From an optimization exercise on the open Yosys and OpenROAD flow, aimed at small area and a short achievable clock period; shortcuts taken in it are not production practice.
At most, simulation tests tie the RTL to the original design; equivalence was not proved.
Not every run is shown, and edits may drop behaviour that the tests do not exercise.
Only the layout flow was run in runs 6 to 11 and 16; the RTL was not checked for function there.
Power is estimated from default activity; no workload was simulated. No driver is modelled on the clock port, so clocking that relies on it looks cheaper here than on a real chip.

**flow/run.sh**
```bash
#!/bin/bash
# synth_recipe.tcl (not shown) runs the flow's synth.tcl, then flattens the netlist and writes it again
# the make line also repeats each setting of config.mk as NAME=value (left out here)
make -C /OpenROAD-flow-scripts/flow DESIGN_CONFIG=/design/flow/config.mk WORK_HOME=/design/flow/orfs CLKGATE_MAP_FILE= SYNTH_SCRIPT=/design/flow/synth_recipe.tcl finish
```
**flow/config.mk**
```make
export PLATFORM = sky130hd
export DESIGN_NAME = edge_detection_top
export DESIGN_NICKNAME = edge_detection_top
export VERILOG_FILES = /design/flow/design.v
export SDC_FILE = /design/flow/constraint.sdc
export NUM_CORES = 4
export LEC_CHECK = 0
export CAP_MARGIN = 35
export CORE_MARGIN = 2
export CORE_UTILIZATION = 65
export CTS_CLUSTER_DIAMETER = 100
export CTS_CLUSTER_SIZE = 30
export SETUP_SLACK_MARGIN = 5
export SLEW_MARGIN = 30
```
**flow/design.v**
```verilog
module image_buffer #(
    parameter IMAGE_WIDTH = 128
)(
    input  wire        clk,
    input  wire        reset,
    input  wire [7:0]  pixel_in,
    input  wire        pixel_valid,
    output wire [23:0] column,
    output wire        column_valid,   
    output wire        column_window   
);
    localparam N = 2 * IMAGE_WIDTH;
    reg  [7:0]     pix_r;
    reg            pix_v;
    reg  [8*N-1:0] chain;    
    reg  [6:0]     x_count;
    reg  [1:0]     y_count;  
    always @(posedge clk)
        pix_r <= pixel_in;
    always @(posedge clk or posedge reset) begin
        if (reset)
            pix_v <= 1'b0;
        else
            pix_v <= pixel_valid;
    end
    always @(posedge clk) begin
        if (pix_v)
            chain <= {chain[8*N-9:0], pix_r};
    end
    always @(posedge clk or posedge reset) begin
        if (reset) begin
            x_count <= 7'd0;
            y_count <= 2'd0;
        end else if (pix_v) begin
            x_count <= x_count + 7'd1;
            if (x_count == 7'd127 && !y_count[1])
                y_count <= y_count + 2'd1;
        end
    end
    assign column        = {pix_r, chain[8*(IMAGE_WIDTH-1) +: 8], chain[8*(N-1) +: 8]};
    assign column_valid  = pix_v;
    assign column_window = pix_v && y_count[1] && (x_count[6:1] != 6'd0);
endmodule
module sobel_core (
    input  wire        clk,
    input  wire        reset,
    input  wire [23:0] column,         
    input  wire        column_valid,
    input  wire        column_window,
    output reg  [7:0]  edge_magnitude,
    output reg         magnitude_valid
);
    wire [7:0] c = column[23:16];
    wire [7:0] b = column[15:8];
    wire [7:0] a = column[7:0];
    reg        [9:0] u1;
    reg signed [8:0] d1;
    reg              v1, w1;
    always @(posedge clk) begin
        u1 <= {2'b00, a} + {1'b0, b, 1'b0} + {2'b00, c};
        d1 <= $signed({1'b0, c}) - $signed({1'b0, a});
    end
    reg        [9:0]  uh0, uh1;
    reg signed [8:0]  dh0, dh1;
    reg signed [10:0] gx2, gy2;
    reg               w2;
    always @(posedge clk) begin
        if (v1) begin
            uh0 <= u1;  uh1 <= uh0;
            dh0 <= d1;  dh1 <= dh0;
        end
        gx2 <= $signed({1'b0, u1}) - $signed({1'b0, uh1});
        gy2 <= d1 + (dh0 <<< 1) + dh1;
    end
    wire        sx = gx2[10];
    wire        sy = gy2[10];
    wire [9:0]  ox = gx2[9:0] ^ {10{sx}};
    wire [9:0]  oy = gy2[9:0] ^ {10{sy}};
    wire [10:0] sum = {1'b0, ox} + {1'b0, oy} + {10'd0, sx} + {10'd0, sy};
    reg  [7:0]  s3;
    reg         big3;
    reg         w3;
    always @(posedge clk) begin
        s3   <= sum[7:0];
        big3 <= sum[10:8] != 3'd0;
    end
    always @(posedge clk)
        edge_magnitude <= s3 | {8{big3}};
    always @(posedge clk or posedge reset) begin
        if (reset) begin
            v1 <= 1'b0; w1 <= 1'b0; w2 <= 1'b0; w3 <= 1'b0;
        end else begin
            v1 <= column_valid;
            w1 <= column_window;
            w2 <= w1;
            w3 <= w2;
        end
    end
    always @(posedge clk)
        magnitude_valid <= w3;
endmodule
module edge_detection_top #(
    parameter IMAGE_WIDTH = 128
)(
    input  wire        clk,
    input  wire        reset,
    input  wire [7:0]  image_data,
    input  wire        data_valid,
    output wire [7:0]  edge_output,
    output wire        edge_valid
);
    wire [23:0] column;
    wire        column_valid, column_window;
    image_buffer #(
        .IMAGE_WIDTH(IMAGE_WIDTH)
    ) image_buffer_inst (
        .clk(clk),
        .reset(reset),
        .pixel_in(image_data),
        .pixel_valid(data_valid),
        .column(column),
        .column_valid(column_valid),
        .column_window(column_window)
    );
    sobel_core sobel_core_inst (
        .clk(clk),
        .reset(reset),
        .column(column),
        .column_valid(column_valid),
        .column_window(column_window),
        .edge_magnitude(edge_output),
        .magnitude_valid(edge_valid)
    );
endmodule
```
**flow/constraint.sdc**
```tcl
create_clock -name core_clock -period 7.5 [get_ports {clk}]
set_input_delay 1.5000 -clock core_clock [delete_from_list [all_inputs] [get_ports {clk}]]
set_output_delay 1.5000 -clock core_clock [all_outputs]
set_load 0.01 [all_outputs]
```
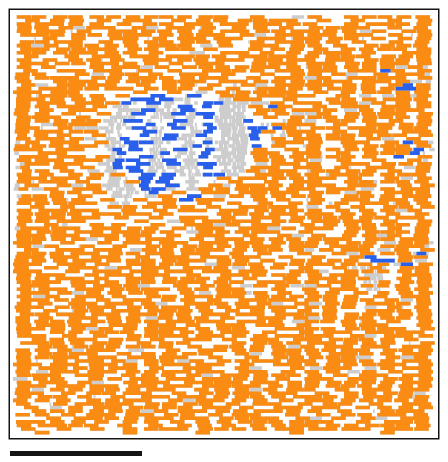
run_1/by_instance.png
Scale bar: 100 um.
[`sobel_core_inst`] blue | flops: 97
[`image_buffer_inst`] orange | flops: 2066 | where: widely spread
die area: 105600 sq um
post-layout util: 70.87%
final cell count without fillers: 4060

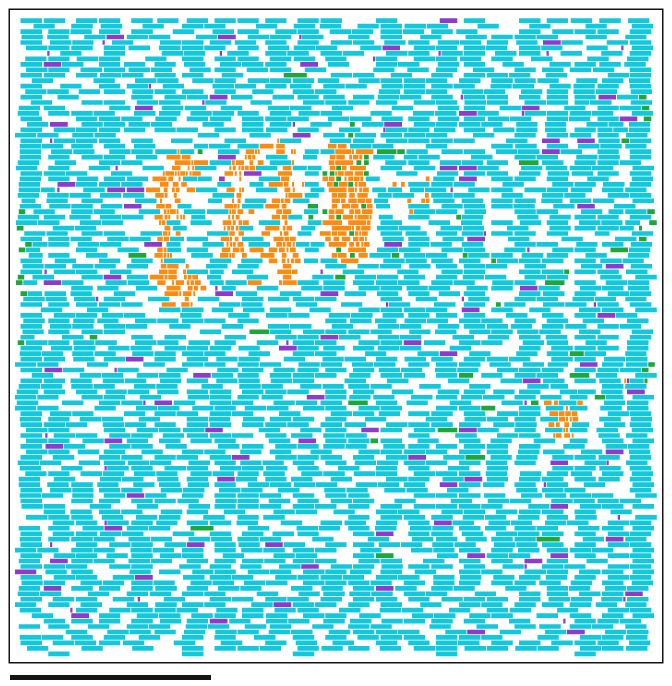
run_1/placement_by_type.png
Scale bar: 100 um.
[flops] cyan | cells: 2163
[other buffers and delay cells] green | cells: 69
[combinational and other logic] orange | cells: 327
[clock drivers and dummy loads] purple | cells: 133
design area: 72210 sq um
fraction of standard cell area that is sequential: 88.99%
row count: 117

==> flow_summary.toml, run 1 <==
[yosys]
post_synth_xor_area_fraction_pct = 0.7328
synth_nets = 2582
synth-compound-area-share_pct = 0.7477
post_synth_and_or_nand_nor_area_fraction_pct = 0.5645
synth.area.top_cells = "sky130_fd_sc_hd__edfxtp_1, sky130_fd_sc_hd__dfxtp_1, sky130_fd_sc_hd__ha_1"
synth_top_family_by_area = "adder cells"
synth-async-reset-ratio_pct = 0.6472
avgSynthCellArea_sq_um = 26.85
yosysWarnings = 2
synth.top_cell.area_share_pct = 93.49

[min_path]
timing.hold.worst.start = "sobel_core_inst.w1"

[timing]
finalHoldWorstSlack_ns = 0.3575
setup-tns-final_ns = 0
fin_worst_skew_ns = 0.02938
period_minus_slack_ns = 2.616
report.final.slew_viol_count = 0
setup_viol = 0
slew_headroom_pct = 33.43
max_slew.worst_pin.slew_ns = 0.9985

[clocking]
cts.clk_slew.worst_paths_ns = 0.10
htree_levels = 3
cts_hold_repair.buffers = 0
cts-root-buf = "sky130_fd_sc_hd__clkbuf_16"
clk-insertion-delay-late_ns = 0.67

[worst_setup_path]
rr_worst_depth = 10
worst-path-max-fanout = 1
worst-path-buf-inv = 1
cpMaxStageDelayCell = "sky130_fd_sc_hd__dfxtp_2"
critical_path_endpoint_category = "output port"

[cells_and_area]
final_common_cell = "sky130_fd_sc_hd__edfxtp_1"

[floorplanning]
die_w_um = 324.9

[placement]
buffer_ports.inserted = 19

[grt]
first_global_vias = 20910
grt_start_max_net_pins = 183
global_route.usage.total_pct = 14.24
grtUsageMet1_pct = 25.64

[drt]
ant_nets_after_route = 0
num_vias = 21840

[run_status]
outcome = "no timing/DRC/antenna violations"

[pwr]
p_total_uw = 22520
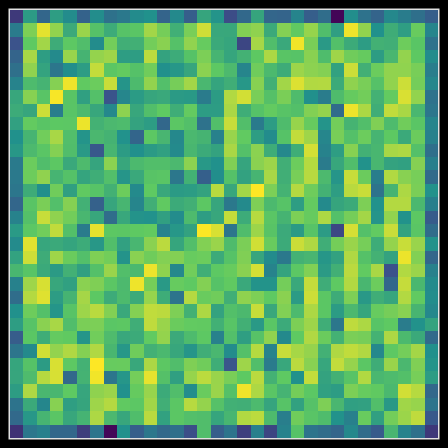
run_1/cell_density.png
32 x 32 tiles, from dark purple (low) to yellow (high), 0 to 100% covered.
fullest tile: 100%
tiles over 75% full: 36%
nearly empty tiles: 0.20%
mean over tiles: 67%
initial standard-cell utilization of the core: 65.69%
area of the placeable core: 101900 sq um

==> run 1: power by group <==
group          total [uW]  internal [uW]  leakage, uW  switching [uW]
Combinational        2730           1320      0.00186            1410
Sequential          14500          14200       0.0211             303
Clock                5340           2190      0.00114            3150
==> run 1: state kept, by name (all words and copies together), names as in the netlist <==
| register | flops |
|---|---|
| sobel_core_inst.big3 | 1 |
| sobel_core_inst.gy2 | 11 |
| sobel_core_inst.v1 | 1 |
| sobel_core_inst.uh0 | 9 |
| sobel_core_inst.s3 | 8 |
| sobel_core_inst.gx2 | 10 |
| image_buffer_inst.y_count | 2 |
| sobel_core_inst.w1 | 1 |
| sobel_core_inst.w3 | 1 |
| sobel_core_inst.d1 | 8 |
| image_buffer_inst.pix_r | 8 |
| image_buffer_inst.chain | 2048 |
| sobel_core_inst.dh0 | 9 |
| image_buffer_inst.x_count | 7 |
| sobel_core_inst.dh1 | 8 |
| sobel_core_inst.magnitude_valid | 1 |
| image_buffer_inst.pix_v | 1 |
| sobel_core_inst.w2 | 1 |
| sobel_core_inst.u1 | 10 |
| sobel_core_inst.edge_magnitude | 8 |
| sobel_core_inst.uh1 | 10 |
==> run 1: cells by family after synthesis <==
logic type	after synthesis
buffers and inverters	45
xor gates and xnor gates	56
and+or+nand+nor	74
muxes	3
DFF	2163
adders and majority gates	78
AOI/OAI and AO/OA	74
==> run 1: layer usage <==
layer	up-vias	part of all wire [%]
met2	229	41
met1	11370	54
met5	-	0
met4	0	2.2
met3	113	2.8
li1	10130	-
==> run 1: stage by stage <==
| stage | cell area (sq um) | setup slack (ns) |
|---|---|---|
| 3_3_place_gp | 69070 | 4.548 |
| 3_5_place_dp | 69100 | 4.429 |
| 5_1_grt | 72210 | 4.810 |
| 2_1_floorplan | 66940 | -8.458 |
| 6_report | 72210 | 4.884 |
| 4_1_cts | 71790 | 4.819 |
==> run 1: repair_timing <==
item / CTS / global route
setup endpoints to repair: 1324 / 635
cloned: 3 / 3
gates resized for setup: 75 / 39
pin swaps: 8 / 25
setup buffers: 8 / 16
==> run 1: layout make-up <==
type / count / area [sq um] / share of cell area [%]
clock inverter: 2 / 38.79 / 0.05372
inverter: 42 / 157.7 / 0.2183
tap: 1368 / 1712 / 2.371
multi-input combinational: 285 / 2771 / 3.838
timing repair buffer: 69 / 930.9 / 1.289
clock buffer: 131 / 2342 / 3.244
sequential: 2163 / 64250 / 88.99
==> run 1 -> run 2 <==
--- a/flow/config.mk
+++ b/flow/config.mk
@@ -7,7 +7,7 @@
 export LEC_CHECK = 0
 export CAP_MARGIN = 35
 export CORE_MARGIN = 2
-export CORE_UTILIZATION = 65
+export CORE_UTILIZATION = 80
 export CTS_CLUSTER_DIAMETER = 100
 export CTS_CLUSTER_SIZE = 30
 export SETUP_SLACK_MARGIN = 5
==> run 2 against run 1 <==
The flow now stops in detailed placement (3_5_place_dp). Synthesized area is the same. Synthesized cell count is the same.
==> flow_summary.toml, run 2 <==
[yosys]
ys_types = 49
synth-async-reset-ratio_pct = 0.6472
synth_nets = 2582
yosysWarnings = 2
postSynthRegisterBits = 2163
ys_seq_area_share_pct = 95.96
synth.cell_area_sq_um = 66930
synth_cell_count_leaders = "sky130_fd_sc_hd__edfxtp_1, sky130_fd_sc_hd__dfxtp_1, sky130_fd_sc_hd__ha_1"
netlist.top_cell.by_area = "sky130_fd_sc_hd__edfxtp_1"
synth_enable_flop_cells = 2084
synthCells = 2493
ys_flop_type = "sky130_fd_sc_hd__edfxtp_1"
synth.area.top_cells = "sky130_fd_sc_hd__edfxtp_1, sky130_fd_sc_hd__dfxtp_1, sky130_fd_sc_hd__ha_1"
synth.top_cell.area_share_pct = 93.49
avgSynthCellArea_sq_um = 26.85
synthMostInstantiatedCell = "sky130_fd_sc_hd__edfxtp_1"

[run_status]
outcome = "did not finish"
first-error = "[ERROR DPL-0033] detailed placement checks failed during check placement."
lastStage = "detailed placement (3_5_place_dp)"

[placement]
buffer_ports.inserted = 19
detailed_placement_wirelength_estimate_um = 47850
place_congestion = 0.7582

[floorplanning]
count_of_boundary_i_o_pins = 20
fp.dieH_um = 293.3
row_count = 106
initial_standard_cell_utilization_of_the_core_pct = 80.36
die_w_um = 293.3
[run 2: power by group through the flow]
stage / registers [uW] / logic, uW / clock network, uW
after floorplan: 15000 / 1370 / 0
after global placement: 14700 / 1830 / 0
[run 2: cell families after synthesis]
| kind of cell | count (synthesis) | share of synthesized area [%] |
|---|---|---|
| and+or+nand+nor | 74 | 0.5646 |
| muxes | 3 | 0.04673 |
| DFF | 2163 | 95.96 |
| AOI/OAI and AO/OA | 74 | 0.7478 |
| adders and majority gates | 78 | 1.694 |
| xor gates and xnor gates | 56 | 0.7328 |
| buffers and inverters | 45 | 0.2524 |
[run 2: how the worst max path moves through the flow]
stage                                 endpoint  slack, ns                    start  cells past startpoint
floorplan         image_buffer_inst.y_count[0]      -8.46  image_buffer_inst.pix_v                      5
global placement  image_buffer_inst.chain[536]       4.56  image_buffer_inst.pix_v                      2
[run 2: per-stage QoR]
step	setup slack (ns)	hold WS (ns)
2_1_floorplan	-8.458	0.3242
3_3_place_gp	4.562	0.3378
==> run 2 -> run 3 <==
--- a/flow/config.mk
+++ b/flow/config.mk
@@ -7,7 +7,7 @@
 export LEC_CHECK = 0
 export CAP_MARGIN = 35
 export CORE_MARGIN = 2
-export CORE_UTILIZATION = 80
+export CORE_UTILIZATION = 72
 export CTS_CLUSTER_DIAMETER = 100
 export CTS_CLUSTER_SIZE = 30
 export SETUP_SLACK_MARGIN = 5
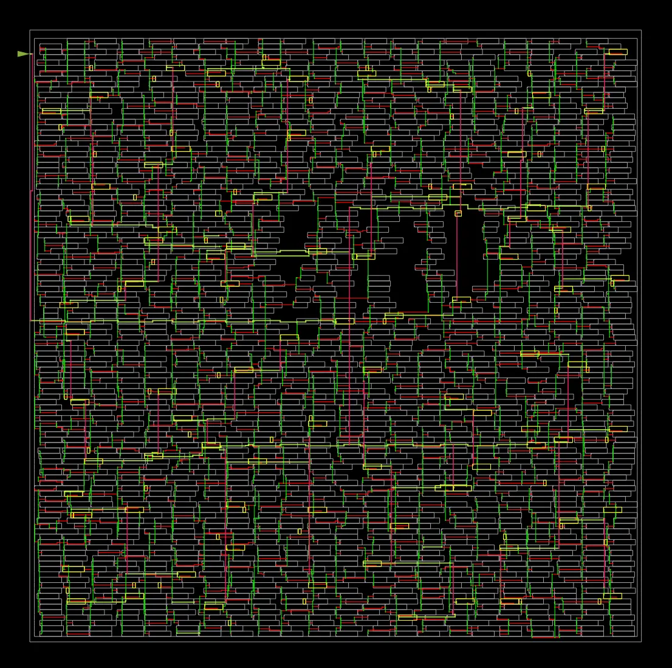
run_3/clocks.png
total number of clock tree sinks: 2163
power consumed by the clock network: 5310 uW
worst skew pair latency: 0.67 ns
flip-flop and latch count: 2163
cts bufs inserted: 82

==> run 3 against run 2 <==
Synthesized area stayed put. The run now finishes clean. Synthesized cell count is the same.
==> flow_summary.toml, run 3 <==
[yosys]
synth.area.mux_share_pct = 0.04673
ys_types = 49
post_synth_and_or_nand_nor_area_fraction_pct = 0.5645
synth_enable_flop_cells = 2084
postSynthRegisterBits = 2163
ys_seq_area_share_pct = 95.96
netlist.top_cell.by_area = "sky130_fd_sc_hd__edfxtp_1"
synth-async-reset-ratio_pct = 0.6472
post_synth_xor_area_fraction_pct = 0.7328
synth_cell_count_leaders = "sky130_fd_sc_hd__edfxtp_1, sky130_fd_sc_hd__dfxtp_1, sky130_fd_sc_hd__ha_1"
synthCells = 2493
avgSynthCellArea_sq_um = 26.85
synth_area_in_adders_pct = 1.694
synth.area.top_cells = "sky130_fd_sc_hd__edfxtp_1, sky130_fd_sc_hd__dfxtp_1, sky130_fd_sc_hd__ha_1"
synthMostInstantiatedCell = "sky130_fd_sc_hd__edfxtp_1"

[min_path]
timing.hold.worst.start = "sobel_core_inst.w3"

[cells_and_area]
largest_reg_flops = 2048
final_common_cell = "sky130_fd_sc_hd__edfxtp_1"
biggest_regs = "image_buffer_inst.chain: 2048 flops, sobel_core_inst.gy2: 11 flops"
regMostFlops = "image_buffer_inst.chain"

[timing]
setup-tns-final_ns = 0
setup_viol = 0
max_slew.worst_pin.slew_ns = 0.9301
report.final.slew_viol_count = 0
fin_worst_skew_ns = 0.02446

[clocking]
htree_levels = 3
cts_hold_repair.buffers = 0

[floorplanning]
die_w_um = 308.9
count_of_boundary_i_o_pins = 20
fp.dieH_um = 308.9
fp.dieArea_sq_um = 95420

[worst_setup_path]
critical_path_endpoint_category = "output port"
worst-path-max-fanout = 1

[placement]
buffer_ports.inserted = 19
total_placed_instance_area_sq_um = 68960

[drt]
ant_nets_after_route = 0
num_vias = 21640

[run_status]
outcome = "no timing/DRC/antenna violations"

[grt]
grt_start_max_net_pins = 202
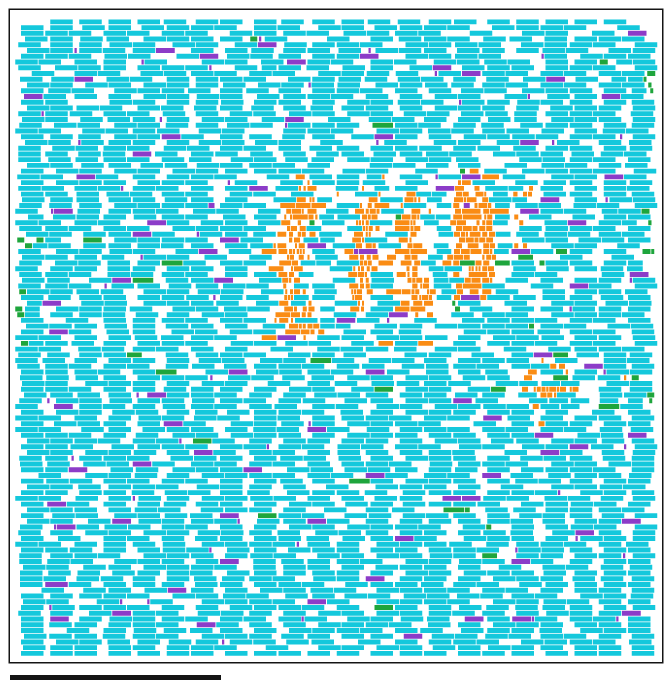
run_3/placement_by_type.png
Scale bar: 100 um.
[flops] cyan | cells: 2163
[clock drivers and dummy loads] purple | cells: 143
[other buffers and delay cells] green | cells: 51
[combinational and other logic] orange | cells: 327
area of the placeable core: 91940 sq um
design area: 71760 sq um
row count: 111
post-layout util: 78.05%

## run 3: layer usage
metal	part of all wire (%)	vias to the layer above	global-route usage [%]
li1	-	10080	-
met1	52	11150	27.66
met2	42	312	20.61
met3	3.7	98	2.761
met4	2.0	0	3.951
met5	0	-	0
## run 3: final cells by class
class	instances	area [sq um]
Tap cell	1243	1555
Multi-Input combinational cell	285	2656
Clock inverter	4	53.80
Inverter	42	157.7
Clock buffer	139	2330
Timing Repair Buffer	51	760.7
Sequential cell	2163	64250
Fill cell	4634	20180
## run 3: power breakdown
group	internal [uW]	total, uW	switching, uW
logic	1050	2310	1260
registers	14200	14400	298
clock network	2170	5310	3140
total	17400	22100	4700
## run 3: stage by stage
stage	worst slack (ns)	cells	hold slack (ns)
floorplan	-8.458	2493	0.3242
CTS	4.836	3918	0.3555
global route	4.820	3927	0.3733
finish	4.890	3927	0.3543
global placement	4.588	3769	0.3300
detailed placement	4.412	3770	0.3340
## run 3: final timing paths
| path | depth (start not counted) | end | slack (ns) |
|---|---|---|---|
| max in group asynchronous | 2 | image_buffer_inst.pix_v | 5.95 |
| setup / recovery | 1 | edge_output[2] | 4.89 |
| min in group asynchronous | 2 | image_buffer_inst.y_count[1] | 1.16 |
| setup reg to reg | 9 | sobel_core_inst.big3 | 4.95 |
| hold / removal | 0 | sobel_core_inst.magnitude_valid | 0.35 |
| hold reg to reg | 0 | sobel_core_inst.magnitude_valid | 0.35 |
## run 3: cell families after synthesis
| logic type | count (synthesis) |
|---|---|
| adder cells (fa/ha/maj) | 78 |
| buffers and inverters | 45 |
| multiplexers | 3 |
| XOR/XNOR | 56 |
| AND/OR/NAND/NOR | 74 |
| AO/OA/AOI/OAI | 74 |
| flip-flops | 2163 |
## run 3: timing repair
item                       in CTS  in global routing
setup endpoints to repair    1144                852
pin swaps                       3                  3
setup buffers                   5                  2
gates cloned                    0                  5
resized for setup              59                 20
run_3/cell_density.png
31 x 31 tiles, from dark purple (low) to yellow (high), 0 to 100% covered.
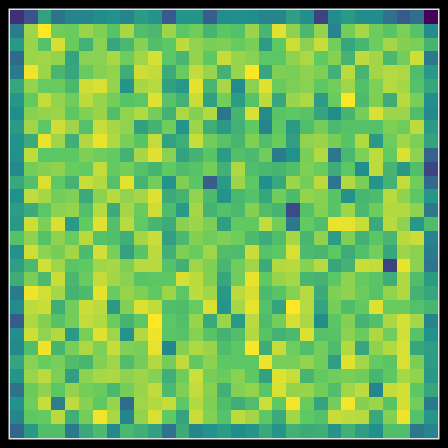

==> run 3 -> run 4 <==
--- a/flow/config.mk
+++ b/flow/config.mk
@@ -8,7 +8,7 @@
 export CAP_MARGIN = 35
 export CORE_MARGIN = 2
 export CORE_UTILIZATION = 72
-export CTS_CLUSTER_DIAMETER = 100
-export CTS_CLUSTER_SIZE = 30
+export CTS_CLUSTER_DIAMETER = 70
+export CTS_CLUSTER_SIZE = 36
 export SETUP_SLACK_MARGIN = 5
 export SLEW_MARGIN = 30
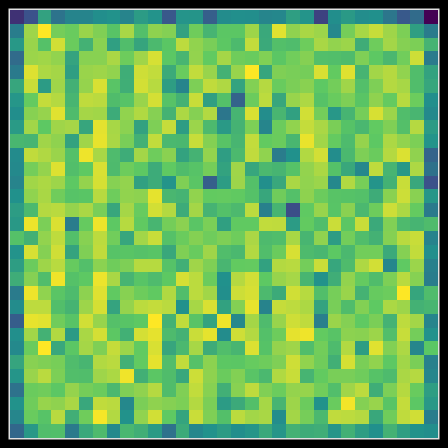
run_4/cell_density.png
31 x 31 tiles, from dark purple (low) to yellow (high), 0 to 100% covered.
tiles over 75% full: 56%
fullest tile: 100%
nearly empty tiles: 0.10%
mean over tiles: 74%
initial standard-cell utilization of the core: 72.80%
post-layout util: 78.40%

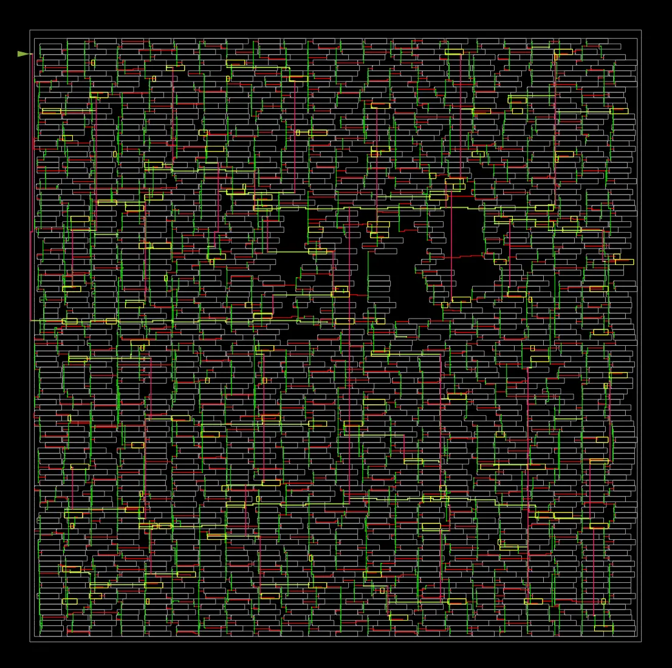
run_4/clocks.png
Fin Clk Skew: 0.02981 ns
power consumed by the clock network: 5550 uW
clkbuf count: 103

==> run 4 against run 3 <==
Register-to-register slack better by 0.02 ns. First-iteration DRC count is 0.21% higher. Synthesized cell count stayed put. Critical path type unchanged.
==> flow_summary.toml, run 4 <==
[cells_and_area]
fillCellCount = 4566
final_cell_area_sq_um = 72080
stdcell_count = 3927
biggest_regs = "image_buffer_inst.chain: 2048 flops, sobel_core_inst.gy2: 11 flops"
largest_reg_flops = 2048
regMostFlops = "image_buffer_inst.chain"
final_common_cell = "sky130_fd_sc_hd__edfxtp_1"

[clocking]
cts-root-buf = "sky130_fd_sc_hd__clkbuf_16"
cts_hold_repair.buffers = 0
htree_levels = 3
clk-insertion-delay-late_ns = 0.68

[yosys]
synth.area.top_cells = "sky130_fd_sc_hd__edfxtp_1, sky130_fd_sc_hd__dfxtp_1, sky130_fd_sc_hd__ha_1"
synth.cell_area_sq_um = 66930
avgSynthCellArea_sq_um = 26.85
ys_flop_type = "sky130_fd_sc_hd__edfxtp_1"
synth-async-reset-ratio_pct = 0.6472
synth_cell_count_leaders = "sky130_fd_sc_hd__edfxtp_1, sky130_fd_sc_hd__dfxtp_1, sky130_fd_sc_hd__ha_1"
netlist.top_cell.by_area = "sky130_fd_sc_hd__edfxtp_1"
yosysWarnings = 2
ys_seq_area_share_pct = 95.96
synth_nets = 2582

[timing]
finalWorstSetupSlack_ns = 4.874
period_minus_slack_ns = 2.626
max_slew.worst_pin.slew_ns = 1.049
slew_headroom_pct = 30.07
setup_viol = 0

[grt]
global_route.usage.total_pct = 15.76
grt_start_max_net_pins = 202

[run_status]
outcome = "no timing/DRC/antenna violations"

[floorplanning]
fp.dieArea_sq_um = 95420
core_area_sq_um = 91940
fp.dieH_um = 308.9
die_w_um = 308.9

[placement]
dpl.cell_count = 3770
place_congestion = 0.7752
buffer_ports.inserted = 19

[drt]
ant_nets_after_route = 0

[worst_setup_path]
cpMaxStageDelayCell = "sky130_fd_sc_hd__dfxtp_2"
worst-path-buf-inv = 1
worst-path-max-fanout = 1
run 4: changes by cell type in the layout (fill, tap and decap cells not counted), moves of 4 or more:
cell and delta:
sky130_fd_sc_hd__inv_6 +4, sky130_fd_sc_hd__inv_16 +4, sky130_fd_sc_hd__clkbuf_1 -36, sky130_fd_sc_hd__inv_8 +4
sky130_fd_sc_hd__clkinv_2 +5, sky130_fd_sc_hd__buf_4 +6, sky130_fd_sc_hd__inv_12 +7
run 4: area by class of cell:
type | count | area [sq um] | share of cell area [%]
Multi-Input combinational cell | 285 | 2751 | 3.817
Clock buffer | 103 | 2161 | 2.998
Tap cell | 1243 | 1555 | 2.158
Timing Repair Buffer | 56 | 769.5 | 1.068
Inverter | 42 | 157.7 | 0.2187
Sequential cell | 2163 | 64250 | 89.13
Clock inverter | 34 | 435.4 | 0.6041
Antenna cell | 1 | 2.502 | 0.003472
run 4: routing by layer:
| layer | track usage, % | routed length [um] | part of all wire [%] |
|---|---|---|---|
| met1 | 27.43 | 38920 | 51 |
| met5 | 0 | 0 | 0 |
| met2 | 21.42 | 32710 | 43 |
| met3 | 2.624 | 2790 | 3.7 |
| met4 | 4.233 | 1681 | 2.2 |
run 4: final timing paths:
path,from,to,slack (ns),cells past startpoint
worst max-delay path,sobel_core_inst.edge_magnitude[4],edge_output[4],4.87,1
worst min-delay path,sobel_core_inst.w3,sobel_core_inst.magnitude_valid,0.36,0
worst max register to register,sobel_core_inst.gy2[10],sobel_core_inst.s3[7],4.97,11
worst min register to register,sobel_core_inst.w3,sobel_core_inst.magnitude_valid,0.36,0
max in group asynchronous,reset,image_buffer_inst.pix_v,5.94,2
min in group asynchronous,reset,sobel_core_inst.w2,1.16,2
run 4: cell families (layout without fill, tap and decap cells):
logic type / after synthesis / in the layout / share of synthesized area, %
flip-flops: 2163 / 2163 / 95.96
other: 0 / 1 / 0
adder cells (fa/ha/maj): 78 / 78 / 1.694
AO/OA/AOI/OAI: 74 / 74 / 0.7478
multiplexers: 3 / 3 / 0.04673
buffers and inverters: 45 / 235 / 0.2524
AND/OR/NAND/NOR: 74 / 74 / 0.5646
XOR/XNOR: 56 / 56 / 0.7328
run 4: timing repair:
item                       4_1_cts  5_1_grt
buffers inserted                 6        7
pin swaps                        1       19
gates resized for setup         61       34
setup endpoints to repair     1144      920
cloned                           0        5
run 4: power by group:
part	switching, uW	internal (uW)
Combinational	1390	1200
Clock	3330	2220
Sequential	305	14200
==> run 4 -> run 5 <==
--- a/flow/config.mk
+++ b/flow/config.mk
@@ -7,7 +7,7 @@
 export LEC_CHECK = 0
 export CAP_MARGIN = 35
 export CORE_MARGIN = 2
-export CORE_UTILIZATION = 72
+export CORE_UTILIZATION = 80
 export CTS_CLUSTER_DIAMETER = 70
 export CTS_CLUSTER_SIZE = 36
 export SETUP_SLACK_MARGIN = 5
==> run 5 against run 4 <==
The flow now stops in detailed placement (3_5_place_dp). Synthesized area is the same. Synthesized cell count is the same.
==> flow_summary.toml, run 5 <==
[yosys]
synthCells = 2493
ys_seq_area_share_pct = 95.96
yosysWarnings = 2
netlist.top_cell.by_area = "sky130_fd_sc_hd__edfxtp_1"
synth.area.top_cells = "sky130_fd_sc_hd__edfxtp_1, sky130_fd_sc_hd__dfxtp_1, sky130_fd_sc_hd__ha_1"
synth.top_cell.area_share_pct = 93.49
synth-async-reset-ratio_pct = 0.6472
ys_types = 49
synth_cell_count_leaders = "sky130_fd_sc_hd__edfxtp_1, sky130_fd_sc_hd__dfxtp_1, sky130_fd_sc_hd__ha_1"
synth_enable_flop_cells = 2084
synthMostInstantiatedCell = "sky130_fd_sc_hd__edfxtp_1"
synth.cell_area_sq_um = 66930
ys_flop_type = "sky130_fd_sc_hd__edfxtp_1"
synth_nets = 2582
avgSynthCellArea_sq_um = 26.85
postSynthRegisterBits = 2163

[floorplanning]
initial_standard_cell_utilization_of_the_core_pct = 80.36
die_w_um = 293.3
count_of_boundary_i_o_pins = 20
fp.dieH_um = 293.3
row_count = 106

[run_status]
lastStage = "detailed placement (3_5_place_dp)"
first-error = "[ERROR DPL-0033] detailed placement checks failed during check placement."
outcome = "did not finish"

[placement]
buffer_ports.inserted = 19
detailed_placement_wirelength_estimate_um = 47850
place_congestion = 0.7582
[run 5: cell counts after synthesis]
Identical to the previous run, type by type.
[run 5: cells by family after synthesis]
kind of cell               share of synthesized area [%]
and+or+nand+nor                                   0.5646
muxes                                            0.04673
AOI/OAI and AO/OA                                 0.7478
adders and majority gates                          1.694
DFF                                                95.96
buffers and inverters                             0.2524
xor gates and xnor gates                          0.7328
[run 5: power by group through the flow]
stage          Sequential, uW  Combinational (uW)  Clock (uW)
2_1_floorplan           15000                1370           0
3_3_place_gp            14700                1830           0
[run 5: how the worst min path moves through the flow]
stage / start / end / slack (ns) / cells past startpoint
2_1_floorplan: sobel_core_inst.w3 / sobel_core_inst.magnitude_valid / 0.32 / 0
3_3_place_gp: sobel_core_inst.w3 / sobel_core_inst.magnitude_valid / 0.34 / 0
[run 5: per-stage QoR]
step | power (uW) | hold slack (ns)
floorplan | 16380 | 0.3242
global placement | 16550 | 0.3378
==> run 5 -> run 6 <==
--- a/flow/design.v
+++ b/flow/design.v
@@ -72,32 +72,26 @@
         gx2 <= $signed({1'b0, u1}) - $signed({1'b0, uh1});
         gy2 <= d1 + (dh0 <<< 1) + dh1;
     end
-    wire        sx = gx2[10];
-    wire        sy = gy2[10];
-    wire [9:0]  ox = gx2[9:0] ^ {10{sx}};
-    wire [9:0]  oy = gy2[9:0] ^ {10{sy}};
-    wire [10:0] sum = {1'b0, ox} + {1'b0, oy} + {10'd0, sx} + {10'd0, sy};
-    reg  [7:0]  s3;
-    reg         big3;
+    wire [10:0] ax = gx2[10] ? -gx2 : gx2;
+    wire [10:0] ay = gy2[10] ? -gy2 : gy2;
+    reg  [11:0] s3;
     reg         w3;
-    always @(posedge clk) begin
-        s3   <= sum[7:0];
-        big3 <= sum[10:8] != 3'd0;
-    end
     always @(posedge clk)
-        edge_magnitude <= s3 | {8{big3}};
+        s3 <= {1'b0, ax} + {1'b0, ay};
+    always @(posedge clk)
+        edge_magnitude <= (s3[11:8] != 4'd0) ? 8'hff : s3[7:0];
     always @(posedge clk or posedge reset) begin
         if (reset) begin
             v1 <= 1'b0; w1 <= 1'b0; w2 <= 1'b0; w3 <= 1'b0;
+            magnitude_valid <= 1'b0;
         end else begin
             v1 <= column_valid;
             w1 <= column_window;
             w2 <= w1;
             w3 <= w2;
+            magnitude_valid <= w3;
         end
     end
-    always @(posedge clk)
-        magnitude_valid <= w3;
 endmodule
 module edge_detection_top #(
     parameter IMAGE_WIDTH = 128
--- a/flow/config.mk
+++ b/flow/config.mk
@@ -7,8 +7,5 @@
 export LEC_CHECK = 0
 export CAP_MARGIN = 35
 export CORE_MARGIN = 2
-export CORE_UTILIZATION = 80
-export CTS_CLUSTER_DIAMETER = 70
-export CTS_CLUSTER_SIZE = 36
-export SETUP_SLACK_MARGIN = 5
+export CORE_UTILIZATION = 40
 export SLEW_MARGIN = 30
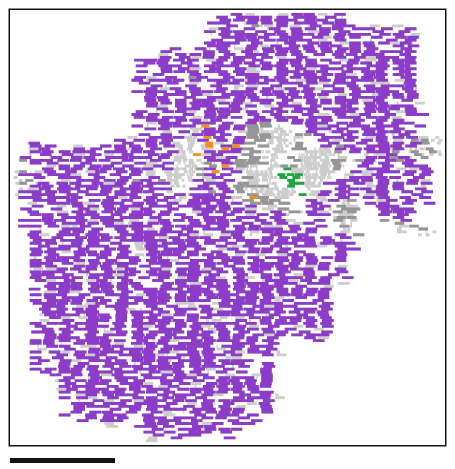
run_6/flops_by_reg.png
Scale bar: 100 um.
[`image_buffer_inst.chain`] purple | flops: 2048 | where: widely spread
[`sobel_core_inst.u1`] orange | flops: 10
[`sobel_core_inst.gy2`] green | flops: 11
sequential standard cell area: 64280 sq um
Power Sequential: 14500 uW
post-layout util: 46.20%
fraction of standard cell area that is sequential: 83.39%

==> run 6 against run 5 <==
Synthesized cell count rose by 1.2%. Now clean on timing, DRC and antenna. Synthesized area up 0.23%.
==> flow_summary.toml, run 6 <==
[cells_and_area]
largest_reg_flops = 2048
regMostFlops = "image_buffer_inst.chain"
final_common_cell = "sky130_fd_sc_hd__edfxtp_1"
biggest_regs = "image_buffer_inst.chain: 2048 flops, sobel_core_inst.gy2: 11 flops, sobel_core_inst.s3: 11 flops"
fillCellCount = 13230

[yosys]
synth.area.top_cells = "sky130_fd_sc_hd__edfxtp_1, sky130_fd_sc_hd__dfxtp_1, sky130_fd_sc_hd__ha_1"
synth.cell_area_sq_um = 67090
yosysWarnings = 2
synth-async-reset-ratio_pct = 0.6928
avgSynthCellArea_sq_um = 26.60
ys_seq_area_share_pct = 95.81
netlist.top_cell.by_area = "sky130_fd_sc_hd__edfxtp_1"
synth_nets = 2604

[run_status]
outcome = "no timing/DRC/antenna violations"

[grt]
global_route.usage.total_pct = 9.519
grt_start_max_net_pins = 199
first_global_vias = 22730

[worst_setup_path]
critical_path_endpoint_category = "output port"
worst-path-buf-inv = 1
cpMaxStageDelayCell = "sky130_fd_sc_hd__clkdlybuf4s50_1"
worst-path-max-fanout = 1

[timing]
fin_worst_skew_ns = 0.03772
max_slew.worst_pin.slew_ns = 0.9918
slew_headroom_pct = 33.88
setup_viol = 0

[drt]
detailroute.wirelength.met2_um = 33200
num_vias = 23040
routedLengthMet1_um = 42910
ant_nets_after_route = 0

[pwr]
combinationalPower_uw = 1800
p_clk_share_pct = 38.2
power_frac_comb_pct = 6.8
top_contributor_to_total_power = "registers"
seqPwrFrac_pct = 55.0
power_clock_uw = 10100

[placement]
buffer_ports.inserted = 19
detailed_placement_wirelength_estimate_um = 37540

[floorplanning]
die_w_um = 413.5
count_of_boundary_i_o_pins = 20
initial_standard_cell_utilization_of_the_core_pct = 40.21
fp.dieH_um = 413.5

[clocking]
htree_levels = 4
tritoncts.num_buffers = 201
post-cts-setup-buffer-count = 0
cts-root-buf = "sky130_fd_sc_hd__clkbuf_16"
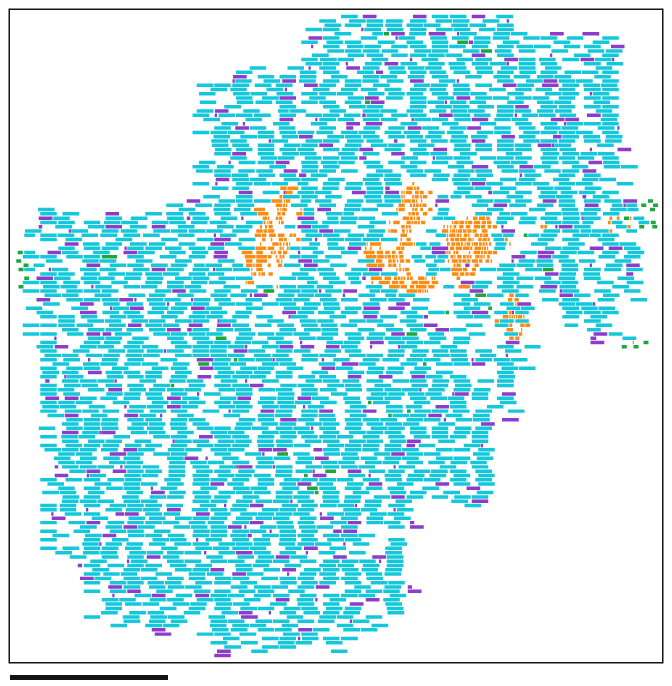
run_6/placement_by_type.png
Scale bar: 100 um.
[flops] cyan | cells: 2165
[clock drivers and dummy loads] purple | cells: 377
[combinational and other logic] orange | cells: 355
[other buffers and delay cells] green | cells: 42
row count: 150
area of the placeable core: 166800 sq um
design area: 77080 sq um

## run 6: changes by cell type after synthesis, sizes merged, moves of 7 or more
| cell | before | now |
|---|---|---|
| o21ai | 14 | 21 |
| or2 | 11 | 2 |
| nand2b | 2 | 12 |
| ha | 57 | 50 |
| or3 | 1 | 8 |
| xnor2 | 26 | 48 |
| xor2 | 30 | 9 |
## run 6: routing by layer
metal  vias to the layer above  track usage, %
met5                         -               0
met1                     11840           15.32
met2                       429           12.05
li1                      10560               -
met4                         0           3.781
met3                       218           2.582
## run 6: final timing paths
path | slack (ns) | startpoint | depth (start not counted) | end
min in group asynchronous | 1.06 | reset | 2 | sobel_core_inst.w1
min reg2reg | 0.35 | sobel_core_inst.w3 | 0 | sobel_core_inst.magnitude_valid
max reg2reg | 4.56 | image_buffer_inst.pix_v | 3 | image_buffer_inst.chain[1028]
max in group asynchronous | 5.96 | reset | 2 | image_buffer_inst.pix_v
min | 0.35 | sobel_core_inst.w3 | 0 | sobel_core_inst.magnitude_valid
max | 4.36 | sobel_core_inst.edge_magnitude[1] | 1 | edge_output[1]
## run 6: cell families (layout without fill, tap and decap cells)
| family | count (synthesis) | count (layout) | synth area share (%) |
|---|---|---|---|
| fa+ha+maj | 71 | 71 | 1.559 |
| flops | 2165 | 2165 | 95.81 |
| xor+xnor | 57 | 57 | 0.7441 |
| other cells | 0 | 1 | 0 |
| simple gates | 89 | 89 | 0.6956 |
| mux | 1 | 1 | 0.01678 |
| compound gates | 93 | 93 | 0.9213 |
| buf+inv | 46 | 463 | 0.2574 |
## run 6: stage by stage
step	hold slack, ns	instances	area [sq um]	worst slack (ns)	total power [uW]
2_1_floorplan	0.3312	2522	67090	-8.331	16200
3_3_place_gp	0.3449	4763	70300	4.764	16440
3_5_place_dp	0.3378	4764	70320	4.690	16560
4_1_cts	0.3508	5141	77030	4.268	26820
5_1_grt	0.3623	5143	77080	4.250	27550
6_report	0.3476	5144	77080	4.361	26460
## run 6: area by class of cell
class	count	area, sq um	share of cell area [%]
Antenna cell	1	2.502	0.003246
Clock buffer	247	5253	6.814
Clock inverter	130	1464	1.899
Inverter	44	165.2	0.2143
Multi-Input combinational cell	311	2641	3.427
Sequential cell	2165	64280	83.39
Tap cell	2204	2758	3.577
Timing Repair Buffer	42	520.5	0.6752
run_6/cell_density.png
21 x 21 tiles, from dark purple (low) to yellow (high), 0 to 100% covered.
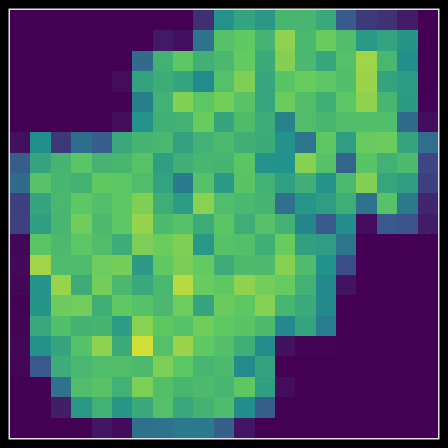

==> run 6 -> run 7 <==
--- a/flow/config.mk
+++ b/flow/config.mk
@@ -8,4 +8,5 @@
 export CAP_MARGIN = 35
 export CORE_MARGIN = 2
 export CORE_UTILIZATION = 40
+export SETUP_SLACK_MARGIN = 5
 export SLEW_MARGIN = 30
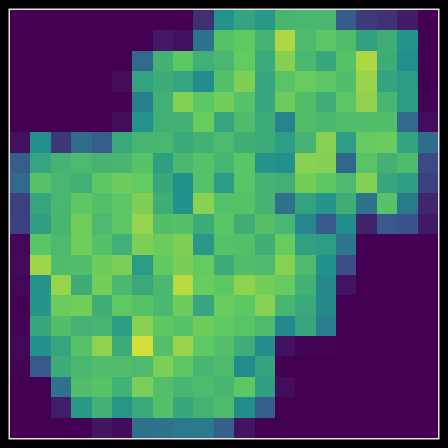
run_7/cell_density.png
21 x 21 tiles, from dark purple (low) to yellow (high), 0 to 100% covered.
fullest tile: 93%
mean over tiles: 44%
nearly empty tiles: 27%
emptiest ninth of the die: lower right
initial standard-cell utilization of the core: 40.21%
post-layout util: 46.57%

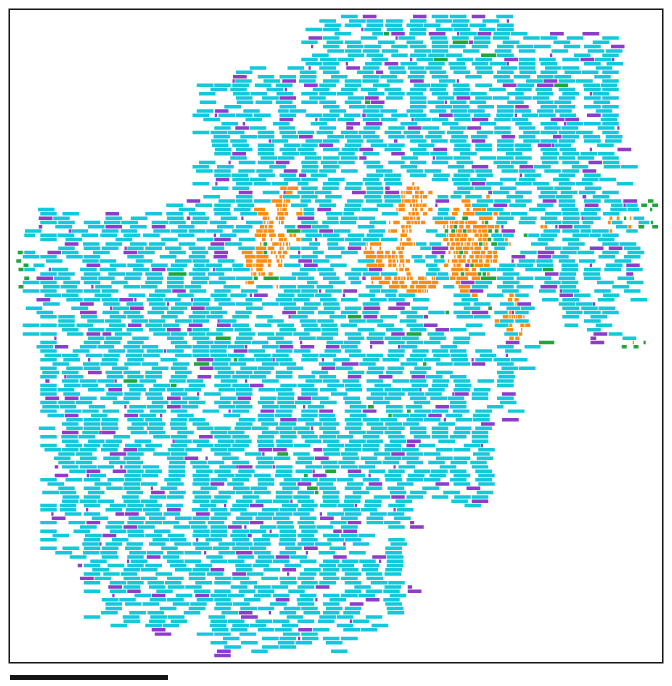
run_7/placement_by_type.png
Scale bar: 100 um.
[clock drivers and dummy loads] purple | cells: 377
[other buffers and delay cells] green | cells: 68
[flops] cyan | cells: 2165
[combinational and other logic] orange | cells: 355
fraction of standard cell area that is sequential: 82.75%
design area: 77700 sq um

==> run 7 against run 6 <==
Still clean. Worst setup slack better by 0.36 ns. Register-to-register slack better by 0.21 ns. Core utilization up 0.37 points. Wire length up 2.3%. Final cell count rose by 0.49%. Clock skew about the same. Maximum frequency is 13% higher. Sequential cell count unchanged. Synthesized area is the same. Global-route usage increased by 0.10 points. Largest cell class unchanged.
==> flow_summary.toml, run 7 <==
[placement]
detailed_placement_wirelength_estimate_um = 37540
dpl.cell_count = 4764
place_congestion = 0.7946
dp_worst_setup_slack_ns = 4.690

[grt]
grt-busiest-layer = "met1"
first_global_vias = 22900
grt_start_max_net_pins = 180

[cells_and_area]
final_common_cell = "sky130_fd_sc_hd__edfxtp_1"
multiInputGateArea_sq_um = 2878
regMostFlops = "image_buffer_inst.chain"
stdcell_count = 5169
biggest_regs = "image_buffer_inst.chain: 2048 flops, sobel_core_inst.gy2: 11 flops, sobel_core_inst.s3: 11 flops"
insertedDiodeCount = 0
area.sequential_sq_um = 64300

[worst_setup_path]
worst-path-max-fanout = 1
reg2reg_slack_ns = 4.77
critical_path_endpoint_category = "output port"
crit-reg2reg-capture = "sobel_core_inst.s3[9]"

[yosys]
ys_types = 49
ys_seq_area_share_pct = 95.81
synth.top_cell.area_share_pct = 93.28
synth.cell_area_sq_um = 67090
postSynthRegisterBits = 2165
synth_cell_count_leaders = "sky130_fd_sc_hd__edfxtp_1, sky130_fd_sc_hd__dfxtp_1, sky130_fd_sc_hd__ha_1"
synth_nets = 2604
ys_flop_type = "sky130_fd_sc_hd__edfxtp_1"
synthMostInstantiatedCell = "sky130_fd_sc_hd__edfxtp_1"
netlist.top_cell.by_area = "sky130_fd_sc_hd__edfxtp_1"
synth_enable_flop_cells = 2084

[timing]
setup_viol = 0
report.final.slew_viol_count = 0
max_slew.worst_pin.slew_ns = 0.9959
slew_headroom_pct = 33.61

[clocking]
htree_levels = 4
cts_sinks = 2165
tritoncts.num_buffers = 201
clk-insertion-delay-late_ns = 0.81
cts_hold_repair.buffers = 0

[floorplanning]
die_w_um = 413.5
fp.dieH_um = 413.5
row_count = 150

[drt]
ant_nets_after_route = 0

[min_path]
worst_hold_path.endpoint = "sobel_core_inst.magnitude_valid"

[run_status]
outcome = "no timing/DRC/antenna violations"
run 7: cell counts after synthesis:
No cell type changed its count.
run 7: cell families after synthesis:
group	count (synthesis)	synth area share (%)
flip-flops	2165	95.81
AO/OA/AOI/OAI	93	0.9213
AND/OR/NAND/NOR	89	0.6956
adder cells (fa/ha/maj)	71	1.559
XOR/XNOR	57	0.7441
buffers and inverters	46	0.2574
multiplexers	1	0.01678
run 7: cell type report:
type | instances | area share [%]
sequential | 2165 | 82.75
clock inverter | 130 | 1.884
tap | 2204 | 3.549
inverter | 44 | 0.2190
multi-input combinational | 311 | 3.704
clock buffer | 247 | 6.760
timing repair buffer | 68 | 1.135
run 7: metrics by stage:
stage / area (sq um) / power (uW)
3_5_place_dp: 70320 / 16560
5_1_grt: 77700 / 28010
2_1_floorplan: 67090 / 16200
6_report: 77700 / 26920
4_1_cts: 77280 / 26980
3_3_place_gp: 70300 / 16440
run 7: per-layer routing:
metal,share of wire [%],vias to the layer above
met5,0,-
met4,2.9,0
met3,4.3,222
met2,41,394
met1,52,12020
li1,-,10620
run 7: worst max path at each step:
stage	to	slack, ns	startpoint	depth (start not counted)
after floorplan	image_buffer_inst.y_count[0]	-8.33	image_buffer_inst.pix_v	5
after detailed placement	image_buffer_inst.chain[22]	4.69	image_buffer_inst.pix_v	2
after global routing	edge_valid	4.64	sobel_core_inst.magnitude_valid	1
final	edge_valid	4.72	sobel_core_inst.magnitude_valid	1
after CTS	edge_valid	4.63	sobel_core_inst.magnitude_valid	1
after global placement	sobel_core_inst.s3[11]	4.76	sobel_core_inst.gy2[0]	12
run 7: power by group:
group,switching (uW),internal [uW]
clock network,4300,5820
registers,373,14200
logic,1250,985
run 7: what timing repair did:
action / in CTS / in global routing
setup buffers: 13 / 8
pin swaps: 21 / 25
gates resized for setup: 69 / 50
setup endpoints to repair: 1171 / 853
gates cloned: 1 / 5
run_7/clocks.png
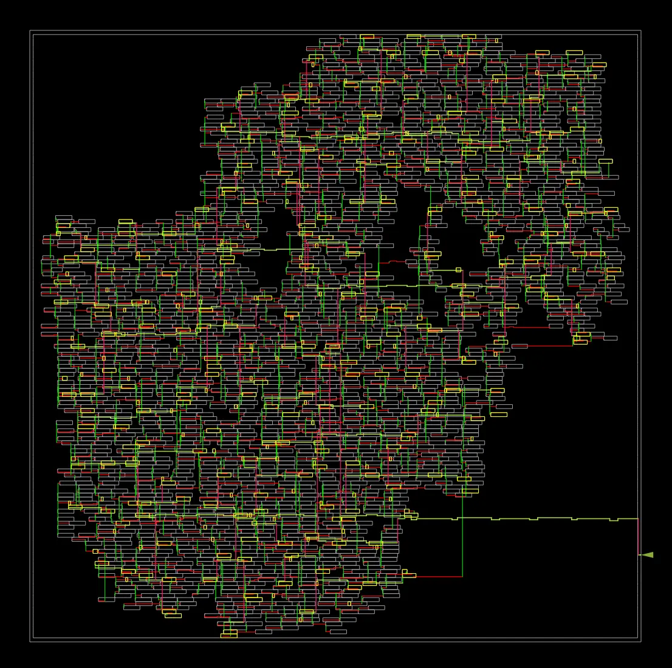

==> run 7 -> run 8 <==
--- a/flow/config.mk
+++ b/flow/config.mk
@@ -7,6 +7,6 @@
 export LEC_CHECK = 0
 export CAP_MARGIN = 35
 export CORE_MARGIN = 2
-export CORE_UTILIZATION = 40
+export CORE_UTILIZATION = 65
 export SETUP_SLACK_MARGIN = 5
 export SLEW_MARGIN = 30
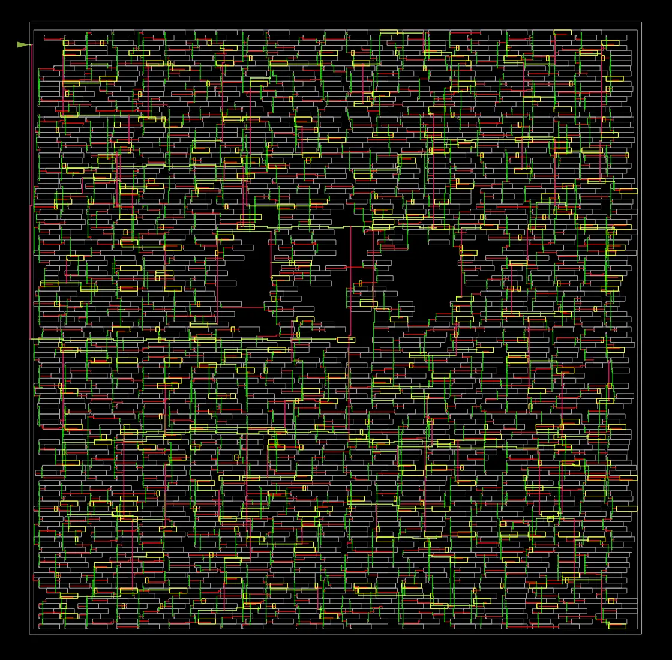
run_8/clocks.png
worst skew pair latency: 0.77 ns
power consumed by the clock network: 9660 uW
cts bufs inserted: 193
flip-flop and latch count: 2165

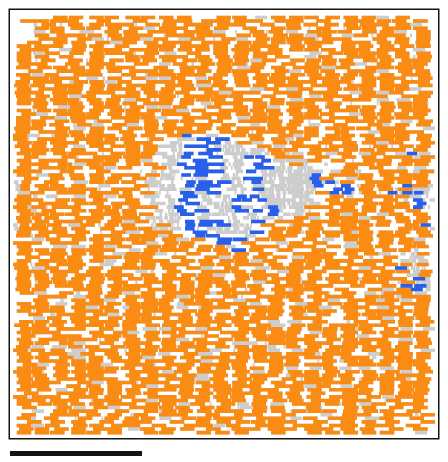
run_8/by_instance.png
Scale bar: 100 um.
[`image_buffer_inst`] orange | flops: 2066 | where: widely spread
[`sobel_core_inst`] blue | flops: 99
post-layout util: 74.73%
final cell count without fillers: 4324
die area: 105800 sq um

==> run 8 against run 7 <==
Still clean on timing, DRC and antenna. Synthesized area unchanged. Count of clock-buffer cells in the layout fell by 1. Clock skew down 0.018 ns. Critical path type unchanged. Critical endpoint unchanged.
==> flow_summary.toml, run 8 <==
[yosys]
synth_cell_count_leaders = "sky130_fd_sc_hd__edfxtp_1, sky130_fd_sc_hd__dfxtp_1, sky130_fd_sc_hd__ha_1"
synth.area.top_cells = "sky130_fd_sc_hd__edfxtp_1, sky130_fd_sc_hd__dfxtp_1, sky130_fd_sc_hd__ha_1"
synth_nets = 2604
synthMostInstantiatedCell = "sky130_fd_sc_hd__edfxtp_1"
postSynthRegisterBits = 2165
synth-async-reset-ratio_pct = 0.6928
ys_flop_type = "sky130_fd_sc_hd__edfxtp_1"
synth_enable_flop_cells = 2084
synth.top_cell.area_share_pct = 93.28
yosysWarnings = 2
avgSynthCellArea_sq_um = 26.60
netlist.top_cell.by_area = "sky130_fd_sc_hd__edfxtp_1"
ys_seq_area_share_pct = 95.81
synthCells = 2522

[cells_and_area]
insertedDiodeCount = 0
largest_reg_flops = 2048
final_common_cell = "sky130_fd_sc_hd__edfxtp_1"
final_cell_area_sq_um = 76250
regMostFlops = "image_buffer_inst.chain"

[grt]
first_global_vias = 22420
grt_start_max_net_pins = 215
global_route.usage.total_pct = 15.10

[timing]
report.final.slew_viol_count = 0
max_slew.worst_pin.slew_ns = 0.8920
slew_headroom_pct = 40.53
period_minus_slack_ns = 2.741
fin_worst_skew_ns = 0.01923
setup-tns-final_ns = 0
setup_viol = 0

[drt]
num_vias = 22870
ant_nets_after_route = 0

[placement]
buffer_ports.inserted = 19
total_placed_instance_area_sq_um = 69270
detailed_placement_wirelength_estimate_um = 35980
place_congestion = 0.7881

[pwr]
p_sw_share_pct = 21.36
power_frac_comb_pct = 8.6
power.switching_uw = 5659
power.internal_uw = 20840
p_total_uw = 26490
seqPwrFrac_pct = 54.9

[worst_setup_path]
cpMaxStageDelayCell = "sky130_fd_sc_hd__dfrtp_1"
critical_path_endpoint_category = "output port"
worst-path-max-fanout = 1
worst-path-buf-inv = 1

[floorplanning]
initial_standard_cell_utilization_of_the_core_pct = 65.75
die_w_um = 325.3
core_area_sq_um = 102000
fp.dieH_um = 325.3
row_count = 117
count_of_boundary_i_o_pins = 20

[run_status]
outcome = "no timing/DRC/antenna violations"

[clocking]
htree_levels = 4
cts_sinks = 2165
cts-root-buf = "sky130_fd_sc_hd__clkbuf_16"
cts_hold_repair.buffers = 0
tritoncts = "done"
run 8: metal layers:
metal / up-vias / share of wire [%] / GRT usage [%] / wire (um)
met1: 11690 / 53 / 26.44 / 42160
li1: 10600 / - / - / -
met3: 168 / 4.3 / 3.445 / 3461
met5: - / 0 / 0 / 0
met4: 0 / 2.5 / 5.988 / 1972
met2: 418 / 40 / 18.44 / 31980
run 8: logic make-up (layout without fill, tap and decap cells):
logic type | Yosys count | count (layout) | synth area share (%)
DFF | 2165 | 2165 | 95.81
xor gates and xnor gates | 57 | 57 | 0.7441
and+or+nand+nor | 89 | 89 | 0.6956
buffers and inverters | 46 | 480 | 0.2574
muxes | 1 | 1 | 0.01678
adders and majority gates | 71 | 71 | 1.559
AOI/OAI and AO/OA | 93 | 93 | 0.9213
run 8: worst paths after layout:
kind                                            startpoint                      endpoint  slack [ns]  depth (start not counted)
hold reg to reg                         sobel_core_inst.w1            sobel_core_inst.w2        0.35                          0
hold / removal                          sobel_core_inst.w1            sobel_core_inst.w2        0.35                          0
min in group asynchronous                            reset  image_buffer_inst.x_count[1]        1.08                          2
setup reg to reg                    sobel_core_inst.gy2[0]         sobel_core_inst.s3[9]        4.78                         12
setup / recovery           sobel_core_inst.magnitude_valid                    edge_valid        4.76                          1
max in group asynchronous                            reset       image_buffer_inst.pix_v        6.02                          2
run 8: final cells by class:
class | instances | area [sq um]
sequential | 2165 | 64300
fill | 5486 | 25790
clock buffer | 246 | 5195
multi-input combinational | 311 | 2887
tap | 1368 | 1712
clock inverter | 121 | 1164
timing repair buffer | 69 | 824.5
inverter | 44 | 167.7
run 8: power by group through the flow:
stage | Clock, uW | Combinational (uW) | Sequential, uW
5_1_grt | 10500 | 2470 | 14600
6_report | 9660 | 2280 | 14600
3_3_place_gp | 0 | 1640 | 14800
3_5_place_dp | 0 | 1730 | 14800
2_1_floorplan | 0 | 1150 | 15000
4_1_cts | 9990 | 1950 | 14500
run 8: through the flow:
| step | std cells | setup WS, ns |
|---|---|---|
| after floorplan | 2522 | -8.331 |
| after global placement | 3929 | 4.593 |
| after detailed placement | 3929 | 4.477 |
| after CTS | 4312 | 4.695 |
| after global routing | 4324 | 4.694 |
| final | 4324 | 4.759 |
run 8: what timing repair did:
action | 4_1_cts | 5_1_grt
setup endpoints to repair | 1188 | 835
setup buffers | 16 | 8
cloned | 0 | 2
gates resized for setup | 68 | 50
pin swaps | 18 | 28
run_8/placement_by_type.png
Scale bar: 100 um.
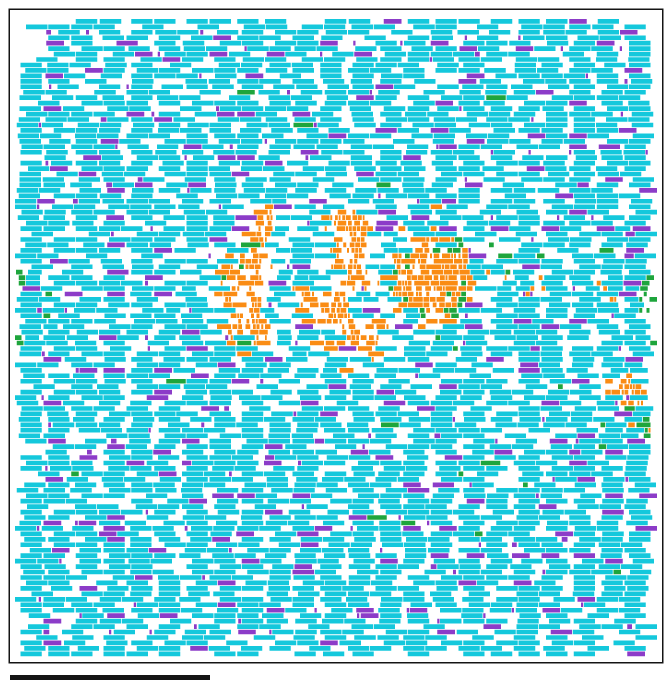

==> run 8 -> run 9 <==
--- a/flow/design.v
+++ b/flow/design.v
@@ -72,24 +72,35 @@
         gx2 <= $signed({1'b0, u1}) - $signed({1'b0, uh1});
         gy2 <= d1 + (dh0 <<< 1) + dh1;
     end
-    wire [10:0] ax = gx2[10] ? -gx2 : gx2;
-    wire [10:0] ay = gy2[10] ? -gy2 : gy2;
-    reg  [11:0] s3;
+    wire [10:0] gx_neg = -gx2;
+    wire [10:0] gy_neg = -gy2;
+    reg  [9:0]  ax3, ay3;
     reg         w3;
+    always @(posedge clk) begin
+        ax3 <= gx2[10] ? gx_neg[9:0] : gx2[9:0];
+        ay3 <= gy2[10] ? gy_neg[9:0] : gy2[9:0];
+    end
+    wire [10:0] sum = {1'b0, ax3} + {1'b0, ay3};
+    reg  [7:0]  s4;
+    reg         big4;
+    reg         w4;
+    always @(posedge clk) begin
+        s4   <= sum[7:0];
+        big4 <= sum[10:8] != 3'd0;
+    end
     always @(posedge clk)
-        s3 <= {1'b0, ax} + {1'b0, ay};
-    always @(posedge clk)
-        edge_magnitude <= (s3[11:8] != 4'd0) ? 8'hff : s3[7:0];
+        edge_magnitude <= s4 | {8{big4}};
     always @(posedge clk or posedge reset) begin
         if (reset) begin
-            v1 <= 1'b0; w1 <= 1'b0; w2 <= 1'b0; w3 <= 1'b0;
+            v1 <= 1'b0; w1 <= 1'b0; w2 <= 1'b0; w3 <= 1'b0; w4 <= 1'b0;
             magnitude_valid <= 1'b0;
         end else begin
             v1 <= column_valid;
             w1 <= column_window;
             w2 <= w1;
             w3 <= w2;
-            magnitude_valid <= w3;
+            w4 <= w3;
+            magnitude_valid <= w4;
         end
     end
 endmodule
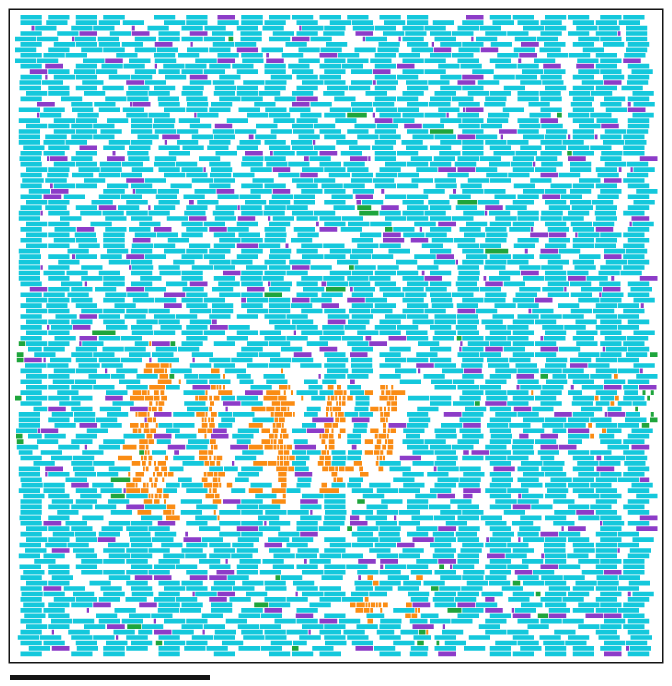
run_9/placement_by_type.png
Scale bar: 100 um.
[other buffers and delay cells] green | cells: 52
[flops] cyan | cells: 2182
[combinational and other logic] orange | cells: 345
[clock drivers and dummy loads] purple | cells: 356
fraction of standard cell area that is sequential: 84.99%
row count: 118
design area: 76040 sq um
post-layout util: 73.68%

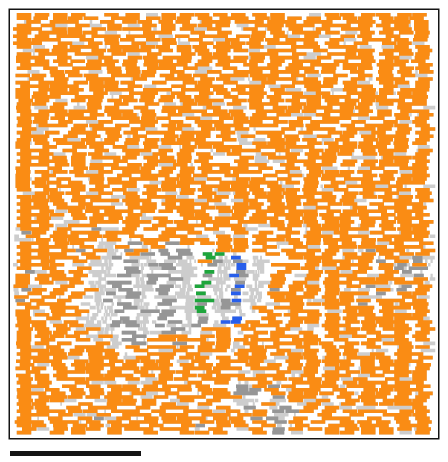
run_9/flops_by_reg.png
Scale bar: 100 um.
[`sobel_core_inst.gy2`] green | flops: 11
[`image_buffer_inst.chain`] orange | flops: 2048 | where: widely spread
[`sobel_core_inst.ax3`] blue | flops: 10
sequential standard cell area: 64630 sq um
Power Sequential: 14700 uW

==> run 9 against run 8 <==
Via count down 0.17%. Clock power down 1%. Cell area is 0.27% lower. Critical path type unchanged. Largest power group unchanged. Sequential share of layout area grew 0.66 points. Maximum frequency fell by 0.67%. Wire length is 1.8% higher. Still clean on timing, DRC and antenna. Sequential power about the same. Largest cell class unchanged.
==> flow_summary.toml, run 9 <==
[worst_setup_path]
crit-reg2reg-capture = "sobel_core_inst.gy2[9]"
critical_path_endpoint_category = "output port"
rr_worst_depth = 9
worstReg2RegStart = "sobel_core_inst.dh1[1]"

[floorplanning]
count_of_boundary_i_o_pins = 20
fp.dieH_um = 325.9
fp.dieArea_sq_um = 106200

[clocking]
cts-root-buf = "sky130_fd_sc_hd__clkbuf_16"
cts.clk_slew.worst_paths_ns = 0.06
tritoncts = "done"
htree_levels = 4
clk-insertion-delay-late_ns = 0.77
cts_hold_repair.buffers = 0

[drt]
ant_nets_after_route = 0

[timing]
max_slew.worst_pin.slew_ns = 0.7020
setup-tns-final_ns = 0
setup_viol = 0
slew_headroom_pct = 53.20
period_minus_slack_ns = 2.759

[yosys]
avgSynthCellArea_sq_um = 26.63
synth.cell_area_sq_um = 67360
ys_types = 49
synth.area.top_cells = "sky130_fd_sc_hd__edfxtp_1, sky130_fd_sc_hd__dfxtp_1, sky130_fd_sc_hd__ha_1"
synth_cell_count_leaders = "sky130_fd_sc_hd__edfxtp_1, sky130_fd_sc_hd__dfxtp_1, sky130_fd_sc_hd__ha_1"
ys_seq_area_share_pct = 95.93
postSynthRegisterBits = 2182
synth_enable_flop_cells = 2084
ys_flop_type = "sky130_fd_sc_hd__edfxtp_1"

[cells_and_area]
final_common_cell = "sky130_fd_sc_hd__edfxtp_1"
biggest_regs = "image_buffer_inst.chain: 2048 flops, sobel_core_inst.gy2: 11 flops"
largest_reg_flops = 2048
regMostFlops = "image_buffer_inst.chain"

[placement]
detailed_placement_wirelength_estimate_um = 36950
buffer_ports.inserted = 19
total_placed_instance_area_sq_um = 69550

[run_status]
outcome = "no timing/DRC/antenna violations"

[grt]
global_route.usage.total_pct = 15.39
grt_start_max_net_pins = 212
first_global_vias = 22330
## run 9: cell count changes after synthesis, sizes merged, moves of 5 or more
cell,previous run,this run
dfxtp,66,82
nor2b,12,6
nor3,5,12
nor2,20,29
inv,44,39
or2,2,9
nand3,1,12
a21oi,23,10
nand2b,12,3
o21ai,21,14
a21o,13,5
## run 9: timing repair
action | CTS | global route
pin swaps | 1 | 2
setup endpoints to repair | 1210 | 386
setup buffers | 2 | 2
gates cloned | 3 | 1
gates resized for setup | 49 | 10
## run 9: kinds of logic (layout without fill, tap and decap cells)
family | Yosys count | count (layout) | share of synthesized area (%)
DFF | 2182 | 2182 | 95.93
and+or+nand+nor | 110 | 110 | 0.8098
adders and majority gates | 70 | 70 | 1.534
AOI/OAI and AO/OA | 69 | 69 | 0.7430
xor gates and xnor gates | 55 | 55 | 0.7151
buffers and inverters | 42 | 447 | 0.2340
muxes | 2 | 2 | 0.03343
other | 0 | 1 | 0
## run 9: per-stage QoR
stage	power, uW	setup slack (ns)	cells
global placement	16140	4.670	3950
global route	26560	4.657	4315
finish	25530	4.741	4316
detailed placement	16180	4.533	3950
CTS	25850	4.654	4311
floorplan	15960	-7.546	2530
## run 9: per-layer routing
layer,part of all wire [%],routed length [um],track usage [%]
met5,0,0,0
met4,2.2,1772,5.630
met3,4.4,3581,3.702
met2,41,33510,19.51
met1,52,42140,26.37
## run 9: final cells by class
cell class                 count  area (sq um)  area share, %
antenna                        1         2.502       0.003291
clock buffer                 249          5303          6.973
clock inverter               107         937.1          1.232
inverter                      39         146.4         0.1925
multi-input combinational    306          2605          3.426
sequential                  2182         64630          84.99
tap                         1380          1727          2.271
timing repair buffer          52         693.2         0.9115
## run 9: worst max-delay path by stage
stage	from	end	slack [ns]	cells past startpoint
after CTS	sobel_core_inst.magnitude_valid	edge_valid	4.65	1
after global placement	image_buffer_inst.pix_v	image_buffer_inst.chain[1160]	4.67	2
after floorplan	image_buffer_inst.pix_v	sobel_core_inst.v1	-7.55	0
after detailed placement	image_buffer_inst.pix_v	image_buffer_inst.chain[184]	4.53	2
final	sobel_core_inst.magnitude_valid	edge_valid	4.74	1
after global routing	sobel_core_inst.magnitude_valid	edge_valid	4.66	1
## run 9: power by group
part           total [uW]  internal (uW)  switching (uW)
Clock                9560           5530            4030
Combinational        1300            514             787
Sequential          14700          14300             352
run_9/cell_density.png
33 x 33 tiles, from dark purple (low) to yellow (high), 0 to 100% covered.
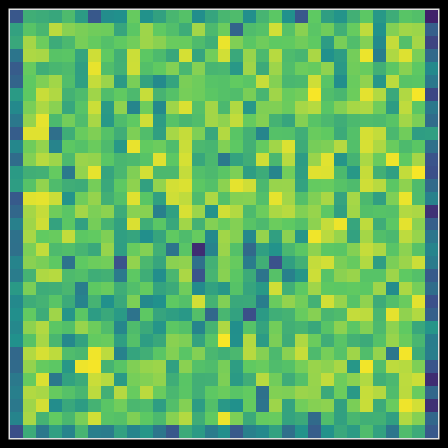

==> run 9 -> run 10 <==
--- a/flow/config.mk
+++ b/flow/config.mk
@@ -8,5 +8,7 @@
 export CAP_MARGIN = 35
 export CORE_MARGIN = 2
 export CORE_UTILIZATION = 65
+export CTS_CLUSTER_DIAMETER = 100
+export CTS_CLUSTER_SIZE = 30
 export SETUP_SLACK_MARGIN = 5
 export SLEW_MARGIN = 30
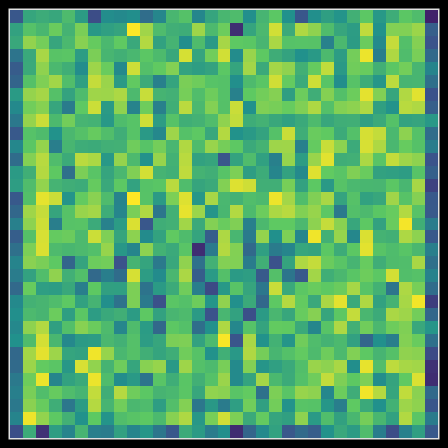
run_10/cell_density.png
33 x 33 tiles, from dark purple (low) to yellow (high), 0 to 100% covered.
mean over tiles: 66%
fullest tile: 100%
tiles over 75% full: 33%
area of the placeable core: 103200 sq um
post-layout util: 69.83%
initial standard-cell utilization of the core: 65.27%

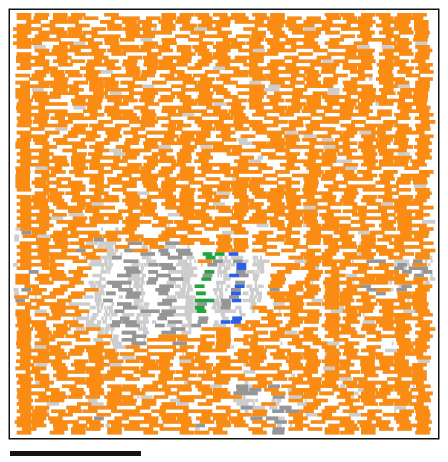
run_10/flops_by_reg.png
Scale bar: 100 um.
[`image_buffer_inst.chain`] orange | flops: 2048 | where: widely spread
[`sobel_core_inst.gy2`] green | flops: 11
[`sobel_core_inst.ax3`] blue | flops: 10
fraction of standard cell area that is sequential: 89.68%
Power Sequential: 14600 uW

==> run 10 against run 9 <==
Combinational power is essentially flat. Via count shrank 3.8%. Sequential cell count unchanged. Sequential power about the same. Total power down 17%. Largest power group unchanged.
==> flow_summary.toml, run 10 <==
[drt]
ant_nets_after_route = 0
num_vias = 21980

[placement]
detailed_placement_wirelength_estimate_um = 36950
place_congestion = 0.7643

[yosys]
avgSynthCellArea_sq_um = 26.63
synth_enable_flop_cells = 2084
netlist.top_cell.by_area = "sky130_fd_sc_hd__edfxtp_1"
ys_types = 49
synth.top_cell.area_share_pct = 92.90
synth_cell_count_leaders = "sky130_fd_sc_hd__edfxtp_1, sky130_fd_sc_hd__dfxtp_1, sky130_fd_sc_hd__ha_1"
ys_seq_area_share_pct = 95.93
synthMostInstantiatedCell = "sky130_fd_sc_hd__edfxtp_1"
yosysWarnings = 2
synth-async-reset-ratio_pct = 0.7333
ys_flop_type = "sky130_fd_sc_hd__edfxtp_1"
synthCells = 2530
synth.cell_area_sq_um = 67360
synth_nets = 2611
postSynthRegisterBits = 2182
synth.area.top_cells = "sky130_fd_sc_hd__edfxtp_1, sky130_fd_sc_hd__dfxtp_1, sky130_fd_sc_hd__ha_1"

[pwr]
seqPwrFrac_pct = 69.0
p_total_uw = 21200
p_clk_share_pct = 24.8
power_frac_comb_pct = 6.1
p_sw_share_pct = 20.23

[floorplanning]
count_of_boundary_i_o_pins = 20
row_count = 118
die_w_um = 325.9
fp.dieH_um = 325.9

[cells_and_area]
insertedDiodeCount = 0
final_common_cell = "sky130_fd_sc_hd__edfxtp_1"
regMostFlops = "image_buffer_inst.chain"
fillCellCount = 5996
multiInputGateArea_sq_um = 2605
largest_reg_flops = 2048
biggest_regs = "image_buffer_inst.chain: 2048 flops, sobel_core_inst.gy2: 11 flops"
area.sequential_sq_um = 64630

[timing]
setup-tns-final_ns = 0
slew_headroom_pct = 46.22
period_minus_slack_ns = 2.691
fin_worst_skew_ns = 0.02655
report.final.slew_viol_count = 0

[clocking]
cts_sinks = 2182
cts.clk_slew.worst_paths_ns = 0.11
cts_hold_repair.buffers = 0

[run_status]
outcome = "no timing/DRC/antenna violations"

[worst_setup_path]
cpMaxStageDelayCell = "sky130_fd_sc_hd__dfrtp_1"
critPathCapture = "edge_valid"
worst-path-buf-inv = 1
worstSetupPathDepth = 1
critPathLaunch = "sobel_core_inst.magnitude_valid"
worst-path-max-fanout = 1
worstReg2RegStart = "sobel_core_inst.dh1[1]"
crit-reg2reg-capture = "sobel_core_inst.gy2[9]"

[grt]
global_route.usage.total_pct = 14.42
met3_usage_pct = 2.387
grt-busiest-layer = "met1"
grt_start_max_net_pins = 212
grtUsageMet1_pct = 25.64
## run 10: what timing repair did
item,CTS,global route
endpoints found under the setup margin,1210,13
setup buffers,3,2
gates resized for setup,50,3
pin swaps,1,2
gates cloned,3,0
## run 10: area by class of cell
class / instances / area share [%]
clock buffers: 112 / 3.092
clock inverters: 3 / 0.03646
inverters: 39 / 0.2031
multi-input cells: 306 / 3.615
flip-flops and latches: 2182 / 89.68
well taps: 1380 / 2.396
repair buffers: 53 / 0.9740
## run 10: metal layers
layer,share of wire (%),up-vias
met5,0,-
met4,1.8,0
met3,3.7,86
met2,41,255
met1,53,11440
li1,-,10200
## run 10: kinds of logic after synthesis
| family | after synthesis | synth area share, % |
|---|---|---|
| xor+xnor | 55 | 0.7151 |
| fa+ha+maj | 70 | 1.534 |
| buf+inv | 42 | 0.2340 |
| mux | 2 | 0.03343 |
| flops | 2182 | 95.93 |
| compound gates | 69 | 0.7430 |
| simple gates | 110 | 0.8098 |
## run 10: per-stage QoR
| step | setup slack, ns | area [sq um] | hold WS (ns) | std cells | utilization (%) |
|---|---|---|---|---|---|
| floorplan | -7.546 | 67370 | 0.3312 | 2530 | - |
| global placement | 4.670 | 69550 | 0.3394 | 3950 | 67.40 |
| detailed placement | 4.533 | 69550 | 0.3386 | 3950 | 67.40 |
| CTS | 4.735 | 71980 | 0.3731 | 4071 | 69.74 |
| global route | 4.722 | 72060 | 0.3764 | 4075 | 69.83 |
| finish | 4.809 | 72060 | 0.3645 | 4075 | 69.83 |
## run 10: power groups by stage
| stage | Combinational, uW | Clock, uW | Sequential, uW |
|---|---|---|---|
| after floorplan | 783 | 0 | 15200 |
| after global placement | 1230 | 0 | 14900 |
| after detailed placement | 1270 | 0 | 14900 |
| after CTS | 1290 | 5520 | 14700 |
| after global routing | 1450 | 5920 | 14700 |
| final | 1300 | 5260 | 14600 |
## run 10: worst min path at each step
stage                            start                               to  cells after the start
floorplan           sobel_core_inst.w4  sobel_core_inst.magnitude_valid                      0
global placement    sobel_core_inst.w4  sobel_core_inst.magnitude_valid                      0
detailed placement  sobel_core_inst.w2               sobel_core_inst.w3                      0
CTS                 sobel_core_inst.w3               sobel_core_inst.w4                      0
global route        sobel_core_inst.w1               sobel_core_inst.w2                      0
finish              sobel_core_inst.w3               sobel_core_inst.w4                      0
run_10/placement_by_type.png
Scale bar: 100 um.
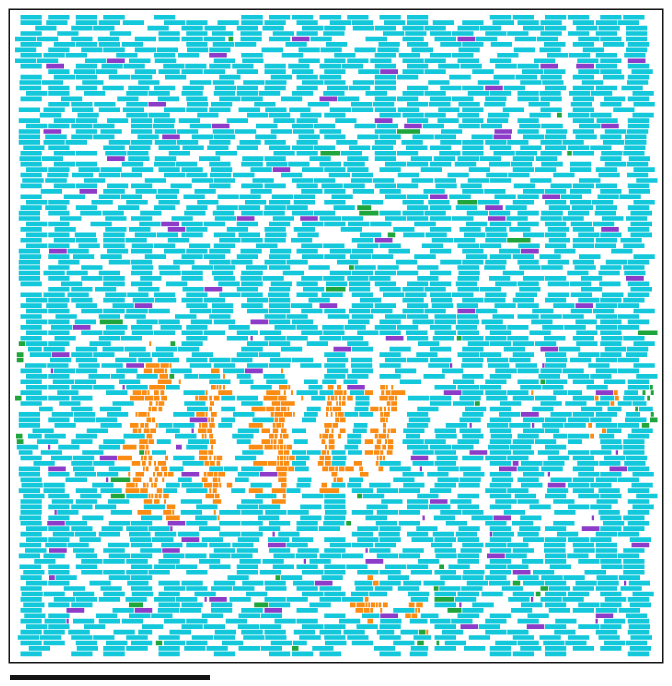

==> run 10 -> run 11 <==
--- a/flow/design.v
+++ b/flow/design.v
@@ -72,37 +72,24 @@
         gx2 <= $signed({1'b0, u1}) - $signed({1'b0, uh1});
         gy2 <= d1 + (dh0 <<< 1) + dh1;
     end
-    wire [10:0] gx_neg = -gx2;
-    wire [10:0] gy_neg = -gy2;
-    reg  [9:0]  ax3, ay3;
-    reg         w3;
-    always @(posedge clk) begin
-        ax3 <= gx2[10] ? gx_neg[9:0] : gx2[9:0];
-        ay3 <= gy2[10] ? gy_neg[9:0] : gy2[9:0];
-    end
-    wire [10:0] sum = {1'b0, ax3} + {1'b0, ay3};
-    reg  [7:0]  s4;
-    reg         big4;
-    reg         w4;
-    always @(posedge clk) begin
-        s4   <= sum[7:0];
-        big4 <= sum[10:8] != 3'd0;
-    end
+    wire        sx = gx2[10];
+    wire        sy = gy2[10];
+    wire [9:0]  ox = gx2[9:0] ^ {10{sx}};
+    wire [9:0]  oy = gy2[9:0] ^ {10{sy}};
+    wire [10:0] sum = {1'b0, ox} + {1'b0, oy} + {10'd0, sx} + {10'd0, sy};
     always @(posedge clk)
-        edge_magnitude <= s4 | {8{big4}};
+        edge_magnitude <= sum[7:0] | {8{sum[10:8] != 3'd0}};
     always @(posedge clk or posedge reset) begin
         if (reset) begin
-            v1 <= 1'b0; w1 <= 1'b0; w2 <= 1'b0; w3 <= 1'b0; w4 <= 1'b0;
-            magnitude_valid <= 1'b0;
+            v1 <= 1'b0; w1 <= 1'b0; w2 <= 1'b0;
         end else begin
             v1 <= column_valid;
             w1 <= column_window;
             w2 <= w1;
-            w3 <= w2;
-            w4 <= w3;
-            magnitude_valid <= w4;
         end
     end
+    always @(posedge clk)
+        magnitude_valid <= w2;
 endmodule
 module edge_detection_top #(
     parameter IMAGE_WIDTH = 128
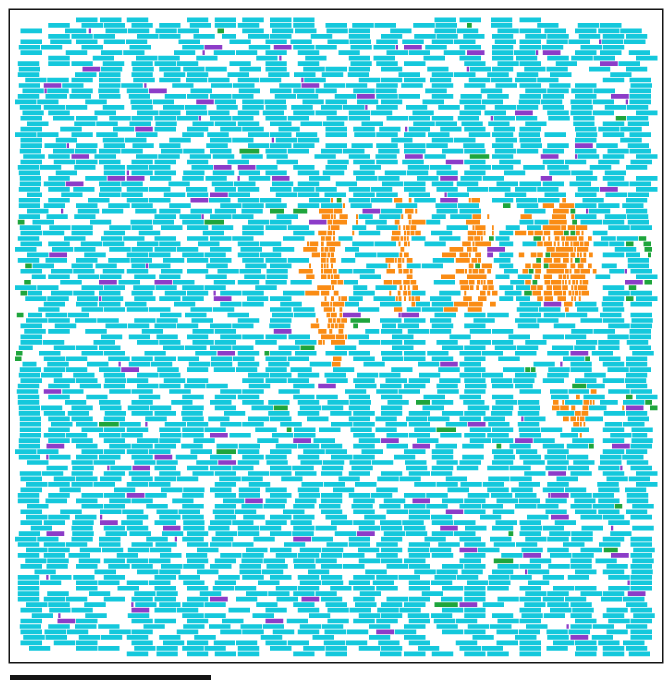
run_11/placement_by_type.png
Scale bar: 100 um.
[other buffers and delay cells] green | cells: 63
[combinational and other logic] orange | cells: 342
[clock drivers and dummy loads] purple | cells: 134
[flops] cyan | cells: 2153
post-layout util: 70.58%
row count: 117
area of the placeable core: 101900 sq um

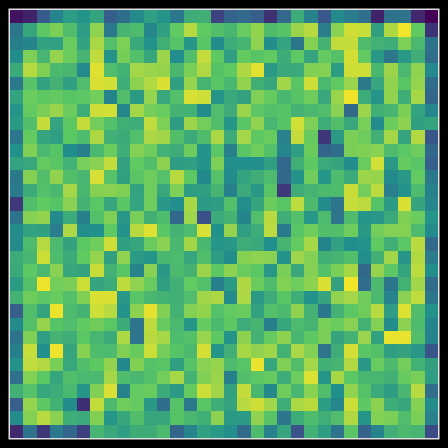
run_11/cell_density.png
32 x 32 tiles, from dark purple (low) to yellow (high), 0 to 100% covered.
tiles over 75% full: 35%
mean over tiles: 67%
fullest tile: 98%
nearly empty tiles: 0.10%
initial standard-cell utilization of the core: 65.54%

==> run 11 against run 10 <==
Combinational power up 120%. Synthesized area down 0.86%. Global-route usage down 0.46 points. Register-to-register slack worse by 0.23 ns. Sequential power about the same. Sequential cell count down 29. Synthesized cell count down 1.3%. Critical endpoint is now sobel_core_inst.edge_magnitude[0].
==> flow_summary.toml, run 11 <==
[pwr]
p_total_uw = 22530
p_sw_share_pct = 22.32
power_frac_comb_pct = 12.8
power.switching_uw = 5028
p_clk_share_pct = 23.5
seqPwrFrac_pct = 63.7
power.internal_uw = 17500

[worst_setup_path]
reg2reg_slack_ns = 4.89
worst-path-max-fanout = 8
cpMaxStageDelayCell = "sky130_fd_sc_hd__dfxtp_4"
worst-path-buf-inv = 1

[yosys]
ys_types = 51
ys_seq_area_share_pct = 95.87
synth.top_cell.area_share_pct = 93.71
postSynthRegisterBits = 2153
synthCells = 2498
synth.area.top_cells = "sky130_fd_sc_hd__edfxtp_1, sky130_fd_sc_hd__dfxtp_1, sky130_fd_sc_hd__ha_1"
synth_nets = 2587
synth_enable_flop_cells = 2084

[timing]
fin_worst_skew_ns = 0.02238
max_slew.worst_pin.slew_ns = 0.6763
finalWorstSetupSlack_ns = 4.885
period_minus_slack_ns = 2.615
report.final.slew_viol_count = 0
slew_headroom_pct = 54.91

[clocking]
htree_levels = 3
cts-root-buf = "sky130_fd_sc_hd__clkbuf_16"
cts_sinks = 2153
tritoncts.num_buffers = 81
tritoncts = "done"
clk-insertion-delay-late_ns = 0.68

[grt]
met3_usage_pct = 2.491
global_route.usage.total_pct = 13.96
grt-busiest-layer = "met1"
grt_start_max_net_pins = 217
first_global_vias = 20460

[drt]
met3_wirelength_um = 2416
detailroute.wirelength.met2_um = 29240
ant_nets_after_route = 0
routedLengthMet1_um = 40110
top_layer_used = "met4"

[min_path]
whs_path_depth = 0

[cells_and_area]
biggest_regs = "image_buffer_inst.chain: 2048 flops, sobel_core_inst.gy2: 11 flops"
regMostFlops = "image_buffer_inst.chain"
insertedDiodeCount = 0

[placement]
dp_worst_setup_slack_ns = 4.505
detailed_placement_wirelength_estimate_um = 33750
place_congestion = 0.7795
buffer_ports.inserted = 19

[run_status]
outcome = "no timing/DRC/antenna violations"

[floorplanning]
count_of_boundary_i_o_pins = 20
fp.dieArea_sq_um = 105300
die_w_um = 324.5
fp.dieH_um = 324.5
[run 11: cell types whose count changed after synthesis, sizes merged, moves of 6 or more]
| cell | previous run | this run |
|---|---|---|
| ha | 49 | 57 |
| xor2 | 11 | 30 |
| a21oi | 10 | 22 |
| nand3 | 12 | 4 |
| dfxtp | 82 | 56 |
| o21a | 8 | 2 |
| nand2b | 3 | 10 |
| inv | 39 | 47 |
| xnor2 | 44 | 24 |
| nor3 | 12 | 5 |
[run 11: what timing repair did]
item | in CTS | in global routing
setup buffers | 12 | 3
gates cloned | 1 | 0
pin swaps | 15 | 22
hold buffers | 0 | 0
endpoints found under the setup margin | 649 | 142
resized for setup | 76 | 26
[run 11: power by group through the flow]
stage / clock (uW) / sequential (uW) / combinational [uW]
floorplan: 0 / 14900 / 1500
detailed placement: 0 / 14600 / 2090
global route: 5940 / 14400 / 3120
CTS: 5570 / 14400 / 2590
finish: 5290 / 14300 / 2890
global placement: 0 / 14600 / 1990
[run 11: worst paths after layout]
check | from | end
setup / recovery | sobel_core_inst.gy2[10] | sobel_core_inst.edge_magnitude[0]
hold / removal | sobel_core_inst.w1 | sobel_core_inst.w2
setup reg to reg | sobel_core_inst.gy2[10] | sobel_core_inst.edge_magnitude[0]
hold reg to reg | sobel_core_inst.w1 | sobel_core_inst.w2
max in group asynchronous | reset | image_buffer_inst.pix_v
min in group asynchronous | reset | image_buffer_inst.x_count[2]
[run 11: cell families after synthesis]
group	Yosys count	synth area share (%)
AO/OA/AOI/OAI	71	0.7082
XOR/XNOR	54	0.7082
adder cells (fa/ha/maj)	78	1.697
buffers and inverters	50	0.2810
flip-flops	2153	95.87
multiplexers	4	0.06370
AND/OR/NAND/NOR	88	0.6670
[run 11: stage by stage]
stage / hold slack, ns / std cells / area (sq um)
final: 0.3609 / 4060 / 71910
after global routing: 0.3809 / 4060 / 71910
after CTS: 0.3630 / 4053 / 71650
after detailed placement: 0.3378 / 3906 / 69000
after global placement: 0.3279 / 3903 / 68920
after floorplan: 0.3242 / 2498 / 66790
[run 11: cell type report]
class	instances	area (sq um)
Clock buffer	132	2325
Multi-Input combinational cell	295	2801
Tap cell	1368	1712
Sequential cell	2153	64050
Clock inverter	2	25.02
Fill cell	5986	29980
Inverter	47	176.4
Timing Repair Buffer	63	820.8
run_11/flops_by_reg.png
Scale bar: 100 um.
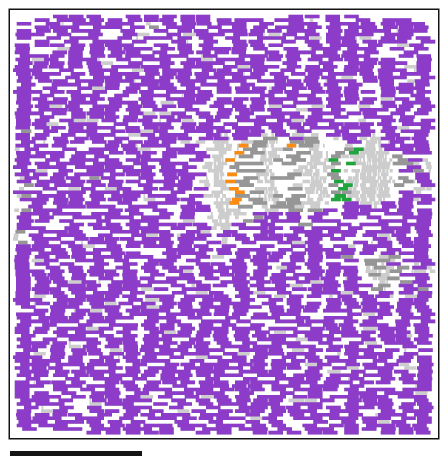

==> run 11 -> run 12 <==
--- a/flow/design.v
+++ b/flow/design.v
@@ -77,19 +77,27 @@
     wire [9:0]  ox = gx2[9:0] ^ {10{sx}};
     wire [9:0]  oy = gy2[9:0] ^ {10{sy}};
     wire [10:0] sum = {1'b0, ox} + {1'b0, oy} + {10'd0, sx} + {10'd0, sy};
+    reg  [7:0]  s3;
+    reg         big3;
+    reg         w3;
+    always @(posedge clk) begin
+        s3   <= sum[7:0];
+        big3 <= sum[10:8] != 3'd0;
+    end
     always @(posedge clk)
-        edge_magnitude <= sum[7:0] | {8{sum[10:8] != 3'd0}};
+        edge_magnitude <= s3 | {8{big3}};
     always @(posedge clk or posedge reset) begin
         if (reset) begin
-            v1 <= 1'b0; w1 <= 1'b0; w2 <= 1'b0;
+            v1 <= 1'b0; w1 <= 1'b0; w2 <= 1'b0; w3 <= 1'b0;
         end else begin
             v1 <= column_valid;
             w1 <= column_window;
             w2 <= w1;
+            w3 <= w2;
         end
     end
     always @(posedge clk)
-        magnitude_valid <= w2;
+        magnitude_valid <= w3;
 endmodule
 module edge_detection_top #(
     parameter IMAGE_WIDTH = 128
==> flow/flow/run.sh (new file) <==
#!/bin/bash
# The standard layout, with clock tree synthesis told not to add dummy
# load cells. Each tool's output goes to ORFS's own logs; make's output to
# make.log here.
set -euo pipefail
export CTS_ARGS="-sink_clustering_enable -repair_clock_nets -dont_use_dummy_load -sink_clustering_size 30 -sink_clustering_max_diameter 100"
bash standard.sh > make.log 2>&1
==> flow/standard.sh (new file) <==
#!/bin/bash
# synth_recipe.tcl (not shown) runs the flow's synth.tcl, then flattens the netlist and writes it again
# the make line also repeats each setting of config.mk as NAME=value (left out here)
make -C /OpenROAD-flow-scripts/flow DESIGN_CONFIG=/design/flow/config.mk WORK_HOME=/design/flow/orfs CLKGATE_MAP_FILE= SYNTH_SCRIPT=/design/flow/synth_recipe.tcl "${@:-finish}"
removed: flow/run.sh
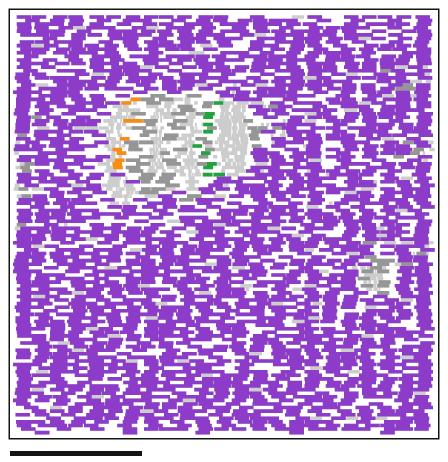
run_12/flops_by_reg.png
Scale bar: 100 um.
[`sobel_core_inst.gy2`] green | flops: 11
[`image_buffer_inst.chain`] purple | flops: 2048 | where: widely spread
[`sobel_core_inst.u1`] orange | flops: 10
not coloured: 94
post-layout util: 70.41%
fraction of standard cell area that is sequential: 89.57%
Power Sequential: 14500 uW
sequential standard cell area: 64250 sq um

==> run 12 against run 11 <==
Still clean. Hold slack got worse by 0.015 ns. Critical path depth decreased by 9. Total power decreased by 1.6%. First-iteration DRC count increased by 0.56%. Worst setup slack improved by 0.0046 ns. Count of clock-buffer cells in the layout decreased by 50. Global-route usage increased by 0.15 points. Die area increased by 0.23%. Cell area decreased by 0.24%. Largest power group unchanged.
==> flow_summary.toml, run 12 <==
[min_path]
whs_path_depth = 0
worst_hold_path.endpoint = "image_buffer_inst.chain[214]"

[floorplanning]
fp.dieH_um = 324.9
fp.dieArea_sq_um = 105600
count_of_boundary_i_o_pins = 20
die_w_um = 324.9

[timing]
setup_viol = 0
max_slew.worst_pin.slew_ns = 1.106
setup-tns-final_ns = 0
fin_worst_skew_ns = 0.06278
period_minus_slack_ns = 2.610

[run_status]
outcome = "no timing/DRC/antenna violations"

[clocking]
clk-insertion-delay-late_ns = 0.67
cts-root-buf = "sky130_fd_sc_hd__clkbuf_16"
cts_hold_repair.buffers = 0
tritoncts.num_buffers = 82

[cells_and_area]
stdcell_count = 4004
biggest_regs = "image_buffer_inst.chain: 2048 flops, sobel_core_inst.gy2: 11 flops"
insertedDiodeCount = 0
final_common_cell = "sky130_fd_sc_hd__edfxtp_1"

[worst_setup_path]
worst-path-max-fanout = 1
crit-reg2reg-capture = "sobel_core_inst.big3"
reg2reg_slack_ns = 4.99
critical_path_endpoint_category = "output port"
rr_worst_depth = 10
cpMaxStageDelayCell = "sky130_fd_sc_hd__dfxtp_2"

[yosys]
synth.top_cell.area_share_pct = 93.49
synth_nets = 2582
synth.area.top_cells = "sky130_fd_sc_hd__edfxtp_1, sky130_fd_sc_hd__dfxtp_1, sky130_fd_sc_hd__ha_1"
synth_cell_count_leaders = "sky130_fd_sc_hd__edfxtp_1, sky130_fd_sc_hd__dfxtp_1, sky130_fd_sc_hd__ha_1"
postSynthRegisterBits = 2163
yosysWarnings = 2
synth-async-reset-ratio_pct = 0.6472
synth.cell_area_sq_um = 66930
synthCells = 2493
ys_seq_area_share_pct = 95.96

[placement]
dpl.cell_count = 3897
buffer_ports.inserted = 19
total_placed_instance_area_sq_um = 69100
dp_worst_setup_slack_ns = 4.429

[grt]
first_global_vias = 20770

[drt]
detailroute.wirelength.met2_um = 30190
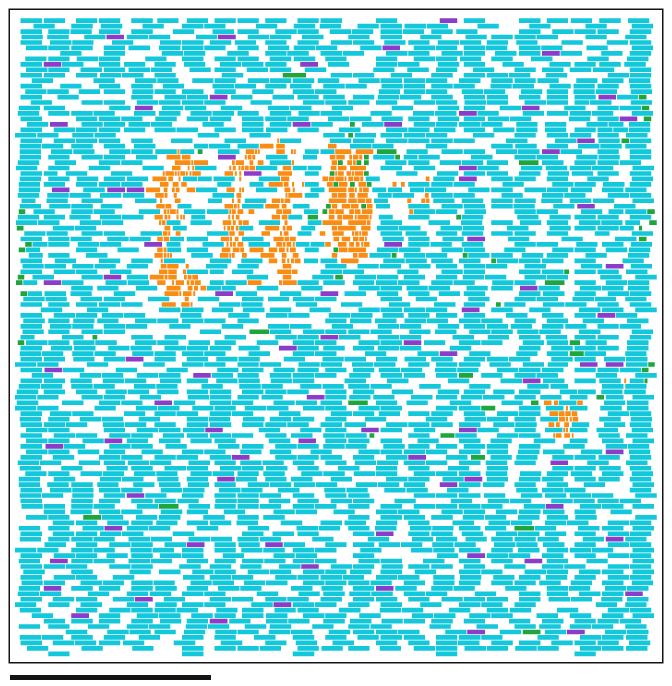
run_12/placement_by_type.png
Scale bar: 100 um.
[other buffers and delay cells] green | cells: 64
[flops] cyan | cells: 2163
[combinational and other logic] orange | cells: 327
[clock drivers] purple | cells: 82
design area: 71740 sq um

[run 12: cell families (layout without fill, tap and decap cells)]
logic type	count (synthesis)	count (layout)	share of synthesized area, %
AO/OA/AOI/OAI	74	74	0.7478
adder cells (fa/ha/maj)	78	78	1.694
XOR/XNOR	56	56	0.7328
AND/OR/NAND/NOR	74	74	0.5646
multiplexers	3	3	0.04673
flip-flops	2163	2163	95.96
buffers and inverters	45	188	0.2524
[run 12: routing by layer]
metal | global-route usage [%] | vias up
li1 | - | 10060
met1 | 25.54 | 11310
met2 | 17.93 | 234
met3 | 2.311 | 123
met4 | 3.824 | 0
met5 | 0 | -
[run 12: layout make-up]
class,count,area (sq um)
clock buffers,82,2052
multi-input cells,285,2748
repair buffers,64,815.8
inverters,42,157.7
well taps,1368,1712
flip-flops and latches,2163,64250
fillers,5924,30150
[run 12: worst register-to-register path, stage by stage, from the launching register on]
cell and delay [ns]:
sky130_fd_sc_hd__dfxtp_4 0.39, sky130_fd_sc_hd__buf_8 0.14, sky130_fd_sc_hd__xor2_1 0.16, sky130_fd_sc_hd__ha_1 0.34
sky130_fd_sc_hd__ha_4 0.31, sky130_fd_sc_hd__a211oi_2 0.07, sky130_fd_sc_hd__o21bai_2 0.18, sky130_fd_sc_hd__a21oi_2 0.09
sky130_fd_sc_hd__or3b_4 0.39, sky130_fd_sc_hd__a211o_1 0.28, sky130_fd_sc_hd__nand4_1 0.10
[run 12: worst max path at each step]
stage,cells after the start,endpoint
2_1_floorplan,5,image_buffer_inst.y_count[0]
3_3_place_gp,2,image_buffer_inst.chain[1431]
3_5_place_dp,2,image_buffer_inst.chain[1447]
4_1_cts,1,edge_output[5]
5_1_grt,1,edge_output[4]
6_report,1,edge_output[4]
[run 12: power by group]
part | leakage, uW | internal [uW] | total (uW) | switching, uW
sequential | 0.0211 | 14200 | 14500 | 300
clock | 0.00101 | 1980 | 5040 | 3060
combinational | 0.00180 | 1280 | 2680 | 1400
[run 12: what timing repair did]
item / CTS / global route
endpoints found under the hold margin: 0 / 0
setup buffers: 7 / 13
resized for setup: 69 / 32
endpoints found under the setup margin: 1324 / 1025
pin swaps: 6 / 22
gates cloned: 1 / 2
run_12/by_instance.png
Scale bar: 100 um.
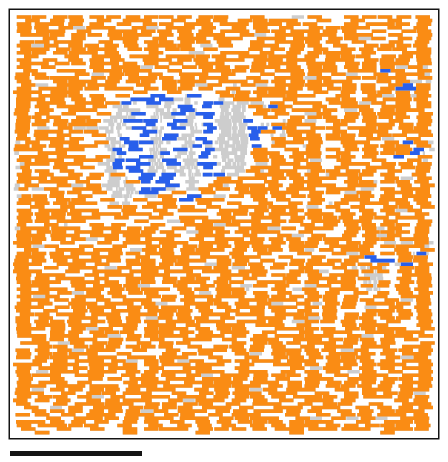

==> run 12 -> run 13 <==
--- a/flow/config.mk
+++ b/flow/config.mk
@@ -5,6 +5,7 @@
 export SDC_FILE = /design/flow/constraint.sdc
 export NUM_CORES = 4
 export LEC_CHECK = 0
+export ABC_AREA = 1
 export CAP_MARGIN = 35
 export CORE_MARGIN = 2
 export CORE_UTILIZATION = 65
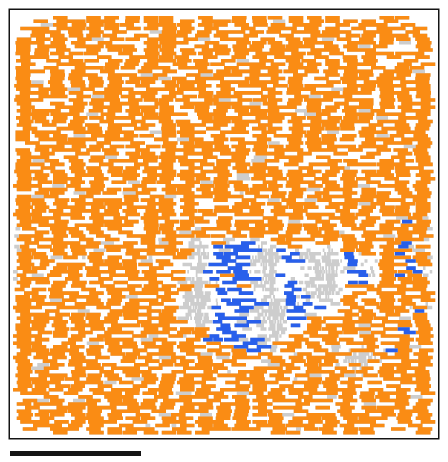
run_13/by_instance.png
Scale bar: 100 um.
[`sobel_core_inst`] blue | flops: 97
[`image_buffer_inst`] orange | flops: 2066 | where: widely spread
final cell count without fillers: 4092
post-layout util: 70.15%

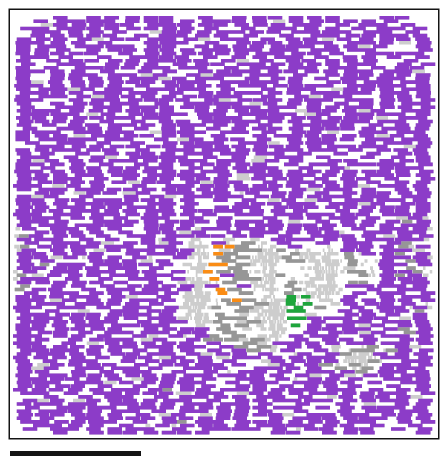
run_13/flops_by_reg.png
Scale bar: 100 um.
[`sobel_core_inst.gy2`] green | flops: 11
[`image_buffer_inst.chain`] purple | flops: 2048 | where: widely spread
[`sobel_core_inst.u1`] orange | flops: 10 | where: centre
not coloured: 94
fraction of standard cell area that is sequential: 89.62%
sequential standard cell area: 64250 sq um

==> run 13 against run 12 <==
Still clean. Maximum frequency is 0.20% lower. Wire length is 2.1% higher. Sequential share of layout area is 0.058 points higher. Critical path type unchanged.
==> flow_summary.toml, run 13 <==
[clocking]
cts_hold_repair.buffers = 0
cts.clk_slew.worst_paths_ns = 0.10
cts_sinks = 2163
cts-root-buf = "sky130_fd_sc_hd__clkbuf_16"
clk-insertion-delay-late_ns = 0.67

[floorplanning]
fp.dieArea_sq_um = 105900

[worst_setup_path]
cpMaxStageDelayCell = "sky130_fd_sc_hd__dfxtp_2"
critPathLaunch = "sobel_core_inst.edge_magnitude[6]"
critical_path_endpoint_category = "output port"
worstSetupPathDepth = 1

[yosys]
ys_types = 32
synth.top_cell.area_share_pct = 93.15
synthCells = 2595
synth-async-reset-ratio_pct = 0.6472
ys_flop_type = "sky130_fd_sc_hd__edfxtp_1"
synthMostInstantiatedCell = "sky130_fd_sc_hd__edfxtp_1"
avgSynthCellArea_sq_um = 25.89
postSynthRegisterBits = 2163

[grt]
grt_start_max_net_pins = 198
first_global_vias = 21150

[timing]
report.final.slew_viol_count = 0
max_slew.worst_pin.slew_ns = 0.8302
finalWorstSetupSlack_ns = 4.884
setup-tns-final_ns = 0
period_minus_slack_ns = 2.616
slew_headroom_pct = 44.65
setup_viol = 0
fin_worst_skew_ns = 0.05656

[run_status]
outcome = "no timing/DRC/antenna violations"

[drt]
ant_nets_after_route = 0
met3_wirelength_um = 2427

[placement]
detailed_placement_wirelength_estimate_um = 36790
dp_worst_setup_slack_ns = 4.640
buffer_ports.inserted = 19
run 13: cell count changes in the layout (fill, tap and decap cells not counted), moves of 7 or more:
cell                      before  now
sky130_fd_sc_hd__nand2_1      13   92
sky130_fd_sc_hd__inv_1        42   75
sky130_fd_sc_hd__nand3_1       2   26
sky130_fd_sc_hd__xnor2_1      26    5
sky130_fd_sc_hd__xor2_1       28   48
sky130_fd_sc_hd__a21oi_1      14   30
sky130_fd_sc_hd__buf_4        25   11
sky130_fd_sc_hd__ha_1         49   57
sky130_fd_sc_hd__nor2b_1       8    0
sky130_fd_sc_hd__ha_4          7    0
run 13: final cells by class:
type,instances,area (sq um)
Inverter,75,281.5
Sequential cell,2163,64250
Tap cell,1368,1712
Clock buffer,82,2052
Fill cell,6055,30500
Timing Repair Buffer,50,728.2
Multi-Input combinational cell,354,2664
run 13: timing repair:
action | CTS | global route
resized for setup | 48 | 11
setup buffers | 1 | 2
endpoints found under the setup margin | 1243 | 875
cloned | 1 | 4
run 13: report_power, final:
group	internal (uW)	switching (uW)	total [uW]
clock	1980	3070	5050
sequential	14200	311	14500
combinational	745	1300	2050
total	16900	4680	21600
run 13: cell families after synthesis:
family	count (synthesis)	synth area share [%]
buf+inv	78	0.4395
flops	2163	95.61
compound gates	57	0.5028
xor+xnor	53	0.6909
fa+ha+maj	78	1.687
simple gates	166	1.073
run 13: worst paths after layout:
path                                           endpoint  slack, ns
max                                      edge_output[6]       4.88
min                        image_buffer_inst.chain[123]       0.36
max reg2reg                        sobel_core_inst.big3       5.12
min reg2reg                image_buffer_inst.chain[123]       0.36
max in group asynchronous       image_buffer_inst.pix_v       5.79
min in group asynchronous            sobel_core_inst.v1       1.23
run 13: stage by stage:
step                      hold WS (ns)  std cells  power, uW
final                           0.3568       4092      21560
after global routing            0.3544       4092      22560
after CTS                       0.3528       4085      21800
after detailed placement        0.3403       4001      16720
after global placement          0.3373       4000      16630
after floorplan                 0.3242       2595      16380
run 13: worst register-to-register path, delay by kind of cell (launching register included):
family | cells | cell delay, ns
adders and majority gates | 2 | 0.82
and+or+nand+nor | 8 | 0.76
xor gates and xnor gates | 1 | 0.22
DFF | 1 | 0.52
run 13: per-layer routing:
layer | vias up | global-route usage, %
met5 | - | 0
met2 | 277 | 18.87
met3 | 117 | 2.579
met4 | 0 | 3.847
li1 | 10280 | -
met1 | 11360 | 25.44
run_13/clocks.png
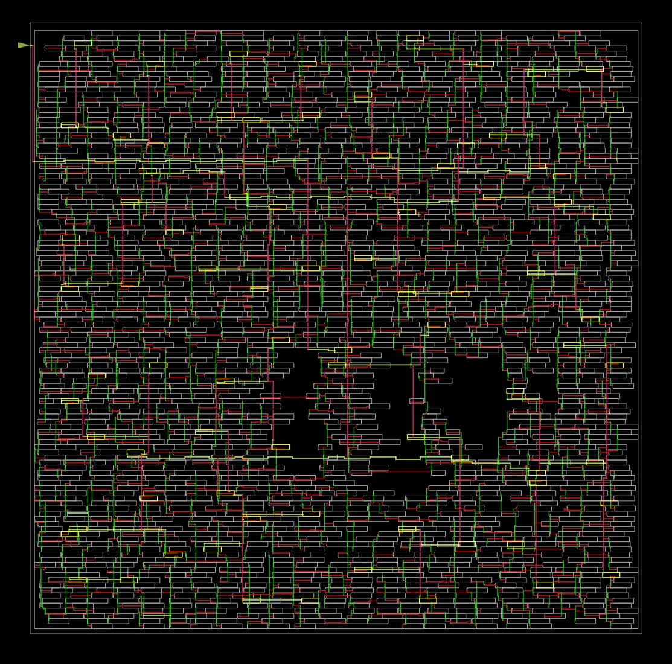

==> run 13 -> run 14 <==
==> flow/flow/run.sh (replaced) <==
#!/bin/bash
# The standard layout, with clock tree synthesis told not to add dummy
# load cells. Each tool's output goes to ORFS's own logs; make's output to
# make.log here.
set -euo pipefail
export CTS_ARGS="-sink_clustering_enable -repair_clock_nets -dont_use_dummy_load -sink_clustering_size 36 -sink_clustering_max_diameter 80"
bash standard.sh > make.log 2>&1
--- a/flow/config.mk
+++ b/flow/config.mk
@@ -5,7 +5,6 @@
 export SDC_FILE = /design/flow/constraint.sdc
 export NUM_CORES = 4
 export LEC_CHECK = 0
-export ABC_AREA = 1
 export CAP_MARGIN = 35
 export CORE_MARGIN = 2
 export CORE_UTILIZATION = 65
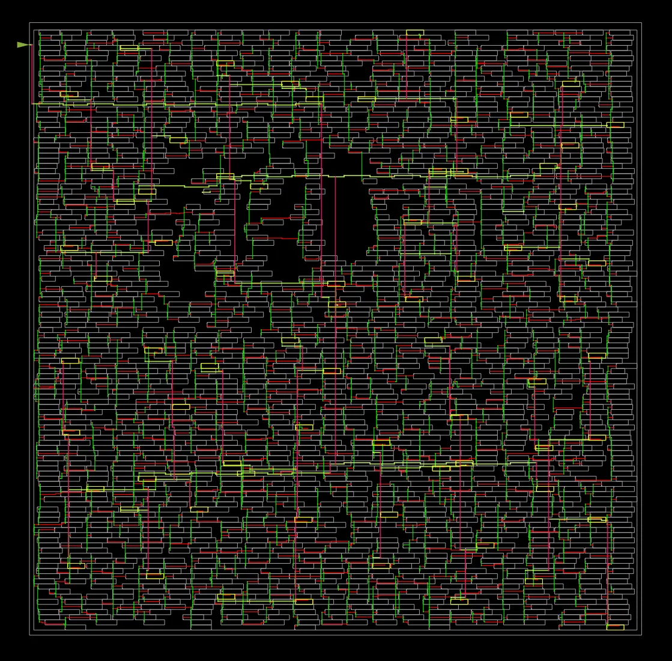
run_14/clocks.png
cts bufs inserted: 70
clkbuf count: 70

==> run 14 against run 13 <==
Still clean. Clock skew fell by 0.0076 ns. Cell area fell by 0.53%. Register-to-register slack got worse by 0.20 ns. Sequential power barely moved. Hold slack improved by 0.011 ns. Clock power fell by 6.9%. Critical path depth did not move. Combinational power rose by about 10%. Global-route usage fell by 0.31 points. Core utilization fell by 0.17 points. Synthesized cell count fell by 3.9%. Highest routed layer unchanged.
==> flow_summary.toml, run 14 <==
[placement]
dp_worst_setup_slack_ns = 4.429
place_congestion = 0.7572
total_placed_instance_area_sq_um = 69100
detailed_placement_wirelength_estimate_um = 35870

[grt]
grt_start_max_net_pins = 183
first_global_vias = 20600

[cells_and_area]
multiInputGateArea_sq_um = 2638
final_common_cell = "sky130_fd_sc_hd__edfxtp_1"
area.sequential_sq_um = 64250
insertedDiodeCount = 0
biggest_regs = "image_buffer_inst.chain: 2048 flops, sobel_core_inst.gy2: 11 flops"
final_cell_area_sq_um = 71300

[floorplanning]
row_count = 117
fp.dieH_um = 324.9
core_area_sq_um = 101900
die_w_um = 324.9

[timing]
setup-tns-final_ns = 0
finalWorstSetupSlack_ns = 4.896
slew_headroom_pct = 30.55
period_minus_slack_ns = 2.604
setup_viol = 0
report.final.slew_viol_count = 0
max_slew.worst_pin.slew_ns = 1.042

[yosys]
post_synth_and_or_nand_nor_area_fraction_pct = 0.5645
netlist.top_cell.by_area = "sky130_fd_sc_hd__edfxtp_1"
ys_types = 49
yosysWarnings = 2
synthMostInstantiatedCell = "sky130_fd_sc_hd__edfxtp_1"
synth_nets = 2582
synth_cell_count_leaders = "sky130_fd_sc_hd__edfxtp_1, sky130_fd_sc_hd__dfxtp_1, sky130_fd_sc_hd__ha_1"
synthCells = 2493

[run_status]
outcome = "no timing/DRC/antenna violations"

[worst_setup_path]
cpMaxStageDelayCell = "sky130_fd_sc_hd__dfxtp_2"
worst-path-buf-inv = 1
worst-path-max-fanout = 1
critical_path_endpoint_category = "output port"

[clocking]
clk-insertion-delay-late_ns = 0.68
htree_levels = 3

[drt]
met3_wirelength_um = 1874
num_vias = 21480
routedLengthMet1_um = 40990
detailroute.wirelength.met2_um = 30240
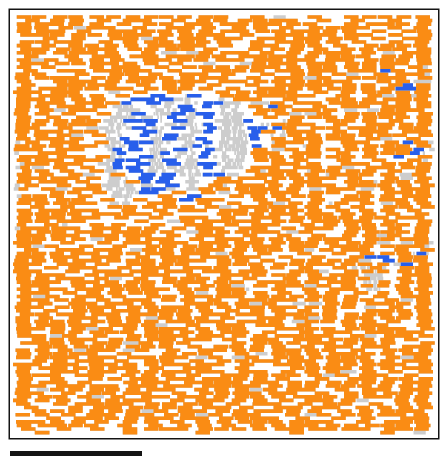
run_14/by_instance.png
Scale bar: 100 um.
[`image_buffer_inst`] orange | flops: 2066 | where: widely spread
[`sobel_core_inst`] blue | flops: 97
final cell count without fillers: 3981
post-layout util: 69.98%

run 14: cell count changes after synthesis, sizes merged, moves of 9 or more:
cell / change
inv: -33
nor2b: +9
nand2: -80
xnor2: +21
nand3: -25
xor2: -18
a21oi: -11
run 14: kinds of logic after synthesis:
logic type | count (synthesis)
flip-flops | 2163
XOR/XNOR | 56
AO/OA/AOI/OAI | 74
multiplexers | 3
adder cells (fa/ha/maj) | 78
AND/OR/NAND/NOR | 74
buffers and inverters | 45
run 14: what timing repair did:
| item | CTS | global route |
|---|---|---|
| pin swaps | 5 | 3 |
| gates cloned | 3 | 3 |
| endpoints found under the setup margin | 1325 | 622 |
| setup buffers | 5 | 3 |
| resized for setup | 75 | 17 |
run 14: routing by layer:
metal,track usage (%),vias to the layer above
met5,0,-
met4,3.543,0
met1,25.72,11190
met2,17.94,188
met3,2.299,94
li1,-,10010
run 14: area by class of cell:
cell class,instances,area share (%)
sequential,2163,90.11
multi-input combinational,285,3.699
clock buffer,70,2.457
tap,1368,2.401
timing repair buffer,53,1.111
inverter,42,0.2211
run 14: path summary, 6_finish.rpt:
path | end | cells after the start | slack [ns]
worst max-delay path | edge_output[5] | 1 | 4.90
worst min-delay path | sobel_core_inst.w2 | 0 | 0.37
worst max register to register | sobel_core_inst.big3 | 10 | 4.92
worst min register to register | sobel_core_inst.w2 | 0 | 0.37
max in group asynchronous | image_buffer_inst.pix_v | 2 | 5.90
min in group asynchronous | image_buffer_inst.pix_v | 2 | 1.21
run 14: power by group:
group          switching, uW  internal, uW
Clock                   2990          1710
Combinational           1260           999
Sequential               298         14200
run 14: through the flow:
stage,std cells,hold slack (ns),power (uW)
detailed placement,3897,0.3347,16700
global route,3981,0.3721,22350
CTS,3975,0.3677,21580
global placement,3896,0.3360,16580
finish,3981,0.3674,21400
floorplan,2493,0.3242,16380
run_14/placement_by_type.png
Scale bar: 100 um.
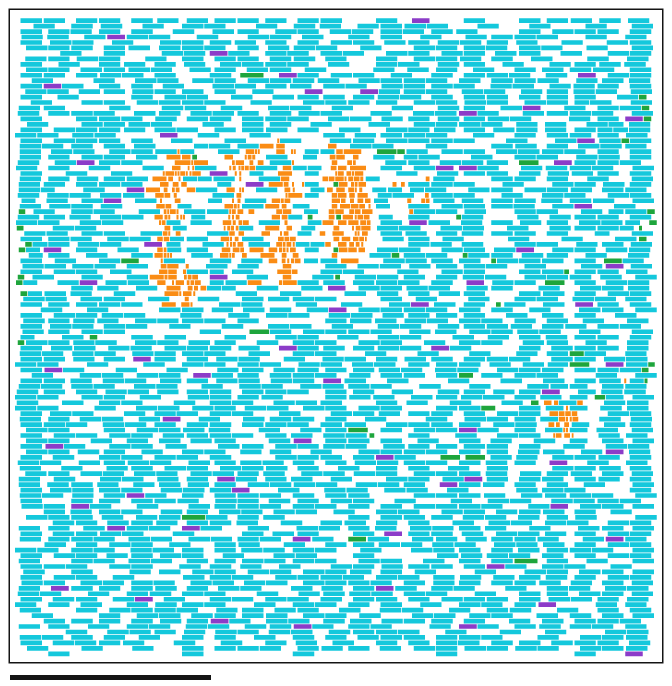

==> run 14 -> run 15 <==
==> flow/flow/run.sh (replaced) <==
#!/bin/bash
# The standard layout, with clock tree synthesis told not to add dummy
# load cells. Each tool's output goes to ORFS's own logs; make's output to
# make.log here.
set -euo pipefail
export CTS_ARGS="-sink_clustering_enable -repair_clock_nets -dont_use_dummy_load -sink_clustering_size 20 -sink_clustering_max_diameter 60 -buf_list {sky130_fd_sc_hd__clkbuf_8 sky130_fd_sc_hd__clkbuf_16} -root_buf sky130_fd_sc_hd__clkbuf_16 -tree_buf sky130_fd_sc_hd__clkbuf_16 -sink_clustering_buffer sky130_fd_sc_hd__clkbuf_8"
bash standard.sh > make.log 2>&1
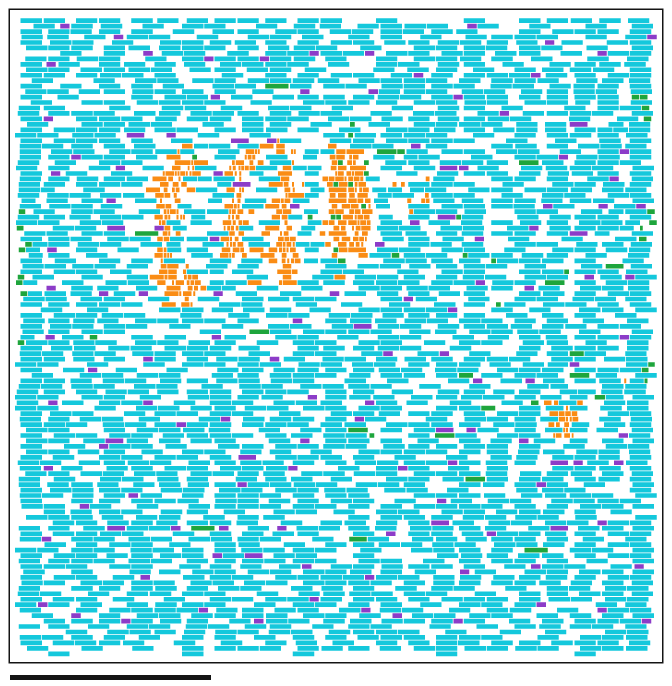
run_15/placement_by_type.png
Scale bar: 100 um.
[clock drivers] purple | cells: 132
[combinational and other logic] orange | cells: 327
[other buffers and delay cells] green | cells: 61
[flops] cyan | cells: 2163
design area: 71680 sq um
post-layout util: 70.35%
fraction of standard cell area that is sequential: 89.64%

==> run 15 against run 14 <==
Sequential share of layout area is 0.47 points lower. Synthesized area stayed put. Wire length rose by 2.7%. Combinational power up 11%. Still clean on timing, DRC and antenna. Sequential cell count unchanged. Global-route usage grew 0.55 points. Non-clock buffer count grew 8. Critical path type unchanged. Count of clock-buffer cells in the layout up 62.
==> flow_summary.toml, run 15 <==
[cells_and_area]
insertedDiodeCount = 0
stdcell_count = 4051
biggest_regs = "image_buffer_inst.chain: 2048 flops, sobel_core_inst.gy2: 11 flops"
fillCellCount = 5920
regMostFlops = "image_buffer_inst.chain"
final_common_cell = "sky130_fd_sc_hd__edfxtp_1"

[worst_setup_path]
worst-path-max-fanout = 1
critical_path_endpoint_category = "output port"
cpMaxStageDelayCell = "sky130_fd_sc_hd__dfxtp_2"
worst-path-buf-inv = 1

[drt]
detailroute.wirelength.met2_um = 31000
ant_nets_after_route = 0
detailedRoute.firstPassIterationCount = 5
routedLengthMet1_um = 41390
met3_wirelength_um = 2538
top_layer_used = "met4"
num_vias = 21880

[placement]
place_congestion = 0.7572
dpl.cell_count = 3897

[pwr]
p_sw_share_pct = 21.68
p_clk_share_pct = 22.5
power_frac_comb_pct = 11.4
power.internal_uw = 17130
power.switching_uw = 4740

[timing]
fin_worst_skew_ns = 0.03321
period_minus_slack_ns = 2.653
slew_headroom_pct = 31.90
setup_viol = 0
max_slew.worst_pin.slew_ns = 1.022
setup-tns-final_ns = 0

[yosys]
synth.top_cell.area_share_pct = 93.49
synth.cell_area_sq_um = 66930
ys_flop_type = "sky130_fd_sc_hd__edfxtp_1"
synth-async-reset-ratio_pct = 0.6472
netlist.top_cell.by_area = "sky130_fd_sc_hd__edfxtp_1"
yosysWarnings = 2
synth.area.top_cells = "sky130_fd_sc_hd__edfxtp_1, sky130_fd_sc_hd__dfxtp_1, sky130_fd_sc_hd__ha_1"
synth_nets = 2582
avgSynthCellArea_sq_um = 26.85
postSynthRegisterBits = 2163
synth_cell_count_leaders = "sky130_fd_sc_hd__edfxtp_1, sky130_fd_sc_hd__dfxtp_1, sky130_fd_sc_hd__ha_1"
synth_enable_flop_cells = 2084
ys_seq_area_share_pct = 95.96

[clocking]
tritoncts = "done"
cts_sinks = 2163
tritoncts.num_buffers = 132
cts.clk_slew.worst_paths_ns = 0.11
htree_levels = 4
cts-root-buf = "sky130_fd_sc_hd__clkbuf_16"

[floorplanning]
count_of_boundary_i_o_pins = 20
row_count = 117
die_w_um = 324.9
fp.dieArea_sq_um = 105600

[run_status]
outcome = "no timing/DRC/antenna violations"

[grt]
grt-busiest-layer = "met1"
global_route.usage.total_pct = 14.67
met3_usage_pct = 2.683
grtUsageMet1_pct = 25.87
grt_start_max_net_pins = 183
groute.layer.met2.usage_pct = 18.46
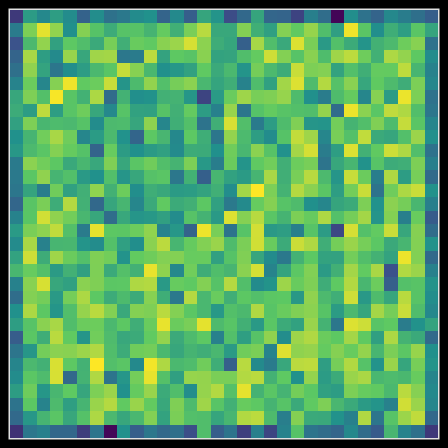
run_15/cell_density.png
32 x 32 tiles, from dark purple (low) to yellow (high), 0 to 100% covered.
fullest tile: 100%
nearly empty tiles: 0.20%
tiles over 75% full: 36%
mean over tiles: 66%
initial standard-cell utilization of the core: 65.69%

run 15: changes by cell type in the layout (fill, tap and decap cells not counted), moves of 3 or more:
cell                        change
sky130_fd_sc_hd__ha_4           +3
sky130_fd_sc_hd__buf_4          +7
sky130_fd_sc_hd__clkbuf_16     -54
sky130_fd_sc_hd__clkbuf_8     +115
run 15: power by group through the flow:
stage	Clock, uW	Combinational [uW]	Sequential, uW
global placement	0	1860	14700
global route	5610	2750	14500
floorplan	0	1370	15000
CTS	5200	2210	14500
detailed placement	0	1970	14700
finish	4920	2500	14400
run 15: what timing repair did:
action	in CTS	in global routing
buffers inserted	8	8
pin swaps	9	20
setup endpoints to repair	1326	467
gates cloned	4	2
resized for setup	73	28
run 15: cell families (layout without fill, tap and decap cells):
| kind of cell | after synthesis | after routing | synth area share, % |
|---|---|---|---|
| AND/OR/NAND/NOR | 74 | 74 | 0.5646 |
| flip-flops | 2163 | 2163 | 95.96 |
| XOR/XNOR | 56 | 56 | 0.7328 |
| multiplexers | 3 | 3 | 0.04673 |
| AO/OA/AOI/OAI | 74 | 74 | 0.7478 |
| adder cells (fa/ha/maj) | 78 | 78 | 1.694 |
| buffers and inverters | 45 | 235 | 0.2524 |
run 15: final timing paths:
kind	from	to	slack, ns	cells past startpoint
max in group asynchronous	reset	image_buffer_inst.pix_v	5.96	2
max reg2reg	sobel_core_inst.gy2[10]	sobel_core_inst.big3	4.98	10
max	sobel_core_inst.edge_magnitude[5]	edge_output[5]	4.85	1
min reg2reg	sobel_core_inst.w1	sobel_core_inst.w2	0.36	0
min	sobel_core_inst.w1	sobel_core_inst.w2	0.36	0
min in group asynchronous	reset	image_buffer_inst.x_count[5]	1.15	2
run 15: final cells by class:
class / count / area, sq um / share of cell area [%]
clock buffer: 132 / 2008 / 2.802
inverter: 42 / 157.7 / 0.2199
multi-input combinational: 285 / 2684 / 3.744
sequential: 2163 / 64250 / 89.64
tap: 1368 / 1712 / 2.388
timing repair buffer: 61 / 863.3 / 1.204
run 15: metrics by stage:
step	utilization [%]	power [uW]	hold slack [ns]	setup slack, ns
global placement	67.79	16580	0.3360	4.548
CTS	70.11	21890	0.3608	4.776
detailed placement	67.82	16700	0.3347	4.429
finish	70.35	21870	0.3586	4.847
floorplan	-	16380	0.3242	-8.458
global route	70.35	22890	0.3821	4.776
run_15/by_instance.png
Scale bar: 100 um.
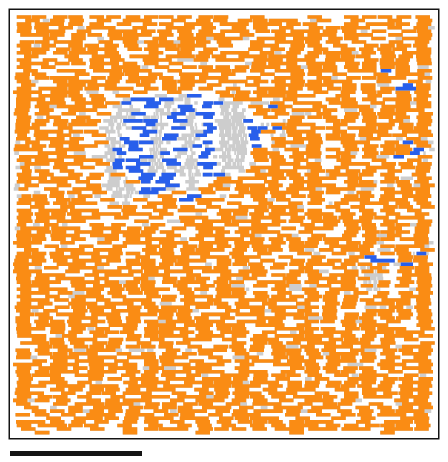

==> run 15 -> run 16 <==
--- a/flow/design.v
+++ b/flow/design.v
@@ -10,36 +10,26 @@
     output wire        column_window   
 );
     localparam N = 2 * IMAGE_WIDTH;
-    reg  [7:0]     pix_r;
-    reg            pix_v;
     reg  [8*N-1:0] chain;    
     reg  [6:0]     x_count;
     reg  [1:0]     y_count;  
-    always @(posedge clk)
-        pix_r <= pixel_in;
-    always @(posedge clk or posedge reset) begin
-        if (reset)
-            pix_v <= 1'b0;
-        else
-            pix_v <= pixel_valid;
-    end
     always @(posedge clk) begin
-        if (pix_v)
-            chain <= {chain[8*N-9:0], pix_r};
+        if (pixel_valid)
+            chain <= {chain[8*N-9:0], pixel_in};
     end
     always @(posedge clk or posedge reset) begin
         if (reset) begin
             x_count <= 7'd0;
             y_count <= 2'd0;
-        end else if (pix_v) begin
+        end else if (pixel_valid) begin
             x_count <= x_count + 7'd1;
             if (x_count == 7'd127 && !y_count[1])
                 y_count <= y_count + 2'd1;
         end
     end
-    assign column        = {pix_r, chain[8*(IMAGE_WIDTH-1) +: 8], chain[8*(N-1) +: 8]};
-    assign column_valid  = pix_v;
-    assign column_window = pix_v && y_count[1] && (x_count[6:1] != 6'd0);
+    assign column        = {pixel_in, chain[8*(IMAGE_WIDTH-1) +: 8], chain[8*(N-1) +: 8]};
+    assign column_valid  = pixel_valid;
+    assign column_window = pixel_valid && y_count[1] && (x_count[6:1] != 6'd0);
 endmodule
 module sobel_core (
     input  wire        clk,
==> flow/run.sh (new file) <==
#!/bin/bash
# synth_recipe.tcl (not shown) runs the flow's synth.tcl, then flattens the netlist and writes it again
# the make line also repeats each setting of config.mk as NAME=value (left out here)
make -C /OpenROAD-flow-scripts/flow DESIGN_CONFIG=/design/flow/config.mk WORK_HOME=/design/flow/orfs CLKGATE_MAP_FILE= SYNTH_SCRIPT=/design/flow/synth_recipe.tcl finish
removed: flow/flow/run.sh
removed: flow/standard.sh
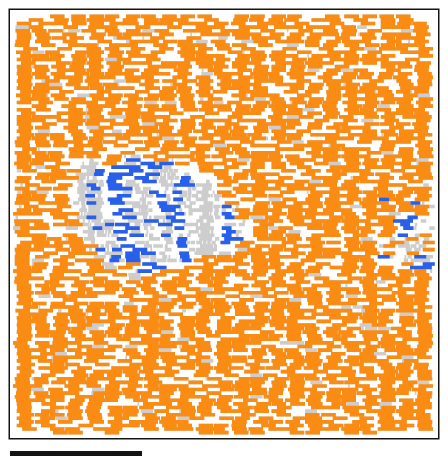
run_16/by_instance.png
Scale bar: 100 um.
[`sobel_core_inst`] blue | flops: 97 | where: a horizontal strip, middle
[`image_buffer_inst`] orange | flops: 2057 | where: widely spread
die area: 105300 sq um
post-layout util: 70.63%
final cell count without fillers: 4055

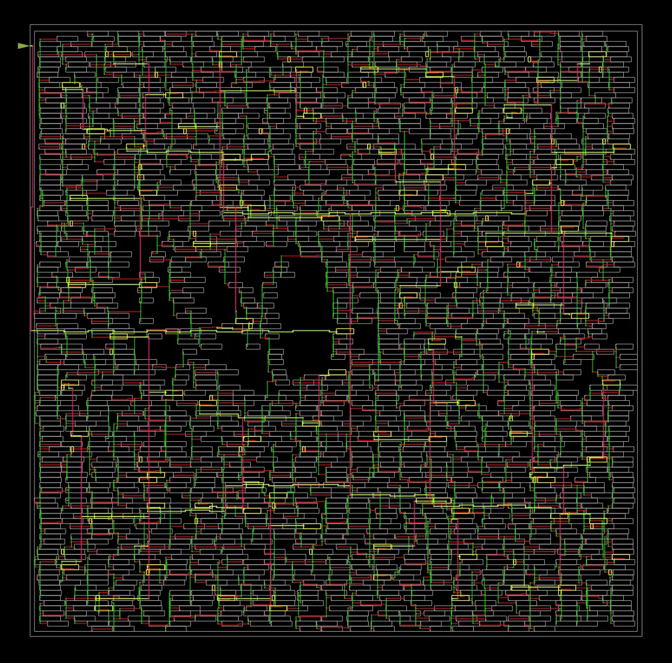
run_16/clocks.png
power consumed by the clock network: 5350 uW
Fin Clk Skew: 0.01683 ns
cts bufs inserted: 81
worst skew pair latency: 0.69 ns

==> run 16 against run 15 <==
Still clean on timing, DRC and antenna. Synthesized area fell by 0.28%. Via count fell by 0.73%. Count of clock-buffer cells in the layout rose by 9. Synthesized cell count fell by 0.36%. Sequential cell count fell by 9. Maximum frequency fell by 2.3%. Global-route usage fell by 0.28 points. First-iteration DRC count fell by 2.2%. Die area fell by 0.27%. Cell area rose by 0.25%. Hold slack got worse by 0.0067 ns. Register-to-register slack improved by 0.09 ns. Largest power group unchanged.
==> flow_summary.toml, run 16 <==
[floorplanning]
row_count = 117
fp.dieH_um = 324.5
initial_standard_cell_utilization_of_the_core_pct = 65.61
die_w_um = 324.5
core_area_sq_um = 101700
count_of_boundary_i_o_pins = 20

[clocking]
cts.clk_slew.worst_paths_ns = 0.11
tritoncts = "done"
htree_levels = 3
cts_hold_repair.buffers = 0

[yosys]
synthMostInstantiatedCell = "sky130_fd_sc_hd__edfxtp_1"
synth.top_cell.area_share_pct = 93.75
synth.cell_area_sq_um = 66750
synth_cell_count_leaders = "sky130_fd_sc_hd__edfxtp_1, sky130_fd_sc_hd__dfxtp_1, sky130_fd_sc_hd__ha_1"
ys_flop_type = "sky130_fd_sc_hd__edfxtp_1"
synth_enable_flop_cells = 2084
ys_types = 49
yosysWarnings = 2

[pwr]
power.internal_uw = 17440
power.switching_uw = 4736

[grt]
global_route.usage.total_pct = 14.40
groute.layer.met2.usage_pct = 18.08

[min_path]
worst_hold_path.endpoint = "sobel_core_inst.magnitude_valid"
timing.hold.worst.start = "sobel_core_inst.w3"

[drt]
routedLengthMet1_um = 41560
met3_wirelength_um = 2478
ant_nets_after_route = 0

[worst_setup_path]
critical_path_endpoint_category = "flip-flop"

[run_status]
outcome = "no timing/DRC/antenna violations"

[timing]
setup_viol = 0
slew_headroom_pct = 34.02
setup-tns-final_ns = 0
[run 16: cell types whose count changed after synthesis, sizes merged]
cell | before | now
dfxtp | 65 | 57
dfrtp | 14 | 13
[run 16: repair_timing]
item                                     CTS  global route
endpoints found under the setup margin  1111           291
setup buffers                              8            10
pin swaps                                 19            28
gates cloned                               1             1
gates resized for setup                   95            34
[run 16: worst max path at each step]
stage                                                  from               endpoint  slack (ns)  cells past startpoint
after floorplan                               image_data[1]  sobel_core_inst.u1[7]        4.29                     10
after global placement                        image_data[1]  sobel_core_inst.u1[7]        3.46                     11
after detailed placement                      image_data[1]  sobel_core_inst.u1[9]        3.42                     11
after CTS                 sobel_core_inst.edge_magnitude[7]         edge_output[7]        4.79                      1
after global routing                          image_data[1]  sobel_core_inst.u1[7]        4.75                     11
final                                         image_data[1]  sobel_core_inst.u1[7]        4.78                     11
[run 16: kinds of logic (layout without fill, tap and decap cells)]
family / after synthesis / in the layout / share of synthesized area [%]
compound gates: 74 / 74 / 0.7498
xor+xnor: 56 / 56 / 0.7348
fa+ha+maj: 78 / 78 / 1.698
buf+inv: 45 / 247 / 0.2531
flops: 2154 / 2154 / 95.95
mux: 3 / 3 / 0.04686
other cells: 0 / 1 / 0
simple gates: 74 / 74 / 0.5661
[run 16: stage by stage]
step / cells / total power, uW / setup WS (ns) / hold slack [ns] / area, sq um
2_1_floorplan: 2484 / 15910 / 4.293 / 0.3242 / 66820
3_3_place_gp: 3889 / 16500 / 3.456 / 0.3384 / 69020
3_5_place_dp: 3890 / 16610 / 3.423 / 0.3269 / 69050
4_1_cts: 4043 / 22150 / 4.793 / 0.3528 / 71640
5_1_grt: 4054 / 23150 / 4.749 / 0.3591 / 71850
6_report: 4055 / 22180 / 4.783 / 0.3519 / 71860
[run 16: final cells by class]
class / count / area (sq um)
diodes: 1 / 2.502
clock buffers: 141 / 2380
clock inverters: 3 / 18.77
fillers: 5927 / 29880
inverters: 42 / 165.2
multi-input cells: 285 / 2783
flip-flops and latches: 2154 / 64060
well taps: 1368 / 1712
repair buffers: 61 / 735.7
[run 16: power by group through the flow]
stage / Sequential (uW) / Combinational [uW] / Clock [uW]
floorplan: 14500 / 1390 / 0
global placement: 14700 / 1840 / 0
detailed placement: 14700 / 1940 / 0
CTS: 14400 / 2130 / 5600
global route: 14500 / 2670 / 5990
finish: 14400 / 2430 / 5350

what the ideal ports hide:
The results above use ideal ports. As a check the final layouts listed here were re-extracted and re-timed, cells and wires unchanged.
Step 1: set_driving_cell puts a clkbuf_16 on clk and a buf_2 on each other input, an assumption about the parent block.
Step 2 also shifts input and output timing later by t, the mid clock arrival at the registers, as if the neighbouring blocks saw the same clock.
Slacks: ideal ports / drivers / drivers and shift; pairs: ideal ports / drivers.
run | t (ns) | slack for setup (ns) | worst hold slack (ns) | cell pins on the clock port's net
run 1 | 0.728 | 4.884 / 4.818 / 4.990 | 0.357 / 0.357 / 0.357 | 1
run 3 | 0.725 | 4.890 / 4.825 / 4.946 | 0.354 / 0.354 / 0.354 | 1
run 4 | 0.740 | 4.874 / 4.809 / 4.974 | 0.362 / 0.362 / 0.362 | 1
run 6 | 0.869 | 4.361 / 4.287 / 4.559 | 0.348 / 0.348 / 0.348 | 1
run 7 | 0.869 | 4.724 / 4.651 / 4.772 | 0.348 / 0.348 / 0.348 | 1
run 8 | 0.831 | 4.759 / 4.693 / 4.777 | 0.349 / 0.349 / 0.349 | 1
run 9 | 0.825 | 4.741 / 4.677 / 5.115 | 0.360 / 0.360 / 0.360 | 1
run 10 | 0.728 | 4.809 / 4.744 / 5.116 | 0.364 / 0.364 / 0.364 | 1
run 11 | 0.736 | 4.885 / 4.821 / 4.885 | 0.361 / 0.361 / 0.361 | 1
run 12 | 0.709 | 4.890 / 4.822 / 4.994 | 0.346 / 0.346 / 0.346 | 1
run 13 | 0.717 | 4.884 / 4.815 / 5.115 | 0.357 / 0.357 / 0.357 | 1
run 14 | 0.720 | 4.896 / 4.830 / 4.925 | 0.367 / 0.367 / 0.367 | 1
run 15 | 0.766 | 4.847 / 4.780 / 4.983 | 0.359 / 0.359 / 0.359 | 1
run 16 | 0.741 | 4.783 / 4.735 / 3.994 | 0.352 / 0.352 / 0.352 | 1
After both steps every run listed still meets setup and hold. The setup slack of run 16, which loses most, moves by -0.048 ns with the drivers and by -0.789 ns with both steps. The worst setup slack also covers recovery checks on asynchronous resets.
